What follows belongs to an exercise in optimizing a design on an open flow for small area, a short achievable clock period and few clock cycles; a production flow would make more cautious choices. Only simulation tests tie the RTL to the original design; equivalence was not proved. Not every run is shown, and edits may drop behaviour that the tests do not exercise.

File: design/flow/config.mk
export PLATFORM = sky130hd
export DESIGN_NAME = pagerank16
export DESIGN_NICKNAME = pagerank16
export VERILOG_FILES = /design/flow/design.v
export SDC_FILE = /design/flow/constraint.sdc
export NUM_CORES = 8
export LEC_CHECK = 0
export CAP_MARGIN = 20
export CORE_MARGIN = 2
export CORE_UTILIZATION = 30
export PLACE_DENSITY = 0.45
export SLEW_MARGIN = 20
File: design/flow/constraint.sdc
create_clock -name core_clock -period 23.0 [get_ports {clk}]
set_input_delay 4.6000 -clock core_clock [delete_from_list [all_inputs] [get_ports {clk}]]
set_output_delay 4.6000 -clock core_clock [all_outputs]
set_load 0.01 [all_outputs]
File: design/flow/design.v
module pagerank16 #(parameter N=16, WIDTH=16)
(
input clk,
input reset,
input start,
input [5:0] iters,
input [N*N-1:0] adjacency,
input [N*WIDTH-1:0] weights,
output [10*WIDTH-1:0] top_vals,
output [10*4-1:0] top_ids,
output reg done
);
localparam base = 17'h10000;
localparam d    = 16'h2666;           
localparam dn   = d/N;                
localparam db   = base-d;             
localparam n_1  = base/N;             
localparam S_IDLE = 2'd0, S_RUN = 2'd1, S_SORT = 2'd2;
reg [1:0] state;
reg [WIDTH-1:0] nodeVal [N-1:0];       
reg [WIDTH-1:0] nodeVal_next [N-1:0];  
reg [3:0] ID [N-1:0];                  
reg [3:0] page;       
reg [3:0] ref_page;   
reg [5:0] iter;       
reg [WIDTH-1:0] acc;  
reg [3:0] head, p, max;
wire [WIDTH-1:0] w_k = weights[ref_page*WIDTH +: WIDTH];
wire [WIDTH-1:0] v_k = nodeVal[ref_page];
wire [3*WIDTH-1:0] temp = db * w_k * v_k;
wire link = adjacency[{page, ref_page}];
wire [WIDTH-1:0] acc_base = (ref_page == 4'd0) ? dn[WIDTH-1:0] : acc;
wire [WIDTH-1:0] acc_new = acc_base + (link ? temp[3*WIDTH-1:2*WIDTH] : {WIDTH{1'b0}});
wire better = (nodeVal[p] > nodeVal[max]) ||
              ((nodeVal[p] == nodeVal[max]) && (ID[p] < ID[max]));
wire [3:0] max_sel = better ? p : max;
integer i;
always @(posedge clk or posedge reset) begin
	if (reset) begin
		state <= S_IDLE;
		done <= 1'b0;
		page <= 0;
		ref_page <= 0;
		iter <= 0;
		acc <= 0;
		head <= 0;
		p <= 0;
		max <= 0;
		for (i=0; i<N; i=i+1) begin
			nodeVal[i] <= n_1[WIDTH-1:0];
			nodeVal_next[i] <= 0;
			ID[i] <= i;
		end
	end
	else begin
		case (state)
		S_IDLE: begin
			if (start) begin
				done <= 1'b0;
				page <= 0;
				ref_page <= 0;
				iter <= 0;
				head <= 0;
				p <= 1;
				max <= 0;
				for (i=0; i<N; i=i+1) begin
					nodeVal[i] <= n_1[WIDTH-1:0];
					ID[i] <= i;
				end
				state <= (iters == 6'd0) ? S_SORT : S_RUN;
			end
		end
		S_RUN: begin
			acc <= acc_new;
			ref_page <= ref_page + 1'b1;
			if (ref_page == N-1) begin
				nodeVal_next[page] <= acc_new;
				page <= page + 1'b1;
				if (page == N-1) begin
					for (i=0; i<N-1; i=i+1)
						nodeVal[i] <= nodeVal_next[i];
					nodeVal[N-1] <= acc_new;
					iter <= iter + 1'b1;
					if (iter + 6'd1 == iters)
						state <= S_SORT;
				end
			end
		end
		S_SORT: begin
			if (p == N-1) begin
				nodeVal[head] <= nodeVal[max_sel];
				nodeVal[max_sel] <= nodeVal[head];
				ID[head] <= ID[max_sel];
				ID[max_sel] <= ID[head];
				if (head == 4'd9) begin
					state <= S_IDLE;
					done <= 1'b1;
				end
				else begin
					head <= head + 1'b1;
					p <= head + 4'd2;
					max <= head + 1'b1;
				end
			end
			else begin
				max <= max_sel;
				p <= p + 1'b1;
			end
		end
		default: state <= S_IDLE;
		endcase
	end
end
generate
	genvar g;
	for (g=0; g<10; g=g+1) begin : outs
		assign top_vals[g*WIDTH +: WIDTH] = nodeVal[g];
		assign top_ids[g*4 +: 4] = ID[g];
	end
endgenerate
endmodule
File: design/flow/run.sh
#!/bin/bash
# synth_recipe.tcl (not shown) runs the flow's synth.tcl, then flattens the netlist and writes it again
# the make line also repeats each setting of config.mk as NAME=value (left out here)
make -C /OpenROAD-flow-scripts/flow DESIGN_CONFIG=/design/flow/config.mk WORK_HOME=/design/flow/orfs CLKGATE_MAP_FILE= SYNTH_SCRIPT=/design/flow/synth_recipe.tcl finish
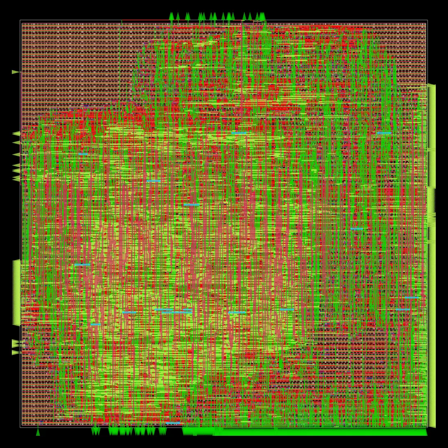
Run 1: routing view
total wirelength of the detailed-routed design: 436,000 microns
routed vias: 69,800

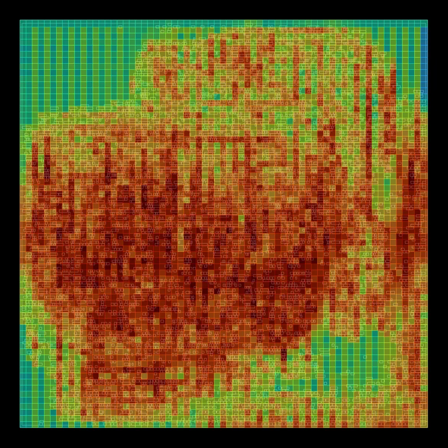
Run 1: congestion heat map
met3 Use GR: 14.4%
Most Used Layer, Global Route: met2
GRT met1 Usage: 46.9%
utilization after layout: 37.0%
Routed WL per cell: 40.4 microns

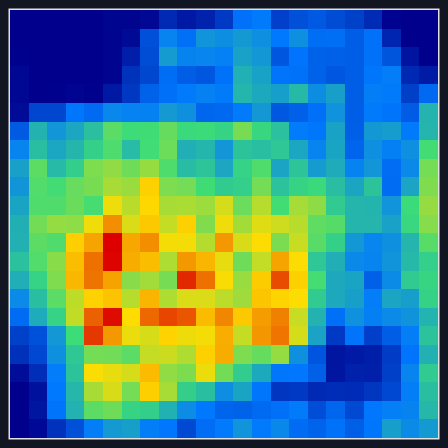
Run 1: routed metal per tile
The die is cut into 23 by 23 equal tiles; dark blue is low, red is high, scaled to the fullest tile. Values are wire area over tile area, all layers added.
emptiest ninth of the die: north-west
tiles over half the peak: 34%
nearly empty tiles: 7.8%
fullest tile: 0.92
mean over tiles: 0.36
GR Util All Layers: 39.4%

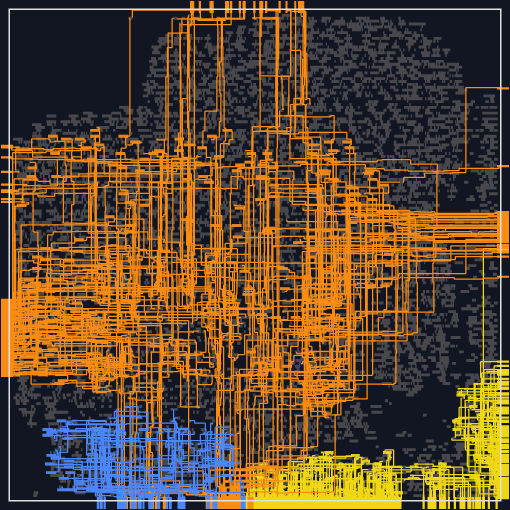
Run 1: nets reached from selected ports
[yellow] `adjacency` | bits: 256 | direction: input | edge: 184 south, 72 east | end cells: 64 | wire: 10,400 microns
[blue] `top_ids` | bits: 40 | direction: output | edge: south | end cells: 40 | wire: 6,930 microns
[orange] `top_vals` | bits: 160 | direction: output | edge: 63 west, 41 south, 31 east, 25 north | end cells: 160 | wire: 60.1 mm
num ports: 722
count of buffers from port buffering: 721

==> run 1: cell usage in the layout, fill, tap and decap left out, types with 137 or more instances in the layout <==
master                            count
sky130_fd_sc_hd__nand3_1            138
sky130_fd_sc_hd__mux4_2             164
sky130_fd_sc_hd__buf_4              342
sky130_fd_sc_hd__a21oi_1            178
sky130_fd_sc_hd__clkdlybuf4s50_1    721
sky130_fd_sc_hd__ha_1               300
sky130_fd_sc_hd__nand2_1           1171
sky130_fd_sc_hd__a22o_1             137
sky130_fd_sc_hd__a31oi_1            266
sky130_fd_sc_hd__fa_1               486
sky130_fd_sc_hd__dfrtp_1            553
sky130_fd_sc_hd__o21ai_0            720
sky130_fd_sc_hd__nor2_1             261
sky130_fd_sc_hd__inv_1              644
sky130_fd_sc_hd__a22oi_1            275
==> run 1: routing by layer <==
layer | wire, microns | vias up
met2 | 184000 | 5462
met1 | 160000 | 35300
li1 | - | 27300
met5 | 248 | -
met4 | 40400 | 34
met3 | 51600 | 1695
==> run 1: through the flow <==
| stage | utilization, % | setup WS, ps |
|---|---|---|
| finish | 37.0 | 2020 |
| global route | 37.0 | 1110 |
| CTS | 36.9 | 2050 |
| detailed placement | 35.7 | 1360 |
| global placement | 35.7 | 1380 |
| floorplan | - | 1540 |
==> run 1: cell families (layout without fill, tap and decap cells) <==
| logic type | Yosys count | count (layout) |
|---|---|---|
| compound gates | 2236 | 2236 |
| xor+xnor | 75 | 75 |
| fa+ha+maj | 788 | 788 |
| buf+inv | 1240 | 1857 |
| flops | 605 | 605 |
| mux | 297 | 297 |
| other cells | 0 | 27 |
| simple gates | 2089 | 2089 |
==> run 1: final cells by class <==
class	count	area (sq um)
multi-input cells	5485	43900
clock inverters	31	420
repair buffers	1070	9900
clock buffers	109	2210
flip-flops and latches	605	15200
fillers	21800	132000
inverters	647	2440
well taps	2805	3510
diodes	27	67.6
==> run 1: state kept, by name (all words and copies together) (netlist names) <==
signal	flops
ref_page	4
done	1
ID	64
max	4
page	4
nodeVal	256
state	2
head	4
acc	16
nodeVal_next	240
p	4
iter	6
==> run 1: final timing paths <==
check                             from            endpoint  slack, ps
min in group asynchronous        reset            ID[2][2]       4440
setup reg to reg           ref_page[0]     nodeVal[15][15]       5050
setup / recovery           weights[19]     nodeVal[15][15]       2020
hold / removal                 acc[14]             acc[14]        480
hold reg to reg                acc[14]             acc[14]        480
max in group asynchronous        reset  nodeVal_next[6][2]      14670
==> Implementation_results.wiki, run 1 <==
{| class="wikitable"
! Metric !! Value
|-
| Most numerous cell types in the synthesized netlist || sky130_fd_sc_hd__nand2_1, sky130_fd_sc_hd__o21ai_0, sky130_fd_sc_hd__inv_1, sky130_fd_sc_hd__dfrtp_1, sky130_fd_sc_hd__clkbuf_1
|-
| CP max-delay cell || sky130_fd_sc_hd__xor2_2
|-
| Non-filler instance count after layout || 10,800
|-
| Drt pass-1 iters || 13
|-
| Layout overhead on the synthesized area || 22.6%
|-
| Area of the mapped netlist || 63,300 sq um
|-
| Critical path launch point type || input pin
|-
| Reg2Reg Depth || 59
|-
| Maximum level of the CTS H-tree || 3
|-
| Maximum clock rate || 47.7 MHz
|-
| Final global-route overflow total || 0
|-
| Insertion delay of the later-clocked pin in the worst-skew pair || 740 ps
|-
| Maximum fanout count along the critical path || 16
|-
| Final-report hold violation count || 0
|-
| Ratio of final minimum period to clock period || 91.2%
|-
| Pins Over Slew Limit || 0
|-
| Compound-gate portion of the synthesized area || 23.2%
|-
| Worst Path Buf+Inv || 10
|-
| Number of nets with antenna violations after routing || 0
|-
| Vias in the first global route || 67,900
|-
| Share of synthesized area spent on multiplexers || 8.10%
|-
| Worst hold path class || flop to flop
|-
| Wire length of the first global-routing pass || 588,000 microns
|-
| Final-report setup violation count || 0
|-
| Count leader, synth || sky130_fd_sc_hd__nand2_1
|-
| Simple-gate portion of the synthesized area || 14.7%
|-
| Clock tree from TritonCTS || done
|-
| Flops & latches, synth || 605
|-
| Async set or reset register ratio after synthesis || 100%
|-
| Required time of the critical path || 23,550 ps
|-
| Clock period minus worst slack || 20,980 ps
|-
| Number of cell rows || 168
|-
| Portion of the post-synthesis area used by sequential elements || 24.0%
|-
| Max-cap violation count || 0
|-
| Total instance count after detailed placement || 10,600
|-
| Setup total negative slack || 0 ps
|-
| Status || complete, no violations
|-
| Number of DRC markers in iteration 0 || 10,900
|-
| Placeable core region || 210,000 sq um
|-
| # nets final || 9,195
|-
| Dpl cell area || 74,900 sq um
|-
| Grt met2 use || 58.5%
|-
| Width of the die || 463 microns
|-
| Unrepaired setup endpoints after global routing || no
|-
| Total of warnings raised by yosys || 4
|-
| Detailed-route DRC error count || 0
|-
| Delay-heaviest family, CP || adder cells
|-
| Skew final || 53.0 ps
|-
| Count of cells along the worst hold path || 1
|-
| Worst EP arrival || 21,530 ps
|-
| Leading post-synthesis cells by cell area || sky130_fd_sc_hd__dfrtp_1, sky130_fd_sc_hd__fa_1, sky130_fd_sc_hd__nand2_1
|-
| CP peak stage delay || 710 ps
|-
| Critical path class || input pin to flop
|-
| Cell accounting for the most synthesized area || sky130_fd_sc_hd__dfrtp_1
|-
| Number of clock buffers inserted by TritonCTS || 77
|-
| Number of flops mapped to enable cells by yosys || 0
|-
| Root buffer selected by CTS || sky130_fd_sc_hd__clkbuf_16
|-
| Antenna violations before repair || 54
|-
| Maximum number of pins on one net before global-route repair || 107
|-
| Adder-cell share of the synthesized area || 21.3%
|-
| Half-perimeter wire length after placement || 314,000 microns
|-
| Proportion of layout cells with a drive suffix above 1 || 11.8%
|-
| Slew headroom || 7.40%
|-
| Starting density of the core || 30.2%
|-
| Most used cell along the critical path || sky130_fd_sc_hd__fa_1
|-
| Design area || 77,600 sq um
|-
| Setup Buffers After CTS || 0
|-
| Portion of synthesized cell area occupied by the leading cell type || 22.0%
|-
| Post-synthesis area per instance || 8.64 sq um
|}
Testbench counts for the RTL of run 1, summed over its fixed seeds: cycles 250,848.
Run 1, sequential cells coloured by netlist name:
Bar = 100 microns. Other sequential cells in the stronger grey, the rest of the logic in the fainter grey.
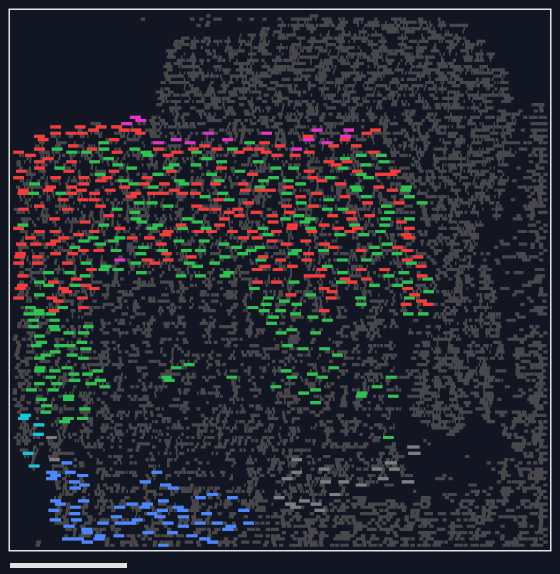

==> run 2, diff against run 1 <==
==> design/flow/design.v (replaced) <==
module pagerank16 #(parameter N=16, WIDTH=16)
(
input clk,
input reset,
input start,
input [5:0] iters,
input [N*N-1:0] adjacency,
input [N*WIDTH-1:0] weights,
output [10*WIDTH-1:0] top_vals,
output [10*4-1:0] top_ids,
output reg done
);
localparam [15:0] DN = 16'h0266;
localparam [16:0] DB = 17'h0D99A;
reg busy;
reg init;             
reg [5:0] left;       
reg zero;             
reg [4:0] cnt;        
reg par;              
reg [15:0] val [0:N-1];
reg [15:0] TA [0:N-1];
reg [15:0] TB [0:N-1];
reg m1v;
reg [3:0] m1k;
reg [15:0] wk, vk;
reg m1b;              
reg r1v;
reg [3:0] r1k;
reg [15:0] adj_r;
reg [15:0] lv [0:9];  
reg [3:0] li [0:9];
reg [9:0] lvalid;
wire go = start & ~busy;
wire last = (left == 6'd0);
wire [63:0] prod = {47'd0, DB} * {48'd0, wk} * {48'd0, vk};
wire [15:0] tk = prod[47:32];
reg [15:0] s;
integer k;
always @* begin
	s = DN;
	for (k=0; k<N; k=k+1)
		s = s + (adj_r[k] ? (par ? TB[k] : TA[k]) : 16'd0);
end
wire [15:0] newv = zero ? 16'h1000 : s;
reg [9:0] gt;
always @* begin
	for (k=0; k<10; k=k+1)
		gt[k] = ~lvalid[k] | (newv > lv[k]);
end
wire issue_row = busy & ~init & (cnt < 5'd16);
wire issue_init_mul = busy & init & (cnt < 5'd16);
wire phase_end = busy & (init ? (cnt == 5'd15) : (cnt == 5'd16));
integer i;
always @(posedge clk or posedge reset) begin
	if (reset) begin
		busy <= 1'b0;
		init <= 1'b0;
		left <= 6'd0;
		zero <= 1'b0;
		cnt <= 5'd0;
		par <= 1'b0;
		done <= 1'b0;
		lvalid <= 10'd0;
		r1v <= 1'b0;
		m1v <= 1'b0;
	end else begin
		r1v <= issue_row;
		m1v <= issue_init_mul | (r1v & ~last);
		if (go) begin
			busy <= 1'b1;
			done <= 1'b0;
			zero <= (iters == 6'd0);
			init <= (iters != 6'd0);
			left <= (iters == 6'd0) ? 6'd0 : iters - 6'd1;
			cnt <= 5'd0;
			par <= 1'b0;
			lvalid <= 10'd0;
		end else if (busy) begin
			cnt <= cnt + 1'b1;
			if (r1v && last)
				for (i=0; i<10; i=i+1)
					if (i > 0 && gt[i-1])
						lvalid[i] <= lvalid[i-1];
					else if (gt[i])
						lvalid[i] <= 1'b1;
			if (phase_end) begin
				cnt <= 5'd0;
				if (init) begin
					init <= 1'b0;
				end else if (last) begin
					busy <= 1'b0;
					done <= 1'b1;
				end else begin
					left <= left - 1'b1;
					par <= ~par;
				end
			end
		end
	end
end
always @(posedge clk) begin
	if (go)
		for (i=0; i<N; i=i+1)
			val[i] <= 16'h1000;
	if (issue_row) begin
		adj_r <= adjacency[cnt[3:0]*N +: N];
		r1k <= cnt[3:0];
	end
	if (issue_init_mul) begin
		wk <= weights[cnt[3:0]*WIDTH +: WIDTH];
		vk <= val[cnt[3:0]];
		m1k <= cnt[3:0];
		m1b <= 1'b0;
	end else if (r1v) begin
		wk <= weights[r1k*WIDTH +: WIDTH];
		vk <= newv;
		m1k <= r1k;
		m1b <= ~par;
	end
	if (m1v) begin
		if (m1b) TB[m1k] <= tk;
		else TA[m1k] <= tk;
	end
	if (r1v) begin
		val[r1k] <= newv;
		if (last) begin
			for (i=0; i<10; i=i+1) begin
				if (i > 0 && gt[i-1]) begin
					lv[i] <= lv[i-1];
					li[i] <= li[i-1];
				end else if (gt[i]) begin
					lv[i] <= newv;
					li[i] <= r1k;
				end
			end
		end
	end
end
genvar g;
generate
	for (g=0; g<10; g=g+1) begin : outs
		assign top_vals[g*WIDTH +: WIDTH] = lv[g];
		assign top_ids[g*4 +: 4] = li[g];
	end
endgenerate
endmodule
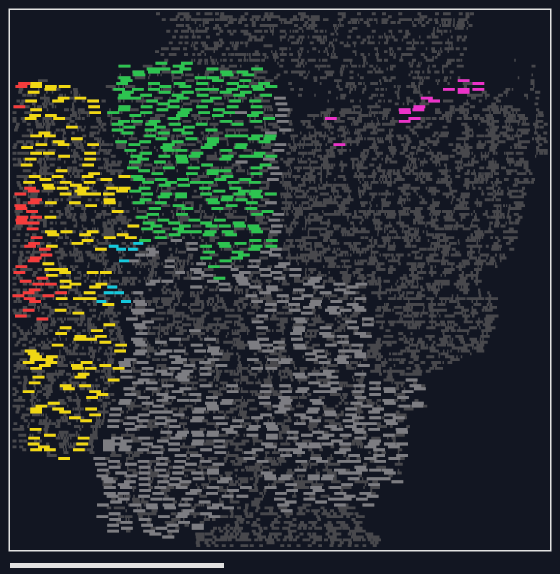
Run 2: sequential cells coloured by netlist name
Bar = 200 microns. Other sequential cells in the stronger grey, the rest of the logic in the fainter grey.
[cyan] `lvalid` | flops: 10 | where: west
[red] `li` | flops: 40 | where: west
[magenta] `wk` | flops: 16 | where: north-east
[yellow] `lv` | flops: 160
[green] `val` | flops: 256
not coloured: 571
utilization after layout: 36.3%
sequential cell area: 31,500 sq um
fraction of area in registers: 34.6%

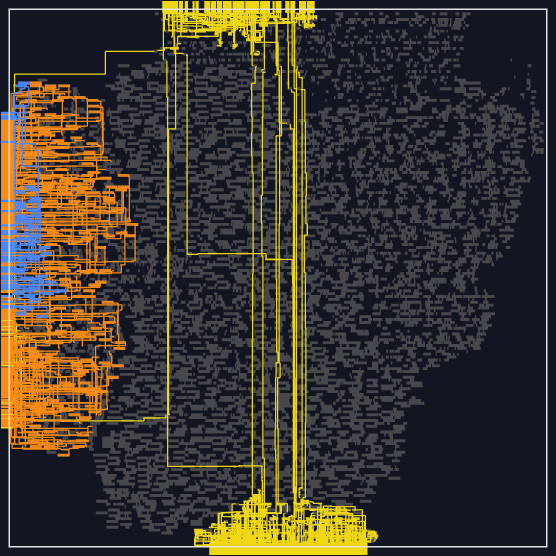
Run 2: nets reached from selected ports
[yellow] `adjacency` | bits: 256 | direction: input | edge: 161 south, 85 north, 10 west | end cells: 76 | wire: 15,400 microns
[blue] `top_ids` | bits: 40 | direction: output | edge: west | end cells: 40 | wire: 2,170 microns
[orange] `top_vals` | bits: 160 | direction: output | edge: west | end cells: 160 | wire: 16,500 microns

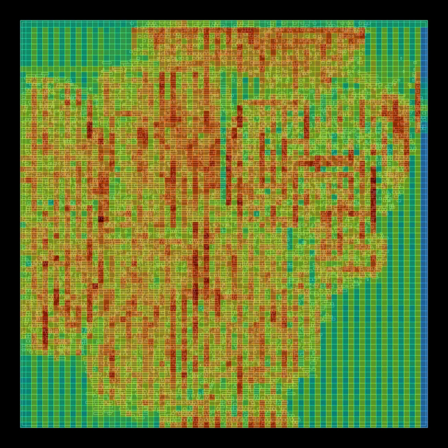
Run 2: congestion heat map
GRT met1 Usage: 29.9%
GR Util All Layers: 22.1%
grt met2 use: 36.3%
Routed WL per cell: 26.8 microns

==> Implementation_results.wiki, run 2 <==
{| class="wikitable"
! Metric !! Value
|-
| Max-cap violation count || 0 (unchanged)
|-
| Setup Buffers After CTS || 0 (unchanged)
|-
| Number of flops mapped to enable cells by yosys || 1,024 (was 0)
|-
| Routed vias || 52,600 (was 69,800)
|-
| Most used cell along the critical path || sky130_fd_sc_hd__fa_1 (unchanged)
|-
| Area of the mapped netlist || 75,400 sq um (was 63,300 sq um)
|-
| Worst EP arrival || 13,600 ps (was 21,530 ps)
|-
| Ratio of final minimum period to clock period || 57.4% (was 91.2%)
|-
| Final-report setup violation count || 0 (unchanged)
|-
| Critical path class || flop to flop (was input pin to flop)
|-
| Root buffer selected by CTS || sky130_fd_sc_hd__clkbuf_16 (unchanged)
|-
| Non-filler instance count after layout || 10,700 (was 10,800)
|-
| Count leader, synth || sky130_fd_sc_hd__edfxtp_1 (was sky130_fd_sc_hd__nand2_1)
|-
| Insertion delay of the later-clocked pin in the worst-skew pair || 790 ps (was 740 ps)
|-
| Num ports || 722 (unchanged)
|-
| Design area || 91,000 sq um (was 77,600 sq um)
|-
| Flops & latches, synth || 1,053 (was 605)
|-
| Leading post-synthesis cells by cell area || sky130_fd_sc_hd__edfxtp_1, sky130_fd_sc_hd__fa_1, sky130_fd_sc_hd__ha_1 (was sky130_fd_sc_hd__dfrtp_1, sky130_fd_sc_hd__fa_1, sky130_fd_sc_hd__nand2_1)
|-
| Drt pass-1 iters || 6 (was 13)
|-
| Maximum clock rate || 75.7 MHz (was 47.7 MHz)
|-
| Skew final || 55.3 ps (was 53.0 ps)
|-
| Setup total negative slack || 0 ps (unchanged)
|-
| CP peak stage delay || 800 ps (was 710 ps)
|-
| Post-synthesis area per instance || 11.6 sq um (was 8.64 sq um)
|-
| Number of clock buffers inserted by TritonCTS || 120 (was 77)
|-
| Clock period minus worst slack || 13,210 ps (was 20,980 ps)
|-
| Vias in the first global route || 54,800 (was 67,900)
|-
| Number of cell rows || 184 (was 168)
|-
| Number of nets with antenna violations after routing || 0 (unchanged)
|-
| Total wirelength of the detailed-routed design || 286,000 microns (was 436,000 microns)
|-
| Number of DRC markers in iteration 0 || 4,113 (was 10,900)
|-
| Maximum fanout count along the critical path || 32 (was 16)
|-
| Width of the die || 505 microns (was 463 microns)
|-
| Placeable core region || 251,000 sq um (was 210,000 sq um)
|-
| Layout overhead on the synthesized area || 20.7% (was 22.6%)
|-
| Registers with the highest flip-flop counts || TA: 256 flops, TB: 256 flops, val: 256 flops (was nodeVal: 256 flops, nodeVal_next: 240 flops, ID: 64 flops)
|-
| Maximum level of the CTS H-tree || 3 (unchanged)
|-
| Cell accounting for the most synthesized area || sky130_fd_sc_hd__edfxtp_1 (was sky130_fd_sc_hd__dfrtp_1)
|-
| Detailed-route DRC error count || 0 (unchanged)
|-
| Half-perimeter wire length after placement || 213,000 microns (was 314,000 microns)
|-
| Total of warnings raised by yosys || 6 (was 4)
|-
| Wire length of the first global-routing pass || 410,000 microns (was 588,000 microns)
|-
| Final-report hold violation count || 0 (unchanged)
|-
| Critical path launch point type || flop (was input pin)
|-
| Total instance count after detailed placement || 10,400 (was 10,600)
|-
| Portion of synthesized cell area occupied by the leading cell type || 40.8% (was 22.0%)
|-
| Most numerous cell types in the synthesized netlist || sky130_fd_sc_hd__edfxtp_1, sky130_fd_sc_hd__nand2_1, sky130_fd_sc_hd__inv_1, sky130_fd_sc_hd__fa_1, sky130_fd_sc_hd__ha_1 (was sky130_fd_sc_hd__nand2_1, sky130_fd_sc_hd__o21ai_0, sky130_fd_sc_hd__inv_1, sky130_fd_sc_hd__dfrtp_1, sky130_fd_sc_hd__clkbuf_1)
|-
| Slew headroom || 26.8% (was 7.40%)
|-
| Status || complete, no violations (unchanged)
|-
| Async set or reset register ratio after synthesis || 2.66% (was 100%)
|-
| Count of buffers from port buffering || 721 (unchanged)
|-
| Unrepaired setup endpoints after global routing || no (unchanged)
|-
| Pins Over Slew Limit || 0 (unchanged)
|-
| Clock tree from TritonCTS || done (unchanged)
|-
| Most used cells in the layout excluding fill and tap cells || sky130_fd_sc_hd__edfxtp_1, sky130_fd_sc_hd__nand2_1, sky130_fd_sc_hd__inv_1, sky130_fd_sc_hd__clkdlybuf4s50_1, sky130_fd_sc_hd__fa_1 (was sky130_fd_sc_hd__nand2_1, sky130_fd_sc_hd__clkdlybuf4s50_1, sky130_fd_sc_hd__o21ai_0, sky130_fd_sc_hd__inv_1, sky130_fd_sc_hd__dfrtp_1)
|}
Testbench counts for the RTL of run 2, summed over its fixed seeds: cycles 17,136.
run 2: worst paths after layout:
check                      start        end  slack, ps  depth (start not counted)
setup / recovery           wk[5]  TB[1][13]       9790                         40
hold / removal              done       done        510                          2
setup reg to reg           wk[5]  TB[1][13]       9790                         40
hold reg to reg             done       done        510                          2
max in group asynchronous  reset     cnt[2]      18490                          3
min in group asynchronous  reset  lvalid[7]       4180                          3
run 2: through the flow:
step	setup WS, ps
after floorplan	11270
after global placement	9660
after detailed placement	9770
after CTS	9670
after global routing	8860
final	9790
run 2: worst max-delay path, delay by kind of cell (launching register included):
kind                     cells  cell delay, ps
XOR/XNOR                     2             970
adder cells (fa/ha/maj)     14            6190
AND/OR/NAND/NOR              7             900
multiplexers                 1             180
flip-flops                   1             510
buffers and inverters        6             320
AO/OA/AOI/OAI               10            3700
run 2: cell type report:
type | count | area, sq um | share of cell area (%)
inverter | 886 | 3330 | 3.66
clock inverter | 55 | 439 | 0.482
multi-input combinational | 4234 | 39700 | 43.6
timing repair buffer | 890 | 8500 | 9.34
tap | 3348 | 4190 | 4.60
clock buffer | 167 | 3220 | 3.54
antenna | 57 | 143 | 0.157
sequential | 1053 | 31500 | 34.6
run 2: cells by family after synthesis:
| group | share of synthesized area [%] |
|---|---|
| and+or+nand+nor | 11.5 |
| buffers and inverters | 6.12 |
| adders and majority gates | 25.5 |
| DFF | 41.7 |
| AOI/OAI and AO/OA | 4.87 |
| muxes | 9.29 |
| xor gates and xnor gates | 1.02 |
run 2: routing by layer:
layer / up-vias / wire length [microns] / global-route usage [%]
met4: 14 / 8570 / 6.58
li1: 23400 / - / -
met3: 321 / 16600 / 3.76
met2: 1538 / 137000 / 36.3
met1: 27400 / 124000 / 29.9
met5: - / 96 / 0
Run 2, routed metal per tile:
The die is cut into 25 by 25 equal tiles; dark blue is low, red is high, scaled to the fullest tile. Values are wire area over tile area, all layers added.
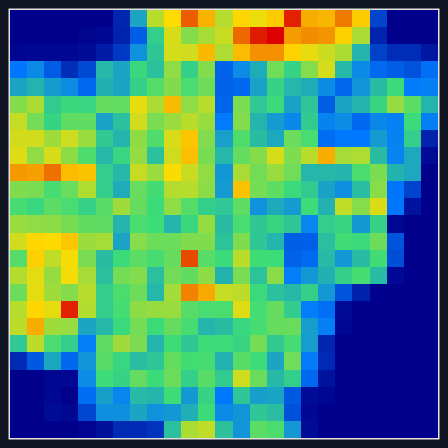

## Run 3: files that changed since run 2, shown whole
==> design/flow/design.v <==
module pagerank16 #(parameter N=16, WIDTH=16)
(
input clk,
input reset,
input start,
input [5:0] iters,
input [N*N-1:0] adjacency,
input [N*WIDTH-1:0] weights,
output [10*WIDTH-1:0] top_vals,
output [10*4-1:0] top_ids,
output reg done
);
localparam [15:0] DN = 16'h0266;
localparam [16:0] DB = 17'h0D99A;
reg busy;
reg init;             
reg [5:0] left;       
reg zero;             
reg [3:0] cnt;        
reg par;              
reg [15:0] val [0:N-1];
reg [15:0] TA [0:N-1];
reg [15:0] TB [0:N-1];
reg m1v;
reg [2:0] m1c;        
reg [15:0] wa, va, wb, vb;
reg m1b;
reg r1v;
reg [2:0] r1c;
reg [15:0] adja, adjb;
reg [15:0] lv [0:9];  
reg [3:0] li [0:9];
reg [9:0] lvalid;
wire go = start & ~busy;
wire last = (left == 6'd0);
wire [63:0] proda = {47'd0, DB} * {48'd0, wa} * {48'd0, va};
wire [63:0] prodb = {47'd0, DB} * {48'd0, wb} * {48'd0, vb};
wire [15:0] ta = proda[47:32];
wire [15:0] tb = prodb[47:32];
reg [15:0] sa, sb;
integer k;
always @* begin
	sa = DN;
	sb = DN;
	for (k=0; k<N; k=k+1) begin
		sa = sa + (adja[k] ? (par ? TB[k] : TA[k]) : 16'd0);
		sb = sb + (adjb[k] ? (par ? TB[k] : TA[k]) : 16'd0);
	end
end
wire [15:0] newa = zero ? 16'h1000 : sa;
wire [15:0] newb = zero ? 16'h1000 : sb;
wire [3:0] ida = {r1c, 1'b0};
wire [3:0] idb = {r1c, 1'b1};
reg [15:0] v1 [0:9];
reg [3:0] i1 [0:9];
reg [9:0] ok1;
reg [15:0] v2 [0:9];
reg [3:0] i2 [0:9];
reg [9:0] ok2;
reg [9:0] g1, g2;
integer i;
always @* begin
	for (i=0; i<10; i=i+1)
		g1[i] = ~lvalid[i] | (newa > lv[i]);
	for (i=0; i<10; i=i+1) begin
		if (i > 0 && g1[i-1]) begin
			v1[i] = lv[i-1]; i1[i] = li[i-1]; ok1[i] = lvalid[i-1];
		end else if (g1[i]) begin
			v1[i] = newa; i1[i] = ida; ok1[i] = 1'b1;
		end else begin
			v1[i] = lv[i]; i1[i] = li[i]; ok1[i] = lvalid[i];
		end
	end
	for (i=0; i<10; i=i+1)
		g2[i] = ~ok1[i] | (newb > v1[i]);
	for (i=0; i<10; i=i+1) begin
		if (i > 0 && g2[i-1]) begin
			v2[i] = v1[i-1]; i2[i] = i1[i-1]; ok2[i] = ok1[i-1];
		end else if (g2[i]) begin
			v2[i] = newb; i2[i] = idb; ok2[i] = 1'b1;
		end else begin
			v2[i] = v1[i]; i2[i] = i1[i]; ok2[i] = ok1[i];
		end
	end
end
wire issue_row = busy & ~init & (cnt < 4'd8);
wire issue_init_mul = busy & init & (cnt < 4'd8);
wire phase_end = busy & (init ? (cnt == 4'd7) : (cnt == 4'd8));
always @(posedge clk or posedge reset) begin
	if (reset) begin
		busy <= 1'b0;
		init <= 1'b0;
		left <= 6'd0;
		zero <= 1'b0;
		cnt <= 4'd0;
		par <= 1'b0;
		done <= 1'b0;
		lvalid <= 10'd0;
		r1v <= 1'b0;
		m1v <= 1'b0;
	end else begin
		r1v <= issue_row;
		m1v <= issue_init_mul | (r1v & ~last);
		if (go) begin
			busy <= 1'b1;
			done <= 1'b0;
			zero <= (iters == 6'd0);
			init <= (iters != 6'd0);
			left <= (iters == 6'd0) ? 6'd0 : iters - 6'd1;
			cnt <= 4'd0;
			par <= 1'b0;
			lvalid <= 10'd0;
		end else if (busy) begin
			cnt <= cnt + 1'b1;
			if (r1v && last)
				lvalid <= ok2;
			if (phase_end) begin
				cnt <= 4'd0;
				if (init) begin
					init <= 1'b0;
				end else if (last) begin
					busy <= 1'b0;
					done <= 1'b1;
				end else begin
					left <= left - 1'b1;
					par <= ~par;
				end
			end
		end
	end
end
always @(posedge clk) begin
	if (go)
		for (i=0; i<N; i=i+1)
			val[i] <= 16'h1000;
	if (issue_row) begin
		adja <= adjacency[{cnt[2:0], 1'b0}*N +: N];
		adjb <= adjacency[{cnt[2:0], 1'b1}*N +: N];
		r1c <= cnt[2:0];
	end
	if (issue_init_mul) begin
		wa <= weights[{cnt[2:0], 1'b0}*WIDTH +: WIDTH];
		wb <= weights[{cnt[2:0], 1'b1}*WIDTH +: WIDTH];
		va <= val[{cnt[2:0], 1'b0}];
		vb <= val[{cnt[2:0], 1'b1}];
		m1c <= cnt[2:0];
		m1b <= 1'b0;
	end else if (r1v) begin
		wa <= weights[ida*WIDTH +: WIDTH];
		wb <= weights[idb*WIDTH +: WIDTH];
		va <= newa;
		vb <= newb;
		m1c <= r1c;
		m1b <= ~par;
	end
	if (m1v) begin
		if (m1b) begin
			TB[{m1c, 1'b0}] <= ta;
			TB[{m1c, 1'b1}] <= tb;
		end else begin
			TA[{m1c, 1'b0}] <= ta;
			TA[{m1c, 1'b1}] <= tb;
		end
	end
	if (r1v) begin
		val[ida] <= newa;
		val[idb] <= newb;
		if (last)
			for (i=0; i<10; i=i+1) begin
				lv[i] <= v2[i];
				li[i] <= i2[i];
			end
	end
end
genvar g;
generate
	for (g=0; g<10; g=g+1) begin : outs
		assign top_vals[g*WIDTH +: WIDTH] = lv[g];
		assign top_ids[g*4 +: 4] = li[g];
	end
endgenerate
endmodule
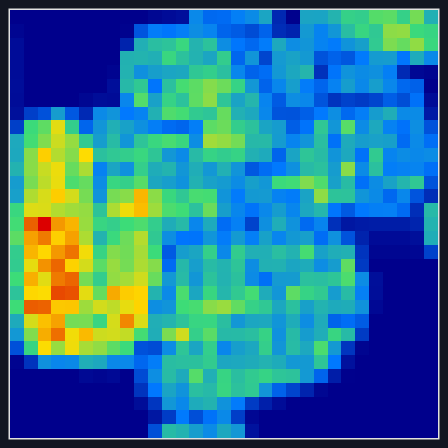
Run 3: routed metal per tile
The die is cut into 31 by 31 equal tiles; dark blue is low, red is high, scaled to the fullest tile. Values are wire area over tile area, all layers added.
densest ninth of the die: west
mean over tiles: 0.18
tiles over half the peak: 18%
emptiest ninth of the die: south-east
nearly empty tiles: 21%
GR Util All Layers: 22.4%
routed vias: 85,700

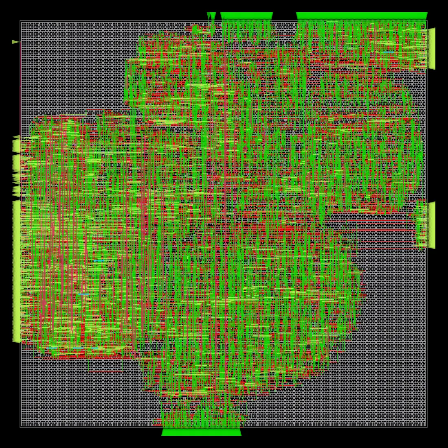
Run 3: routing view
total wirelength of the detailed-routed design: 432,000 microns
detailed-routing wirelength on met1: 182,000 microns

==> Implementation_results.wiki, run 3 <==
{| class="wikitable"
! Metric !! Value
|-
| # nets final || 14,400 (was 8,837)
|-
| Async set or reset register ratio after synthesis || 2.46% (was 2.66%)
|-
| Skew final || 77.6 ps (was 55.3 ps)
|-
| Most used cell along the critical path || sky130_fd_sc_hd__fa_1 (unchanged)
|-
| Setup total negative slack || 0 ps (unchanged)
|-
| Final global-route overflow total || 0 (unchanged)
|-
| Count leader, synth || sky130_fd_sc_hd__inv_1 (was sky130_fd_sc_hd__edfxtp_1)
|-
| Delay-heaviest family, CP || buffers and inverters (was adder cells)
|-
| Number of clock buffers inserted by TritonCTS || 143 (was 120)
|-
| Flops & latches, synth || 1,098 (was 1,053)
|-
| Ratio of final minimum period to clock period || 62.4% (was 57.4%)
|-
| CP max-delay cell || sky130_fd_sc_hd__dfrtp_4 (was sky130_fd_sc_hd__xor2_4)
|-
| Critical path class || flop to flop (unchanged)
|-
| Required time of the critical path || 23,570 ps (was 23,390 ps)
|-
| Count of cells along the worst hold path || 1 (was 2)
|-
| Clock period minus worst slack || 14,350 ps (was 13,210 ps)
|-
| Maximum number of pins on one net before global-route repair || 143 (was 93)
|-
| R2R Path End || li[8][1] (was TB[1][13])
|-
| Worst Min Path Start || done (unchanged)
|-
| Final-report hold violation count || 0 (unchanged)
|-
| Status || complete, no violations (unchanged)
|-
| Count of buffers from port buffering || 721 (unchanged)
|-
| Crit. Startpoint || par (was wk[5])
|-
| Number of nets with antenna violations after routing || 0 (unchanged)
|-
| Slew headroom || 17.8% (was 26.8%)
|-
| Wire length of the first global-routing pass || 629,000 microns (was 410,000 microns)
|-
| Num ports || 722 (unchanged)
|-
| Most frequent standard cell in the layout excluding fill and tap cells || sky130_fd_sc_hd__inv_1 (was sky130_fd_sc_hd__edfxtp_1)
|-
| Cell accounting for the most synthesized area || sky130_fd_sc_hd__edfxtp_1 (unchanged)
|-
| Layout overhead on the synthesized area || 16.4% (was 20.7%)
|-
| Pins Over Slew Limit || 0 (unchanged)
|-
| CP peak stage delay || 750 ps (was 800 ps)
|-
| Leading post-synthesis cells by cell area || sky130_fd_sc_hd__edfxtp_1, sky130_fd_sc_hd__fa_1, sky130_fd_sc_hd__ha_1 (unchanged)
|-
| Insertion delay of the later-clocked pin in the worst-skew pair || 860 ps (was 790 ps)
|-
| Total instance count after detailed placement || 16,500 (was 10,400)
|-
| Setup Buffers After CTS || 0 (unchanged)
|-
| Clock tree from TritonCTS || done (unchanged)
|-
| Maximum clock rate || 69.7 MHz (was 75.7 MHz)
|-
| Post-synthesis area per instance || 10.2 sq um (was 11.6 sq um)
|-
| Detailed-route DRC error count || 0 (unchanged)
|-
| Startpoint of the lowest-slack register-to-register path || par (was wk[5])
|-
| Portion of the post-synthesis area used by sequential elements || 29.0% (was 41.7%)
|-
| Most used cells in the layout excluding fill and tap cells || sky130_fd_sc_hd__inv_1, sky130_fd_sc_hd__nand2_1, sky130_fd_sc_hd__fa_1, sky130_fd_sc_hd__edfxtp_1, sky130_fd_sc_hd__ha_1 (was sky130_fd_sc_hd__edfxtp_1, sky130_fd_sc_hd__nand2_1, sky130_fd_sc_hd__inv_1, sky130_fd_sc_hd__clkdlybuf4s50_1, sky130_fd_sc_hd__fa_1)
|-
| Critical path launch point type || flop (unchanged)
|-
| Starting density of the core || 30.1% (about the same)
|-
| Final-report setup violation count || 0 (unchanged)
|-
| Number of DRC markers in iteration 0 || 7,359 (was 4,113)
|-
| Worst hold path class || flop to flop (unchanged)
|-
| Reg2Reg Depth || 44 (was 40)
|-
| Die outline area || 382,000 sq um (was 255,000 sq um)
|-
| Most numerous cell types in the synthesized netlist || sky130_fd_sc_hd__inv_1, sky130_fd_sc_hd__nand2_1, sky130_fd_sc_hd__fa_1, sky130_fd_sc_hd__edfxtp_1, sky130_fd_sc_hd__ha_1 (was sky130_fd_sc_hd__edfxtp_1, sky130_fd_sc_hd__nand2_1, sky130_fd_sc_hd__inv_1, sky130_fd_sc_hd__fa_1, sky130_fd_sc_hd__ha_1)
|-
| Placeable core region || 375,000 sq um (was 251,000 sq um)
|-
| Number of flops mapped to enable cells by yosys || 1,070 (was 1,024)
|-
| Unrepaired setup endpoints after global routing || no (unchanged)
|-
| Maximum level of the CTS H-tree || 4 (was 3)
|-
| Hold EP || done (unchanged)
|-
| Vias in the first global route || 91,200 (was 54,800)
|-
| Non-filler instance count after layout || 16,800 (was 10,700)
|-
| Worst setup slack before clock tree synthesis || 8870 ps (was 9770 ps)
|-
| Root buffer selected by CTS || sky130_fd_sc_hd__clkbuf_16 (unchanged)
|-
| Proportion of layout cells with a drive suffix above 1 || 8.42% (was 10.4%)
|-
| Maximum fanout count along the critical path || 68 (was 32)
|-
| Max-cap violation count || 0 (unchanged)
|-
| Half-perimeter wire length after placement || 318,000 microns (was 213,000 microns)
|}
Testbench counts for the RTL of run 3, summed over its fixed seeds: cycles 9,072.
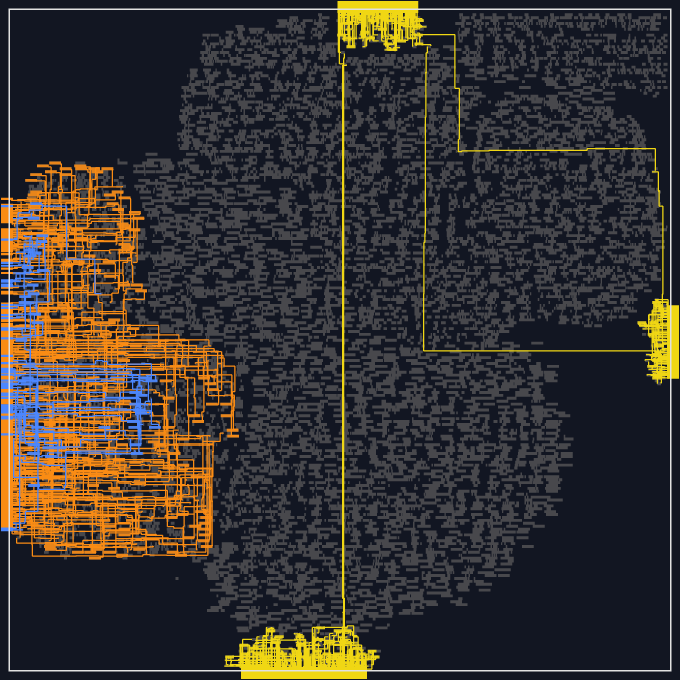
Run 3: nets reached from selected ports
[orange] `top_vals` | bits: 160 | direction: output | edge: west | end cells: 160 | wire: 29.0 mm
[yellow] `adjacency` | bits: 256 | direction: input | edge: 126 south, 80 north, 50 east | end cells: 64 | wire: 10,100 microns
[blue] `top_ids` | bits: 40 | direction: output | edge: west | end cells: 40 | wire: 5,020 microns

## run 3: metal layers
layer / vias to the layer above / wire, microns / track usage, %
met1: 44300 / 182000 / 29.5
met5: - / 77 / 0
met4: 12 / 19400 / 8.70
met2: 2949 / 204000 / 37.0
li1: 37700 / - / -
met3: 749 / 26700 / 3.30
## run 3: cells by family after synthesis
logic type      synth area share [%]
xor+xnor                        1.29
buf+inv                         7.72
flops                           29.0
fa+ha+maj                       34.0
mux                             7.94
simple gates                    13.1
compound gates                  6.87
## run 3: worst max path at each step
stage / to / slack [ps] / cells past startpoint
CTS: lv[3][12] / 8810 / 42
detailed placement: lv[3][12] / 8870 / 42
global placement: lv[3][12] / 9050 / 42
global route: li[8][2] / 7910 / 44
finish: li[8][1] / 8650 / 44
floorplan: li[9][0] / 11160 / 49
## run 3: final cells by class
class	count	area (sq um)	area share (%)
Sequential cell	1098	32800	25.0
Multi-Input combinational cell	7670	72000	54.7
Inverter	1751	6580	5.00
Antenna cell	37	92.6	0.0703
Tap cell	4994	6250	4.75
Clock inverter	72	636	0.483
Clock buffer	177	3860	2.94
Timing Repair Buffer	1010	9410	7.15
## run 3: through the flow
stage	area (sq um)	utilization, %
floorplan	113000	-
global placement	127000	33.8
detailed placement	127000	33.9
CTS	132000	35.1
global route	132000	35.1
finish	132000	35.1
## run 3: worst reg2reg max path, delay by kind of cell (launching register included)
family          cells  cell delay [ps]
compound gates      9             1770
buf+inv            11             3880
simple gates        5             1110
xor+xnor            7             1900
flops               1              750
mux                 4             1000
fa+ha+maj           8             3710
Run 3, congestion heat map:
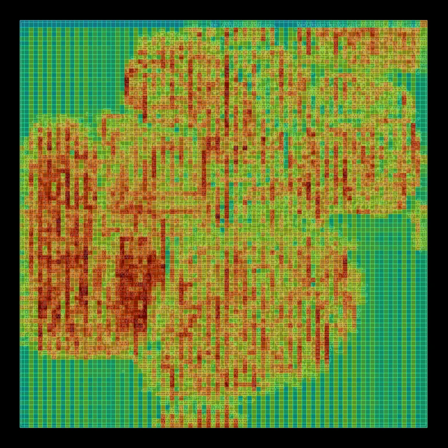

==> run 4, diff against run 3 <==
--- a/design/flow/design.v
+++ b/design/flow/design.v
@@ -29,8 +29,12 @@
 reg [2:0] r1c;
 reg [15:0] adja, adjb;
+reg insv;             
+reg fin;              
+reg [15:0] qa, qb;
+reg [3:0] qida, qidb;
 reg [15:0] lv [0:9];  
 reg [3:0] li [0:9];
 reg [9:0] lvalid;
-wire go = start & ~busy;
+wire go = start & ~busy & ~fin;
 wire last = (left == 6'd0);
 wire [63:0] proda = {47'd0, DB} * {48'd0, wa} * {48'd0, va};
@@ -62,10 +66,10 @@
 always @* begin
 	for (i=0; i<10; i=i+1)
-		g1[i] = ~lvalid[i] | (newa > lv[i]);
+		g1[i] = ~lvalid[i] | (qa > lv[i]);
 	for (i=0; i<10; i=i+1) begin
 		if (i > 0 && g1[i-1]) begin
 			v1[i] = lv[i-1]; i1[i] = li[i-1]; ok1[i] = lvalid[i-1];
 		end else if (g1[i]) begin
-			v1[i] = newa; i1[i] = ida; ok1[i] = 1'b1;
+			v1[i] = qa; i1[i] = qida; ok1[i] = 1'b1;
 		end else begin
 			v1[i] = lv[i]; i1[i] = li[i]; ok1[i] = lvalid[i];
@@ -73,10 +77,10 @@
 	end
 	for (i=0; i<10; i=i+1)
-		g2[i] = ~ok1[i] | (newb > v1[i]);
+		g2[i] = ~ok1[i] | (qb > v1[i]);
 	for (i=0; i<10; i=i+1) begin
 		if (i > 0 && g2[i-1]) begin
 			v2[i] = v1[i-1]; i2[i] = i1[i-1]; ok2[i] = ok1[i-1];
 		end else if (g2[i]) begin
-			v2[i] = newb; i2[i] = idb; ok2[i] = 1'b1;
+			v2[i] = qb; i2[i] = qidb; ok2[i] = 1'b1;
 		end else begin
 			v2[i] = v1[i]; i2[i] = i1[i]; ok2[i] = ok1[i];
@@ -99,5 +103,11 @@
 		r1v <= 1'b0;
 		m1v <= 1'b0;
+		insv <= 1'b0;
+		fin <= 1'b0;
 	end else begin
+		insv <= r1v & last;
+		fin <= 1'b0;
+		if (fin)
+			done <= 1'b1;
 		r1v <= issue_row;
 		m1v <= issue_init_mul | (r1v & ~last);
@@ -113,5 +123,5 @@
 		end else if (busy) begin
 			cnt <= cnt + 1'b1;
-			if (r1v && last)
+			if (insv)
 				lvalid <= ok2;
 			if (phase_end) begin
@@ -121,5 +131,5 @@
 				end else if (last) begin
 					busy <= 1'b0;
-					done <= 1'b1;
+					fin <= 1'b1;
 				end else begin
 					left <= left - 1'b1;
@@ -166,10 +176,14 @@
 		val[ida] <= newa;
 		val[idb] <= newb;
-		if (last)
-			for (i=0; i<10; i=i+1) begin
-				lv[i] <= v2[i];
-				li[i] <= i2[i];
-			end
+		qa <= newa;
+		qb <= newb;
+		qida <= ida;
+		qidb <= idb;
 	end
+	if (insv)
+		for (i=0; i<10; i=i+1) begin
+			lv[i] <= v2[i];
+			li[i] <= i2[i];
+		end
 end
 genvar g;
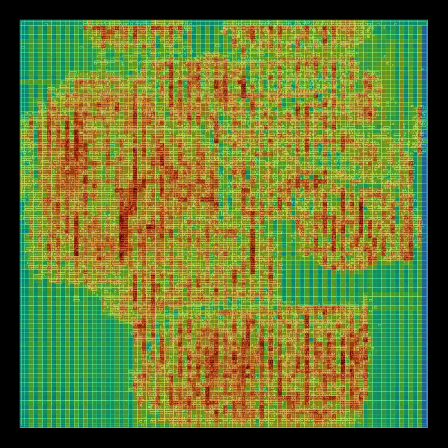
Run 4: congestion heat map
grt met2 use: 36.4%
met3 Use GR: 2.49%
GRT met1 Usage: 29.2%
Routed WL per cell: 25.2 microns
GR Util All Layers: 21.5%

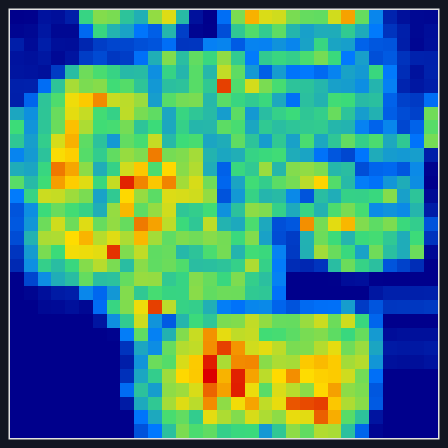
Run 4: routed metal per tile
The die is cut into 31 by 31 equal tiles; dark blue is low, red is high, scaled to the fullest tile. Values are wire area over tile area, all layers added.
nearly empty tiles: 14%
fullest tile: 0.44
emptiest ninth of the die: south-west
total wirelength of the detailed-routed design: 421,000 microns
routed vias: 84,900

==> Implementation_results.wiki, run 4 <==
{| class="wikitable"
! Metric !! Value
|-
| Total of warnings raised by yosys || 11 (unchanged)
|-
| Skew final || 96.3 ps (was 77.6 ps)
|-
| Setup total negative slack || 0 ps (unchanged)
|-
| Setup Buffers After CTS || 0 (unchanged)
|-
| Final global-route overflow total || 0 (unchanged)
|-
| Number of nets with antenna violations after routing || 0 (unchanged)
|-
| Hold EP || done (unchanged)
|-
| Max-cap violation count || 0 (unchanged)
|-
| Most frequent standard cell in the layout excluding fill and tap cells || sky130_fd_sc_hd__inv_1 (unchanged)
|-
| Insertion delay of the later-clocked pin in the worst-skew pair || 880 ps (was 860 ps)
|-
| Proportion of layout cells with a drive suffix above 1 || 8.60% (was 8.42%)
|-
| Maximum number of pins on one net before global-route repair || 128 (was 143)
|-
| Worst Min Path Start || fin (was done)
|-
| Clk sink count || 1,135 (was 1,098)
|-
| Delay-heaviest family, CP || adder cells (was buffers and inverters)
|-
| # nets final || 14,300 (was 14,400)
|-
| Final-report hold violation count || 0 (unchanged)
|-
| Count of hold-fix buffers inserted at cts || 0 (unchanged)
|-
| CP max-delay cell || sky130_fd_sc_hd__edfxtp_1 (was sky130_fd_sc_hd__dfrtp_4)
|-
| Crit. Startpoint || wa[1] (was par)
|-
| Status || complete, no violations (unchanged)
|-
| Post-Synth XOR/XNOR Area || 1.33% (was 1.29%)
|-
| Portion of synthesized cell area occupied by the leading cell type || 28.9% (was 28.4%)
|-
| Layout overhead on the synthesized area || 16.6% (was 16.4%)
|-
| CP peak stage delay || 920 ps (was 750 ps)
|-
| Dpl cell area || 129,000 sq um (was 127,000 sq um)
|-
| Worst Path Buf+Inv || 6 (was 11)
|-
| Registers with the highest flip-flop counts || TA: 256 flops, TB: 256 flops, val: 256 flops (unchanged)
|-
| Share of synthesized area spent on multiplexers || 8.24% (was 7.94%)
|-
| Clock tree from TritonCTS || done (unchanged)
|-
| Num ports || 722 (unchanged)
|-
| Worst hold path class || flop to flop (unchanged)
|-
| Count of cells along the worst hold path || 2 (was 1)
|-
| Clock period minus worst slack || 13,540 ps (was 14,350 ps)
|-
| Most numerous cell types in the synthesized netlist || sky130_fd_sc_hd__inv_1, sky130_fd_sc_hd__nand2_1, sky130_fd_sc_hd__fa_1, sky130_fd_sc_hd__edfxtp_1, sky130_fd_sc_hd__ha_1 (unchanged)
|-
| Number of DRC markers in iteration 0 || 6,092 (was 7,359)
|-
| Maximum clock rate || 73.8 MHz (was 69.7 MHz)
|-
| Most used cell along the critical path || sky130_fd_sc_hd__fa_1 (unchanged)
|-
| Startpoint of the lowest-slack register-to-register path || wa[1] (was par)
|-
| Die Y || 623 microns (was 618 microns)
|-
| Wire length of the first global-routing pass || 618,000 microns (was 629,000 microns)
|-
| CTS-repair resized insts || 0 (unchanged)
|-
| Number of cell rows || 227 (was 225)
|-
| Worst EP arrival || 14,070 ps (was 14,920 ps)
|-
| Leading post-synthesis cells by cell area || sky130_fd_sc_hd__edfxtp_1, sky130_fd_sc_hd__fa_1, sky130_fd_sc_hd__ha_1 (unchanged)
|-
| Worst-Margin Slew || 1200 ps (was 1230 ps)
|-
| Vias in the first global route || 89,700 (was 91,200)
|-
| Half-perimeter wire length after placement || 310,000 microns (was 318,000 microns)
|-
| Root buffer selected by CTS || sky130_fd_sc_hd__clkbuf_16 (unchanged)
|-
| Detailed-route DRC error count || 0 (unchanged)
|-
| Combinational family with the most area after synthesis || adder cells (unchanged)
|-
| Most used cells in the layout excluding fill and tap cells || sky130_fd_sc_hd__inv_1, sky130_fd_sc_hd__nand2_1, sky130_fd_sc_hd__fa_1, sky130_fd_sc_hd__edfxtp_1, sky130_fd_sc_hd__ha_1 (unchanged)
|-
| Maximum fanout count along the critical path || 22 (was 68)
|-
| Placeable core region || 382,000 sq um (was 375,000 sq um)
|-
| Unique masters post-synth || 90 (was 84)
|-
| Ratio of final minimum period to clock period || 58.9% (was 62.4%)
|-
| Count of filler cells inserted in the layout || 38,600 (was 37,700)
|-
| Compound-gate portion of the synthesized area || 7.30% (was 6.87%)
|-
| Flops & latches, synth || 1,135 (was 1,098)
|-
| Antenna violations before repair || 29 (was 31)
|-
| Count leader, synth || sky130_fd_sc_hd__inv_1 (unchanged)
|-
| Required time of the critical path || 23,520 ps (was 23,570 ps)
|-
| Worst setup slack before clock tree synthesis || 9200 ps (was 8870 ps)
|-
| Area of the mapped netlist || 115,000 sq um (was 113,000 sq um)
|-
| FF-to-FF setup slack || 9460 ps (was 8650 ps)
|-
| Slew headroom || 19.7% (was 17.8%)
|-
| Die outline area || 388,000 sq um (was 382,000 sq um)
|-
| Critical path class || flop to flop (unchanged)
|-
| Design area || 134,000 sq um (was 132,000 sq um)
|-
| Final-report setup violation count || 0 (unchanged)
|-
| Number of clock buffers inserted by TritonCTS || 152 (was 143)
|-
| Sequential cell area || 33,900 sq um (was 32,800 sq um)
|-
| Critical path launch point type || flop (unchanged)
|-
| Portion of the post-synthesis area used by sequential elements || 29.6% (was 29.0%)
|-
| Count of buffers from port buffering || 721 (unchanged)
|-
| Pins Over Slew Limit || 0 (unchanged)
|-
| Capturing element type of the critical path || flop (unchanged)
|-
| Maximum level of the CTS H-tree || 4 (unchanged)
|-
| Final setup margin || 9460 ps (was 8650 ps)
|-
| Footprint of the multi-input gates || 72,600 sq um (was 72,000 sq um)
|-
| R2R Path End || TA[0][15] (was li[8][1])
|-
| Width of the die || 623 microns (was 618 microns)
|-
| Simple-gate portion of the synthesized area || 12.5% (was 13.1%)
|-
| Cell accounting for the most synthesized area || sky130_fd_sc_hd__edfxtp_1 (unchanged)
|-
| Adder-cell share of the synthesized area || 33.5% (was 34.0%)
|-
| Routability congestion estimate from global placement || 0.882 (was 0.913)
|-
| Reg2Reg Depth || 38 (was 44)
|-
| Unrepaired setup endpoints after global routing || no (unchanged)
|-
| Number of flops mapped to enable cells by yosys || 1,105 (was 1,070)
|-
| Drt pass-1 iters || 6 (unchanged)
|-
| Post-synthesis area per instance || 10.5 sq um (was 10.2 sq um)
|-
| Starting density of the core || 30.1% (about the same)
|-
| Async set or reset register ratio after synthesis || 2.56% (was 2.46%)
|}
Testbench counts for the RTL of run 4, summed over its fixed seeds: cycles 9,120.
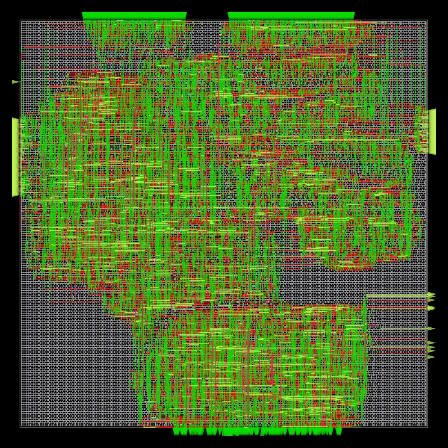
Run 4: routing view
met3 wire length: 21,700 microns
Met2 Wirelength: 204,000 microns

[run 4: cell count changes after synthesis, moves of 58 or more]
cell	change
sky130_fd_sc_hd__o21ai_0	-163
sky130_fd_sc_hd__nor2b_1	+58
sky130_fd_sc_hd__nor2_1	-89
sky130_fd_sc_hd__and2_1	+72
sky130_fd_sc_hd__nand2_1	-133
sky130_fd_sc_hd__a21oi_1	-83
[run 4: metal layers]
metal / vias to the layer above / part of all wire, % / track usage [%]
met5: - / 0 / 0
met4: 0 / 2.6 / 5.03
met3: 480 / 5.2 / 2.49
met2: 2456 / 48 / 36.4
met1: 44300 / 44 / 29.2
li1: 37700 / - / -
[run 4: worst reg2reg max path, delay by kind of cell, from the launching register on]
family                   cells  cell delay [ps]
flip-flops                   1              920
buffers and inverters        6              460
adder cells (fa/ha/maj)     14             6260
XOR/XNOR                     2              680
AND/OR/NAND/NOR              4             1080
AO/OA/AOI/OAI               12             3880
[run 4: layout make-up]
type / count / area share (%)
multi-input combinational: 7550 / 54.3
inverter: 1738 / 4.88
clock inverter: 92 / 0.892
antenna: 7 / 0.0131
tap: 5038 / 4.71
clock buffer: 181 / 3.00
sequential: 1135 / 25.4
timing repair buffer: 983 / 6.88
[run 4: worst max path at each step]
stage	cells after the start	end
finish	38	TA[0][15]
global route	38	TA[0][15]
CTS	37	TA[7][14]
detailed placement	37	TB[6][14]
global placement	37	TA[5][14]
floorplan	38	TA[0][15]
[run 4: cell families after synthesis]
family | Yosys count
mux | 750
flops | 1135
compound gates | 1249
buf+inv | 2297
simple gates | 3126
fa+ha+maj | 2254
xor+xnor | 171
[run 4: through the flow]
stage          std cells  utilization [%]
2_1_floorplan      11000                -
3_3_place_gp       16400             33.7
3_5_place_dp       16400             33.7
4_1_cts            16700             35.0
5_1_grt            16700             35.1
6_report           16700             35.1
Run 4, nets reached from selected ports:
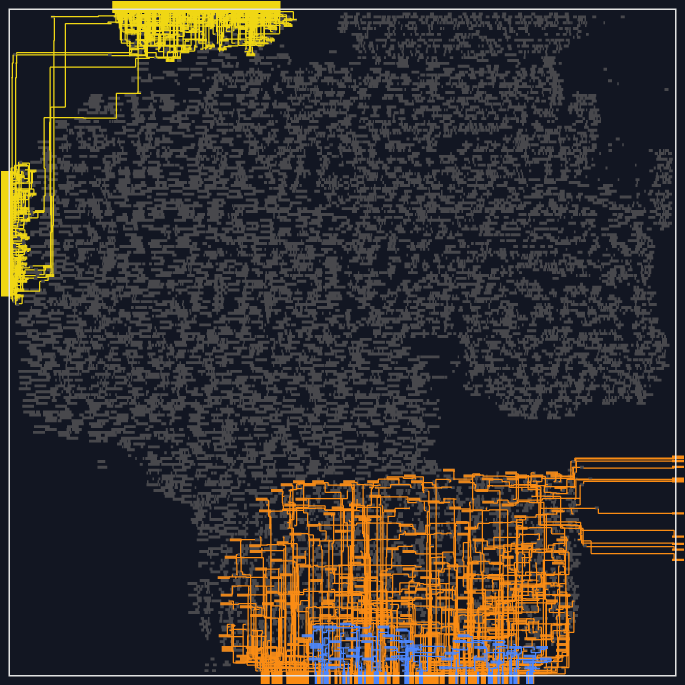

==> run 5, diff against run 4 <==
--- a/design/flow/design.v
+++ b/design/flow/design.v
@@ -24,5 +24,6 @@
 reg m1v;
 reg [2:0] m1c;        
-reg [15:0] wa, va, wb, vb;
+reg [31:0] wa, wb;     
+reg [15:0] va, vb;
 reg m1b;
 reg r1v;
@@ -38,6 +39,6 @@
 wire go = start & ~busy & ~fin;
 wire last = (left == 6'd0);
-wire [63:0] proda = {47'd0, DB} * {48'd0, wa} * {48'd0, va};
-wire [63:0] prodb = {47'd0, DB} * {48'd0, wb} * {48'd0, vb};
+wire [47:0] proda = {16'd0, wa} * {32'd0, va};
+wire [47:0] prodb = {16'd0, wb} * {32'd0, vb};
 wire [15:0] ta = proda[47:32];
 wire [15:0] tb = prodb[47:32];
@@ -150,6 +151,6 @@
 	end
 	if (issue_init_mul) begin
-		wa <= weights[{cnt[2:0], 1'b0}*WIDTH +: WIDTH];
-		wb <= weights[{cnt[2:0], 1'b1}*WIDTH +: WIDTH];
+		wa <= DB * weights[{cnt[2:0], 1'b0}*WIDTH +: WIDTH];
+		wb <= DB * weights[{cnt[2:0], 1'b1}*WIDTH +: WIDTH];
 		va <= val[{cnt[2:0], 1'b0}];
 		vb <= val[{cnt[2:0], 1'b1}];
@@ -157,6 +158,6 @@
 		m1b <= 1'b0;
 	end else if (r1v) begin
-		wa <= weights[ida*WIDTH +: WIDTH];
-		wb <= weights[idb*WIDTH +: WIDTH];
+		wa <= DB * weights[ida*WIDTH +: WIDTH];
+		wb <= DB * weights[idb*WIDTH +: WIDTH];
 		va <= newa;
 		vb <= newb;
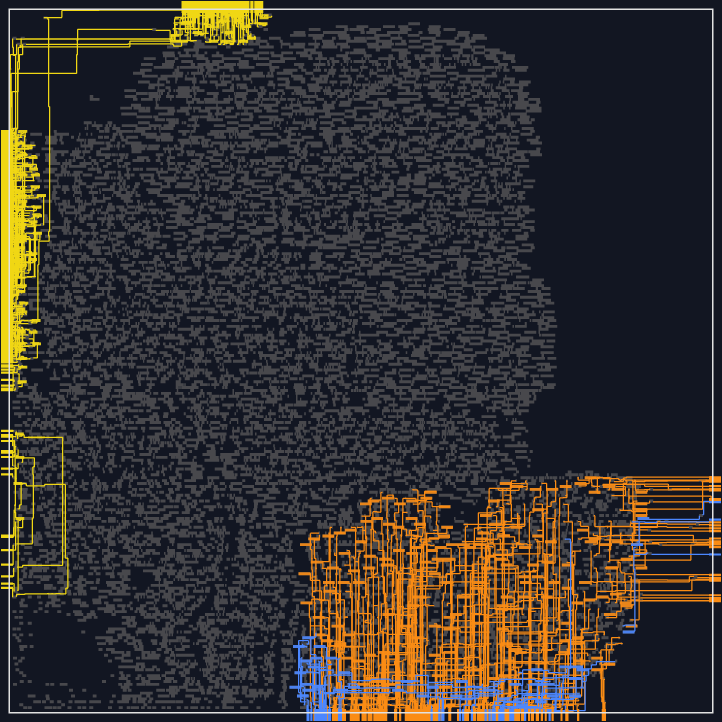
Run 5: nets reached from selected ports
[blue] `top_ids` | bits: 40 | direction: output | edge: 37 south, 3 east | end cells: 40 | wire: 3,500 microns
[yellow] `adjacency` | bits: 256 | direction: input | edge: 184 west, 72 north | end cells: 64 | wire: 9,330 microns
[orange] `top_vals` | bits: 160 | direction: output | edge: 134 south, 26 east | end cells: 160 | wire: 26.5 mm

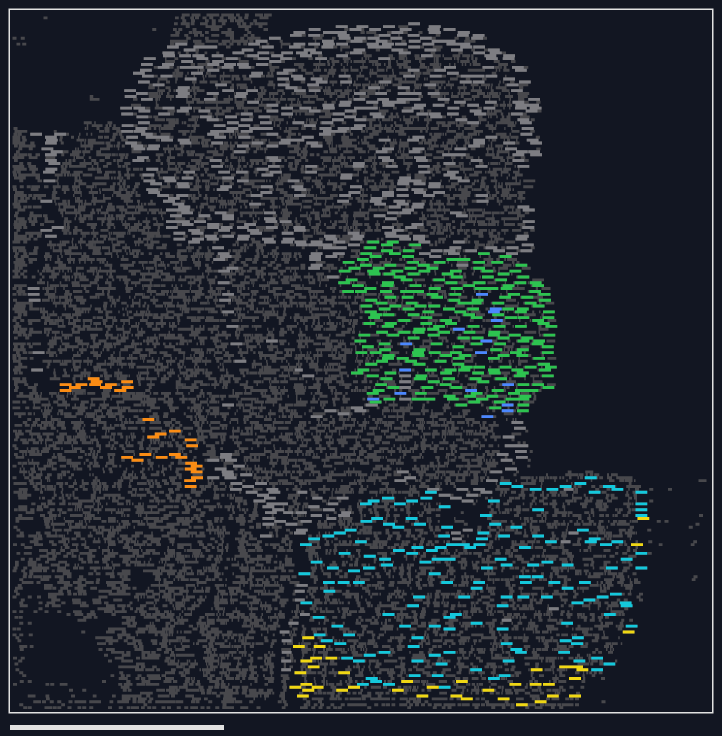
Run 5: sequential cells coloured by netlist name
Bar = 200 microns. Other sequential cells in the stronger grey, the rest of the logic in the fainter grey.
[cyan] `lv` | flops: 160
[yellow] `li` | flops: 40
[green] `val` | flops: 256
[blue] `va` | flops: 16
[orange] `wb` | flops: 31 | where: west
fraction of area in registers: 23.7%
sequential cell area: 34,800 sq um
utilization after layout: 34.7%

==> Implementation_results.wiki, run 5 <==
{| class="wikitable"
! Metric !! Value
|-
| Maximum fanout count along the critical path || 4 (was 22)
|-
| Most Used Layer, Global Route || met2 (unchanged)
|-
| Final global-route overflow total || 0 (unchanged)
|-
| CTS-repair resized insts || 0 (unchanged)
|-
| Die Y || 656 microns (was 623 microns)
|-
| Most used cell along the critical path || sky130_fd_sc_hd__inv_1 (was sky130_fd_sc_hd__fa_1)
|-
| Portion of synthesized cell area occupied by the leading cell type || 26.7% (was 28.9%)
|-
| Flops & latches, synth || 1,165 (was 1,135)
|-
| Grt met2 use || 37.6% (was 36.4%)
|-
| Unrepaired setup endpoints after global routing || no (unchanged)
|-
| Count of hold-fix buffers inserted at cts || 0 (unchanged)
|-
| Clock period minus worst slack || 11,140 ps (was 13,540 ps)
|-
| Worst EP arrival || 11,730 ps (was 14,070 ps)
|-
| Num ports || 722 (unchanged)
|-
| Antenna violations before repair || 115 (was 29)
|-
| Number of nets with antenna violations after routing || 0 (unchanged)
|-
| Total wirelength of the detailed-routed design || 479,000 microns (was 421,000 microns)
|-
| Starting density of the core || 30.1% (about the same)
|-
| Dpl cell area || 142,000 sq um (was 129,000 sq um)
|-
| Maximum level of the CTS H-tree || 4 (unchanged)
|-
| Count of buffers from port buffering || 721 (unchanged)
|-
| Count of filler cells inserted in the layout || 43,100 (was 38,600)
|-
| Status || complete, no violations (unchanged)
|-
| Number of cell rows || 239 (was 227)
|-
| Placeable core region || 423,000 sq um (was 382,000 sq um)
|-
| Proportion of layout cells with a drive suffix above 1 || 9.57% (was 8.60%)
|-
| # nets final || 15,700 (was 14,300)
|-
| Clock tree from TritonCTS || done (unchanged)
|-
| Die outline area || 430,000 sq um (was 388,000 sq um)
|-
| Post-synthesis area per instance || 10.7 sq um (was 10.5 sq um)
|-
| Cell accounting for the most synthesized area || sky130_fd_sc_hd__edfxtp_1 (unchanged)
|-
| Insertion delay of the later-clocked pin in the worst-skew pair || 890 ps (was 880 ps)
|-
| Leading post-synthesis cells by cell area || sky130_fd_sc_hd__edfxtp_1, sky130_fd_sc_hd__fa_1, sky130_fd_sc_hd__ha_1 (unchanged)
|-
| Worst-Margin Slew || 1130 ps (was 1200 ps)
|-
| Maximum number of pins on one net before global-route repair || 98 (was 128)
|-
| Total of warnings raised by yosys || 11 (unchanged)
|-
| Ratio of final minimum period to clock period || 48.4% (was 58.9%)
|-
| GRT met1 Usage || 28.7% (was 29.2%)
|-
| CP max-delay cell || sky130_fd_sc_hd__mux2i_1 (was sky130_fd_sc_hd__edfxtp_1)
|-
| Skew final || 68.0 ps (was 96.3 ps)
|-
| Design area || 147,000 sq um (was 134,000 sq um)
|-
| Area of the mapped netlist || 128,000 sq um (was 115,000 sq um)
|-
| Drt pass-1 iters || 6 (unchanged)
|-
| Met3 Use GR || 3.12% (was 2.49%)
|-
| Routed WL per cell || 26.1 microns (was 25.2 microns)
|-
| Critical path launch point type || input pin (was flop)
|-
| Maximum clock rate || 89.8 MHz (was 73.8 MHz)
|-
| Routability congestion estimate from global placement || 1.10 (was 0.882)
|-
| Layout overhead on the synthesized area || 15.1% (was 16.6%)
|-
| Async set or reset register ratio after synthesis || 2.49% (was 2.56%)
|-
| Unique masters post-synth || 84 (was 90)
|-
| Gate count after technology mapping || 12,000 (was 11,000)
|-
| Most frequent standard cell in the layout excluding fill and tap cells || sky130_fd_sc_hd__inv_1 (unchanged)
|-
| Worst hold path class || flop to flop (unchanged)
|-
| Half-perimeter wire length after placement || 365,000 microns (was 310,000 microns)
|-
| Max Buffers Root-to-Sink || 4 (unchanged)
|-
| GR Util All Layers || 22.1% (was 21.5%)
|-
| Detailed-route DRC error count || 0 (unchanged)
|-
| Portion of the post-synthesis area used by sequential elements || 27.3% (was 29.6%)
|-
| Count leader, synth || sky130_fd_sc_hd__inv_1 (unchanged)
|-
| Worst Path Buf+Inv || 7 (was 6)
|-
| Critical path class || input pin to flop (was flop to flop)
|-
| Capturing element type of the critical path || flop (unchanged)
|-
| Delay-heaviest family, CP || adder cells (unchanged)
|-
| Registers with the highest flip-flop counts || TA: 256 flops, TB: 256 flops, val: 256 flops (unchanged)
|-
| Wire length of the first global-routing pass || 694,000 microns (was 618,000 microns)
|-
| Vias in the first global route || 95,800 (was 89,700)
|-
| CP peak stage delay || 570 ps (was 920 ps)
|-
| Setup total negative slack || 0 ps (unchanged)
|-
| Footprint of the multi-input gates || 82,500 sq um (was 72,600 sq um)
|-
| Clk sink count || 1,165 (was 1,135)
|-
| Most numerous cell types in the synthesized netlist || sky130_fd_sc_hd__inv_1, sky130_fd_sc_hd__fa_1, sky130_fd_sc_hd__nand2_1, sky130_fd_sc_hd__ha_1, sky130_fd_sc_hd__edfxtp_1 (was sky130_fd_sc_hd__inv_1, sky130_fd_sc_hd__nand2_1, sky130_fd_sc_hd__fa_1, sky130_fd_sc_hd__edfxtp_1, sky130_fd_sc_hd__ha_1)
|-
| Setup Buffers After CTS || 0 (unchanged)
|-
| Final-report hold violation count || 0 (unchanged)
|-
| Number of clock buffers inserted by TritonCTS || 152 (unchanged)
|-
| Number of DRC markers in iteration 0 || 6,462 (was 6,092)
|-
| Required time of the critical path || 23,580 ps (was 23,520 ps)
|-
| Max-cap violation count || 0 (unchanged)
|-
| Number of flops mapped to enable cells by yosys || 1,135 (was 1,105)
|-
| Most used cells in the layout excluding fill and tap cells || sky130_fd_sc_hd__inv_1, sky130_fd_sc_hd__fa_1, sky130_fd_sc_hd__nand2_1, sky130_fd_sc_hd__ha_1, sky130_fd_sc_hd__edfxtp_1 (was sky130_fd_sc_hd__inv_1, sky130_fd_sc_hd__nand2_1, sky130_fd_sc_hd__fa_1, sky130_fd_sc_hd__edfxtp_1, sky130_fd_sc_hd__ha_1)
|-
| Final-report setup violation count || 0 (unchanged)
|-
| Root buffer selected by CTS || sky130_fd_sc_hd__clkbuf_16 (unchanged)
|-
| Width of the die || 656 microns (was 623 microns)
|-
| Pins Over Slew Limit || 0 (unchanged)
|-
| Slew headroom || 24.9% (was 19.7%)
|}
Testbench counts for the RTL of run 5, summed over its fixed seeds: cycles 9,120.
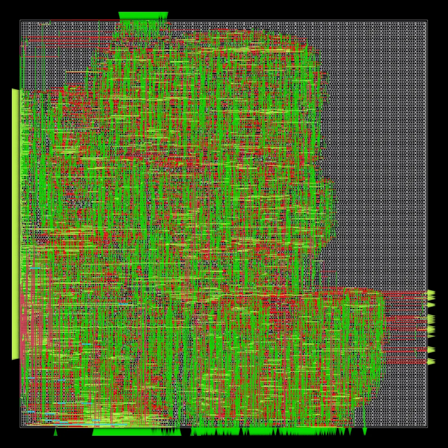
Run 5: routing view
routed vias: 91,100
topmost layer with routed signal wires: met5

[run 5: cell types whose count changed in the layout (fill, tap and decap cells not counted), sizes merged, moves of 67 or more]
cell    delta
mux2      +92
o211ai    -67
mux4     +128
a211o     +71
nor2      +94
fa       +178
ha       +246
inv      +483
and2      +84
nand2    -325
a21oi     +92
nand3    -160
[run 5: path summary, 6_finish.rpt]
kind	startpoint	slack, ps	cells after the start	end
worst max-delay path	weights[158]	11860	24	wb[30]
worst min-delay path	fin	510	2	done
worst max register to register	par	13420	22	val[7][15]
worst min register to register	fin	510	2	done
max in group asynchronous	reset	18090	2	insv
min in group asynchronous	reset	4220	2	lvalid[4]
[run 5: cell families (layout without fill, tap and decap cells)]
kind of cell,Yosys count,count (layout),synth area share [%]
AND/OR/NAND/NOR,2787,2787,10.2
AO/OA/AOI/OAI,1427,1427,7.38
buffers and inverters,2786,3449,8.26
adder cells (fa/ha/maj),2678,2678,35.3
flip-flops,1165,1165,27.3
XOR/XNOR,225,225,1.57
other,0,67,0
multiplexers,907,907,10.0
[run 5: cell type report]
| type | count | share of cell area (%) |
|---|---|---|
| Clock buffer | 189 | 2.79 |
| Multi-Input combinational cell | 8024 | 56.2 |
| Sequential cell | 1165 | 23.7 |
| Inverter | 2209 | 5.65 |
| Antenna cell | 67 | 0.114 |
| Timing Repair Buffer | 971 | 6.22 |
| Tap cell | 5663 | 4.82 |
| Clock inverter | 80 | 0.494 |
[run 5: worst min-delay path, stage by stage, from the launching register on]
cell                      delay, ps
sky130_fd_sc_hd__dfrtp_1        350
sky130_fd_sc_hd__nor2_1          50
sky130_fd_sc_hd__nor2_1          70
[run 5: through the flow]
stage,hold slack (ps),cells,worst slack (ps)
finish,506,18400,11860
floorplan,423,12000,12330
detailed placement,501,18000,10980
CTS,513,18300,11860
global route,528,18300,11440
global placement,491,18000,10980
[run 5: routing by layer]
metal,vias up,wire length [microns]
met4,28,18500
li1,40800,-
met2,2472,231000
met3,638,23300
met5,-,264
met1,47100,207000
Run 5, congestion heat map:
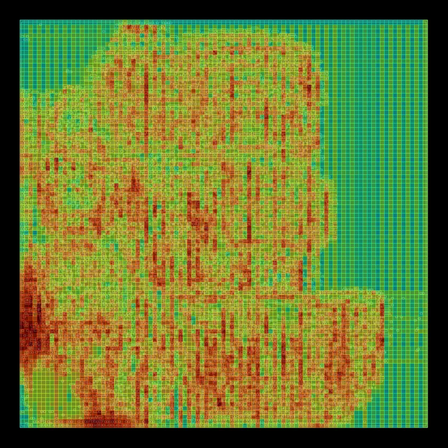

## Run 6: large edit since run 5, in outline
design/flow/design.v: 197 -> 3732 lines; modules unchanged: 0
  pagerank16: edited, 197 -> 106 lines
  pr_x3: new, 237 lines
  pr_term: new, 1158 lines
  pr_pair: new, 280 lines
  pr_row: new, 612 lines
  pr_rank: new, 1083 lines
  pr_out: new, 202 lines
  pr_hit: new, 12 lines
  pr_cmp: new, 11 lines
  pr_fa: new, 4 lines
  pr_ha: new, 4 lines
  pr_lc15: new, 3 lines
  pr_lc16: new, 3 lines
  pr_xnor2: new, 3 lines
  pr_or2: new, 3 lines
  pr_nor2: new, 3 lines
  pr_dec4: new, 5 lines
  pr_maj: new, 3 lines
==> module pr_dec4 as of run 6 <==
module pr_dec4(input [1:0] v, output s1, output s2, output s3);
assign s1 = v[0] & ~v[1];
assign s2 = ~v[0] & v[1];
assign s3 = v[0] & v[1];
endmodule
==> module pagerank16 as of run 6 <==
module pagerank16 #(parameter N=16, WIDTH=16)
(
input clk,
input reset,
input start,
input [5:0] iters,
input [N*N-1:0] adjacency,
input [N*WIDTH-1:0] weights,
output [10*WIDTH-1:0] top_vals,
output [10*4-1:0] top_ids,
output reg done
);
localparam [31:0] DB12  = 32'h0D99A000;    
localparam [33:0] DB12x3 = 34'h028CCE000;  
reg busy;         
reg first;        
reg [5:0] left;   
reg zero;         
reg [31:1] A  [0:N-1];    
reg [33:1] A3 [0:N-1];
reg [15:0] fin [0:N-1];   
reg [7:0] sel1 [0:N-1];
reg [7:0] sel2 [0:N-1];
reg [7:0] sel3 [0:N-1];
function [23:0] digits;   
	input [15:0] x;
	integer j;
	begin
		for (j=0; j<8; j=j+1) begin
			digits[j]    = x[2*j] & ~x[2*j+1];
			digits[8+j]  = ~x[2*j] & x[2*j+1];
			digits[16+j] = x[2*j] & x[2*j+1];
		end
	end
endfunction
wire go = start & ~busy;
wire [19:0] Dl [0:N-1];
wire [33:0] D3 [0:N-1];
wire [N*16-1:0] T, Xh, Yh;
wire [N-1:0] c32;
wire [8*16-1:0] Q;
wire [15:0] S [0:N-1];
genvar k;
generate
	for (k=0; k<N; k=k+1) begin : mk
		pr_term u_term (.A({A[k], 1'b0}), .A3({A3[k], 1'b0}), .s1(sel1[k]), .s2(sel2[k]), .s3(sel3[k]), .T(T[k*16 +: 16]),
			.Xh(Xh[k*16 +: 16]), .Yh(Yh[k*16 +: 16]), .c32(c32[k]), .Dl(Dl[k]));
		pr_x3 u_x3 (.a({T[k*16 +: 12], Dl[k]}), .s(D3[k]));
		pr_row u_row (.T(T), .Q(Q), .adj(adjacency[k*N +: N]), .S(S[k]));
	end
	for (k=0; k<N/2; k=k+1) begin : mp
		pr_pair u_pair (.Xa(Xh[32*k +: 16]), .Ya(Yh[32*k +: 16]), .Xb(Xh[32*k+16 +: 16]), .Yb(Yh[32*k+16 +: 16]),
			.ca(c32[2*k]), .cb(c32[2*k+1]), .Q(Q[16*k +: 16]));
	end
endgenerate
always @(posedge clk or posedge reset) begin
	if (reset) begin
		busy <= 1'b0;
		first <= 1'b0;
		left <= 6'd0;
		zero <= 1'b0;
		done <= 1'b0;
	end else if (go) begin
		busy <= 1'b1;
		first <= 1'b1;
		left <= iters;
		zero <= (iters == 6'd0);
		done <= 1'b0;
	end else if (busy) begin
		first <= 1'b0;
		left <= left - 1'b1;
		if (left <= 6'd1) begin
			busy <= 1'b0;
			done <= 1'b1;
		end
	end
end
integer i;
always @(posedge clk) begin
	for (i=0; i<N; i=i+1) begin
		if (go) begin
			A[i] <= DB12[31:1];
			A3[i] <= DB12x3[33:1];
			{sel3[i], sel2[i], sel1[i]} <= digits(iters == 6'd0 ? 16'h1000 : weights[i*WIDTH +: WIDTH]);
		end else if (busy) begin
			if (!zero)
				{sel3[i], sel2[i], sel1[i]} <= digits(S[i]);
			if (left <= 6'd1)
				fin[i] <= zero ? 16'h1000 : S[i];
			if (first) begin
				A[i] <= {T[i*16 +: 12], Dl[i][19:1]};
				A3[i] <= D3[i][33:1];
			end
		end
	end
end
wire [N*16-1:0] vals;
generate
	for (k=0; k<N; k=k+1) begin : mv
		assign vals[k*16 +: 16] = fin[k];
	end
endgenerate
wire [N*10-1:0] hit;   
pr_rank u_rank (.v(vals), .hit(hit));
pr_out u_out (.v(vals), .hit(hit), .top_vals(top_vals), .top_ids(top_ids));
endmodule
==> module pr_or2 as of run 6 <==
module pr_or2(input a, input b, output y);
assign y = a | b;
endmodule
==> module pr_maj as of run 6 <==
module pr_maj(input a, input b, input c, output y);
assign y = (a & b) | (a & c) | (b & c);
endmodule
==> module pr_lc15 as of run 6 <==
module pr_lc15(input [14:0] p, input [13:0] G, input [13:0] P, input ci, output [14:0] s);
assign s = p ^ {G | (P & {14{ci}}), ci};
endmodule
==> module pr_hit as of run 6 <==
module pr_hit(input [3:0] a, input [3:0] b, output [9:0] h);
genvar k, j;
generate
	for (k=0; k<10; k=k+1) begin : gk
		wire [k:0] t;
		for (j=0; j<=k; j=j+1) begin : gj
			assign t[j] = (a == j) & (b == k-j);
		end
		assign h[k] = |t;
	end
endgenerate
endmodule
==> module pr_xnor2 as of run 6 <==
module pr_xnor2(input a, input b, output y);
assign y = ~(a ^ b);
endmodule
==> module pr_lc16 as of run 6 <==
module pr_lc16(input [15:0] p, input [14:0] G, input [14:0] P, input ci, output [15:0] s);
assign s = p ^ {G | (P & {15{ci}}), ci};
endmodule
==> module pr_fa as of run 6 <==
module pr_fa(input a, input b, input c, output s, output co);
assign s = a ^ b ^ c;
assign co = (a & b) | (a & c) | (b & c);
endmodule
==> module pr_ha as of run 6 <==
module pr_ha(input a, input b, output s, output co);
assign s = a ^ b;
assign co = a & b;
endmodule
==> module pr_nor2 as of run 6 <==
module pr_nor2(input a, input b, output y);
assign y = ~(a | b);
endmodule
==> module pr_cmp as of run 6 <==
module pr_cmp(input [15:0] a, input [15:0] nb, output y);
wire [16:0] c;
assign c[0] = 1'b1;
genvar i;
generate
	for (i=0; i<16; i=i+1) begin : g
		assign c[i+1] = (a[i] & nb[i]) | (a[i] & c[i]) | (nb[i] & c[i]);
	end
endgenerate
assign y = c[16];
endmodule
--- a/design/flow/config.mk
+++ b/design/flow/config.mk
@@ -7,6 +7,9 @@
 export LEC_CHECK = 0
 export CAP_MARGIN = 20
+export CELL_PAD_IN_SITES_DETAIL_PLACEMENT = 2
+export CELL_PAD_IN_SITES_GLOBAL_PLACEMENT = 2
 export CORE_MARGIN = 2
-export CORE_UTILIZATION = 30
-export PLACE_DENSITY = 0.45
+export CORE_UTILIZATION = 20
+export PLACE_DENSITY = 0.3
 export SLEW_MARGIN = 20
+export SYNTH_HIERARCHICAL = 1
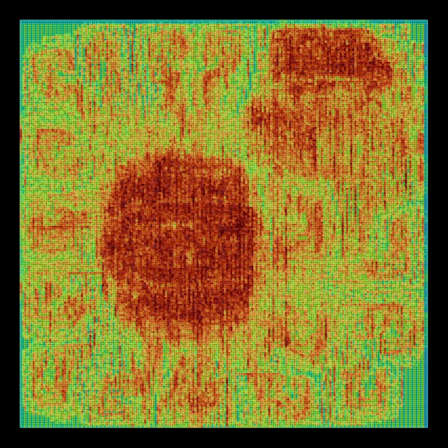
Run 6: congestion heat map
GR Util All Layers: 34.8%
grt met2 use: 51.3%
met3 Use GR: 12.1%
GRT met1 Usage: 43.3%
Routed WL per cell: 52.7 microns

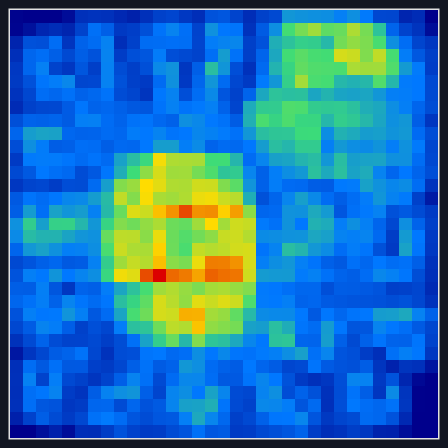
Run 6: routed metal per tile
The die is cut into 33 by 33 equal tiles; dark blue is low, red is high, scaled to the fullest tile. Values are wire area over tile area, all layers added.
mean over tiles: 0.32
densest ninth of the die: centre
tiles over half the peak: 16%
nearly empty tiles: 1.7%
fullest tile: 1.1
total wirelength of the detailed-routed design: 3,250,000 microns
routed vias: 411,000

==> Implementation_results.wiki, run 6 <==
{| class="wikitable"
! Metric !! Value
|-
| # nets final || 42,900 (was 15,700)
|-
| Count of buffers from port buffering || 721 (unchanged)
|-
| Pins Over Slew Limit || 2 (was 0)
|-
| Worst setup slack before clock tree synthesis || 8140 ps (was 10,980 ps)
|-
| Half-perimeter wire length after placement || 2,370,000 microns (was 365,000 microns)
|-
| Design area || 411,000 sq um (was 147,000 sq um)
|-
| Maximum level of the CTS H-tree || 5 (was 4)
|-
| Final-report hold violation count || 0 (unchanged)
|-
| Most frequent standard cell in the layout excluding fill and tap cells || sky130_fd_sc_hd__a222oi_1 (was sky130_fd_sc_hd__inv_1)
|-
| Critical path launch point type || flop (was input pin)
|-
| Total instance count after detailed placement || 60,300 (was 18,000)
|-
| Clock-pin slew of the registers on the worst-case setup and hold paths || 60 ps (about the same)
|-
| Max-cap violation count || 1 (was 0)
|-
| Worst-Margin Slew || 1520 ps (was 1130 ps)
|-
| CTS-repair resized insts || 0 (unchanged)
|-
| Width of the die || 1340 microns (was 656 microns)
|-
| Maximum number of pins on one net before global-route repair || 116 (was 98)
|-
| Status || finished with violations (was complete, no violations)
|-
| Proportion of layout cells with a drive suffix above 1 || 12.3% (was 9.57%)
|-
| Number of nets with antenna violations after routing || 5 (was 0)
|-
| Maximum clock rate || 65.7 MHz (was 89.8 MHz)
|-
| Max reg flops || 528
|-
| Maximum fanout count along the critical path || 20 (was 4)
|-
| Die outline area || 1,790,000 sq um (was 430,000 sq um)
|-
| Gate count after technology mapping || 37,400 (was 12,000)
|-
| Most used cells in the layout excluding fill and tap cells || sky130_fd_sc_hd__a222oi_1, sky130_fd_sc_hd__fa_1, sky130_fd_sc_hd__nor2_1, sky130_fd_sc_hd__buf_4, sky130_fd_sc_hd__a22o_1 (was sky130_fd_sc_hd__inv_1, sky130_fd_sc_hd__fa_1, sky130_fd_sc_hd__nand2_1, sky130_fd_sc_hd__ha_1, sky130_fd_sc_hd__edfxtp_1)
|-
| Largest reg by FF count || A3
|-
| Root buffer selected by CTS || sky130_fd_sc_hd__clkbuf_16 (unchanged)
|-
| Layout overhead on the synthesized area || 15.7% (was 15.1%)
|-
| Worst EP arrival || 10,630 ps (was 11,730 ps)
|-
| Worst hold path class || flop to flop (unchanged)
|-
| Starting density of the core || 20.0% (was 30.1%)
|-
| Insertion delay of the later-clocked pin in the worst-skew pair || 1240 ps (was 890 ps)
|-
| Final-layout worst hold slack || 465 ps (was 506 ps)
|-
| Capturing element type of the critical path || output pin (was flop)
|-
| Final setup margin || 7770 ps (was 11,860 ps)
|-
| Required time of the critical path || 18,400 ps (was 23,580 ps)
|-
| Unrepaired setup endpoints after global routing || no (unchanged)
|-
| Final global-route overflow total || 0 (unchanged)
|-
| Number of cell rows || 489 (was 239)
|-
| Count of cells along the worst hold path || 1 (was 2)
|-
| Ratio of final minimum period to clock period || 66.2% (was 48.4%)
|-
| Antenna violations before repair || 695 (was 115)
|-
| Registers with the highest flip-flop counts || A3: 528 flops, A: 496 flops, fin: 256 flops (was TA: 256 flops, TB: 256 flops, val: 256 flops)
|-
| Area of the mapped netlist || 355,000 sq um (was 128,000 sq um)
|-
| Placeable core region || 1,770,000 sq um (was 423,000 sq um)
|-
| Wire length of the first global-routing pass || 4,220,000 microns (was 694,000 microns)
|-
| Clk sink count || 1,674 (was 1,165)
|-
| Number of clock buffers inserted by TritonCTS || 305 (was 152)
|-
| Post-synthesis area per instance || 9.50 sq um (was 10.7 sq um)
|-
| Slew headroom || -1.55% (was 24.9%)
|-
| Number of DRC markers in iteration 0 || 83,900 (was 6,462)
|-
| Routability congestion estimate from global placement || 1.06 (was 1.10)
|-
| Utilization after layout || 23.2% (was 34.7%)
|-
| Setup Buffers After CTS || 0 (unchanged)
|-
| Critical path class || flop to output pin (was input pin to flop)
|-
| Clock tree from TritonCTS || done (unchanged)
|-
| Num ports || 722 (unchanged)
|-
| Dpl cell area || 398,000 sq um (was 142,000 sq um)
|-
| Skew final || 178 ps (was 68.0 ps)
|-
| Drt pass-1 iters || 21 (was 6)
|-
| Total of warnings raised by yosys || 19 (was 11)
|-
| Reg2Reg Depth || 30 (was 22)
|-
| Final-report setup violation count || 0 (unchanged)
|-
| Count of hold-fix buffers inserted at cts || 0 (unchanged)
|-
| Clock period minus worst slack || 15,230 ps (was 11,140 ps)
|-
| Die Y || 1340 microns (was 656 microns)
|-
| Setup total negative slack || 0 ps (unchanged)
|-
| Max Buffers Root-to-Sink || 5 (was 4)
|-
| Failed layout checks || antenna violations, max-capacitance violations, max-slew violations
|-
| Non-filler instance count after layout || 61,700 (was 18,400)
|-
| Detailed-route DRC error count || 0 (unchanged)
|-
| Vias in the first global route || 410,000 (was 95,800)
|}
Testbench counts for the RTL of run 6, summed over its fixed seeds: cycles 1,008.
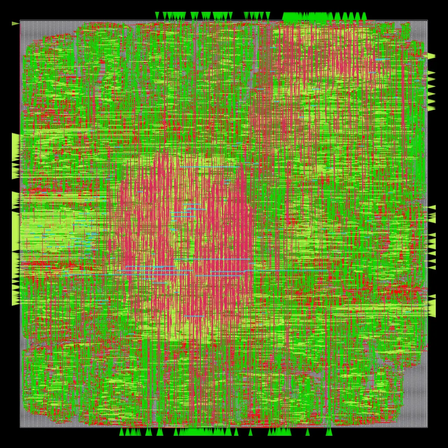
Run 6: routing view
met3 wire length: 333,000 microns
Met2 Wirelength: 1,380,000 microns
detailed-routing wirelength on met1: 1,300,000 microns

==> run 6: per-layer routing <==
| metal | up-vias | wire (microns) | track usage [%] |
|---|---|---|---|
| met1 | 221000 | 1300000 | 43.3 |
| met5 | - | 3790 | 1.13 |
| met2 | 28700 | 1380000 | 51.3 |
| met3 | 7886 | 333000 | 12.1 |
| li1 | 152000 | - | - |
| met4 | 250 | 237000 | 21.9 |
==> run 6: worst max-delay path, cell delays in order (launching register included) <==
cell and delay, ps:
sky130_fd_sc_hd__edfxtp_1 890, sky130_fd_sc_hd__buf_4 440, sky130_fd_sc_hd__buf_4 450, sky130_fd_sc_hd__o21ai_0 180, sky130_fd_sc_hd__a21oi_1 310, sky130_fd_sc_hd__o21ai_0 310
sky130_fd_sc_hd__a22oi_1 900, sky130_fd_sc_hd__fa_1 570, sky130_fd_sc_hd__fa_1 390, sky130_fd_sc_hd__fa_1 660, sky130_fd_sc_hd__ha_1 290, sky130_fd_sc_hd__ha_1 680
sky130_fd_sc_hd__xor2_1 250, sky130_fd_sc_hd__nand4b_1 120, sky130_fd_sc_hd__a2111oi_0 680, sky130_fd_sc_hd__a311o_2 760, sky130_fd_sc_hd__a22o_1 230, sky130_fd_sc_hd__a221oi_1 50
sky130_fd_sc_hd__nand4_1 460, sky130_fd_sc_hd__clkdlybuf4s50_1 650
==> run 6: final timing paths <==
check / slack, ps / startpoint / to
min in group asynchronous: 3910 / reset / left[1]
worst max-delay path: 7770 / fin[0][1] / top_vals[96]
max in group asynchronous: 18700 / reset / zero
worst max register to register: 7880 / sel2[4][0] / fin[14][11]
worst min register to register: 460 / A[4][15] / A[4][15]
worst min-delay path: 460 / A[4][15] / A[4][15]
==> run 6: area by class of cell <==
type | instances | area (sq um)
Fill cell | 198000 | 1360000
Multi-Input combinational cell | 30800 | 299000
Sequential cell | 1674 | 40000
Tap cell | 23600 | 29500
Timing Repair Buffer | 3091 | 25900
Clock buffer | 422 | 8730
Inverter | 1102 | 4140
Antenna cell | 824 | 2060
Clock inverter | 126 | 1280

==> gallery <==
Sequential cells coloured by netlist name.
(a)
Bar = 200 microns. Other sequential cells in the stronger grey, the rest of the logic in the fainter grey.
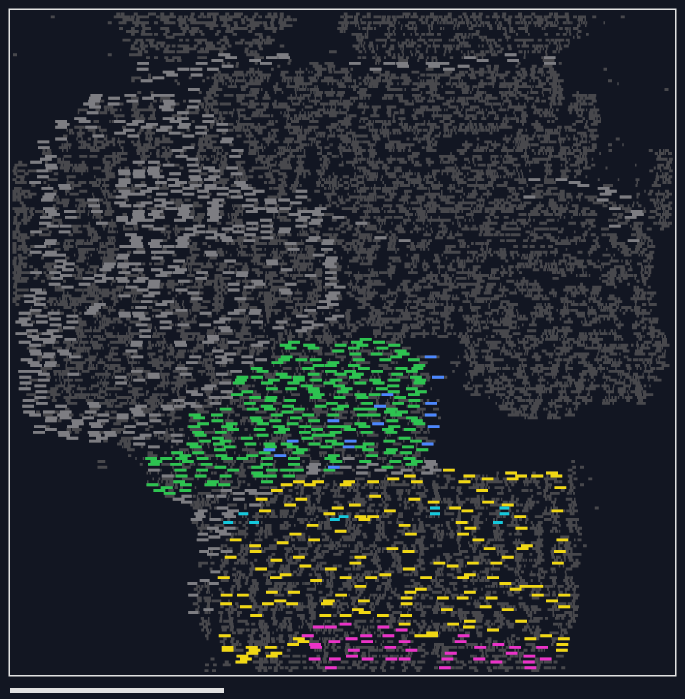
(b)
Bar = 200 microns. Other sequential cells in the stronger grey, the rest of the logic in the fainter grey.
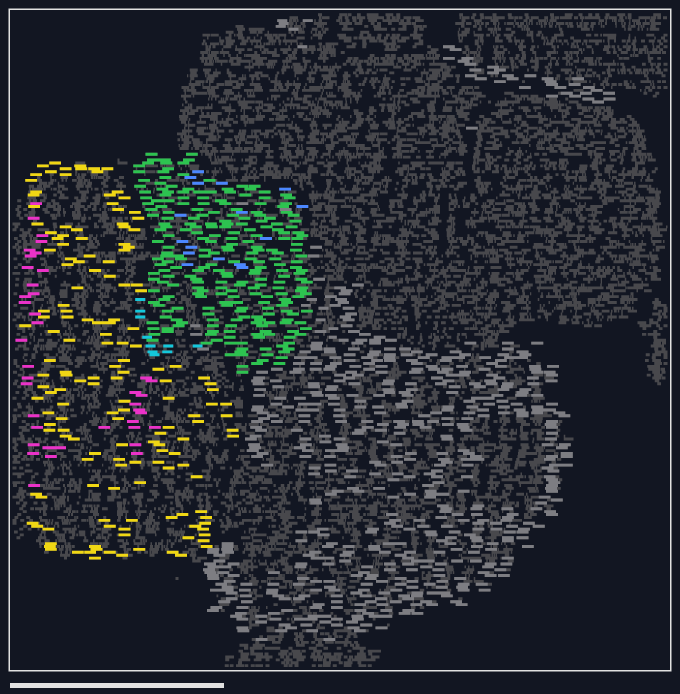
(c)
Bar = 500 microns. Other sequential cells in the stronger grey, the rest of the logic in the fainter grey.
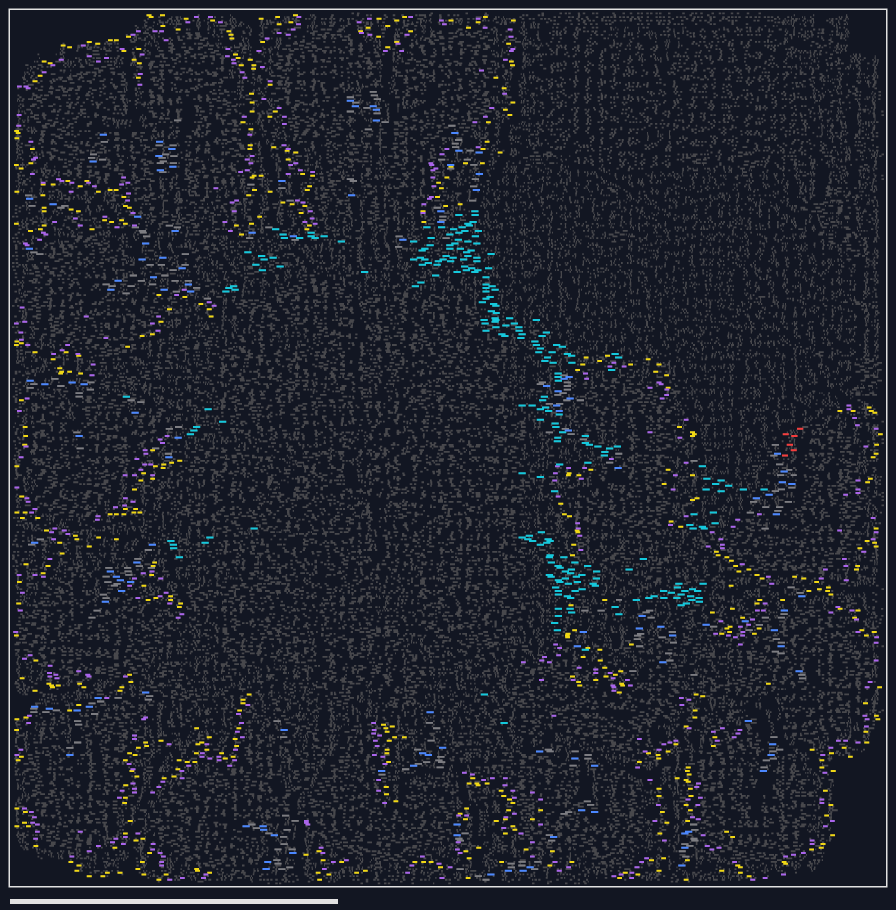
| picture | from |
|---|---|
| (b) | run 3 |
| (a) | run 4 |
| (c) | run 6 |
Of these, most cells: (c)
Of these, largest die: (c)

## static timing again, ports no longer ideal
Ports are ideal in the flow. The routed layouts listed here were re-timed in OpenROAD.
Step 1 (the two cells are an assumption about what drives the block):
set clk [get_ports {clk}]
set_driving_cell -lib_cell sky130_fd_sc_hd__clkbuf_16 $clk
set_driving_cell -lib_cell sky130_fd_sc_hd__buf_2 [delete_from_list [all_inputs] $clk]
Step 2 adds t to the input delays and takes it off the output delays; t is the mean of the earliest and latest rising clock arrival at the registers after step 1. Input paths then give back, and output paths get back, about the clock's delay inside the block.
Three values: ideal ports, drivers, drivers and shift; two values: the first two.
| run | t (ns) | slack for setup (ns) | worst register clock-pin slew, ns |
|---|---|---|---|
| run 1 | 0.810 | 2.020 / 2.031 / 1.220 | 0.07 / 0.07 |
| run 2 | 0.849 | 9.790 / 9.790 / 9.790 | 0.07 / 0.07 |
| run 3 | 0.919 | 8.646 / 8.646 / 8.646 | 0.06 / 0.06 |
| run 4 | 0.941 | 9.455 / 9.455 / 9.455 | 0.07 / 0.07 |
| run 5 | 0.975 | 11.859 / 11.773 / 10.798 | 0.07 / 0.07 |
| run 6 | 1.361 | 7.769 / 7.560 / 7.879 | 0.08 / 0.08 |
For run 5, which loses most, drivers alone change the setup slack by -0.086 ns; drivers and shift together by -1.061 ns.
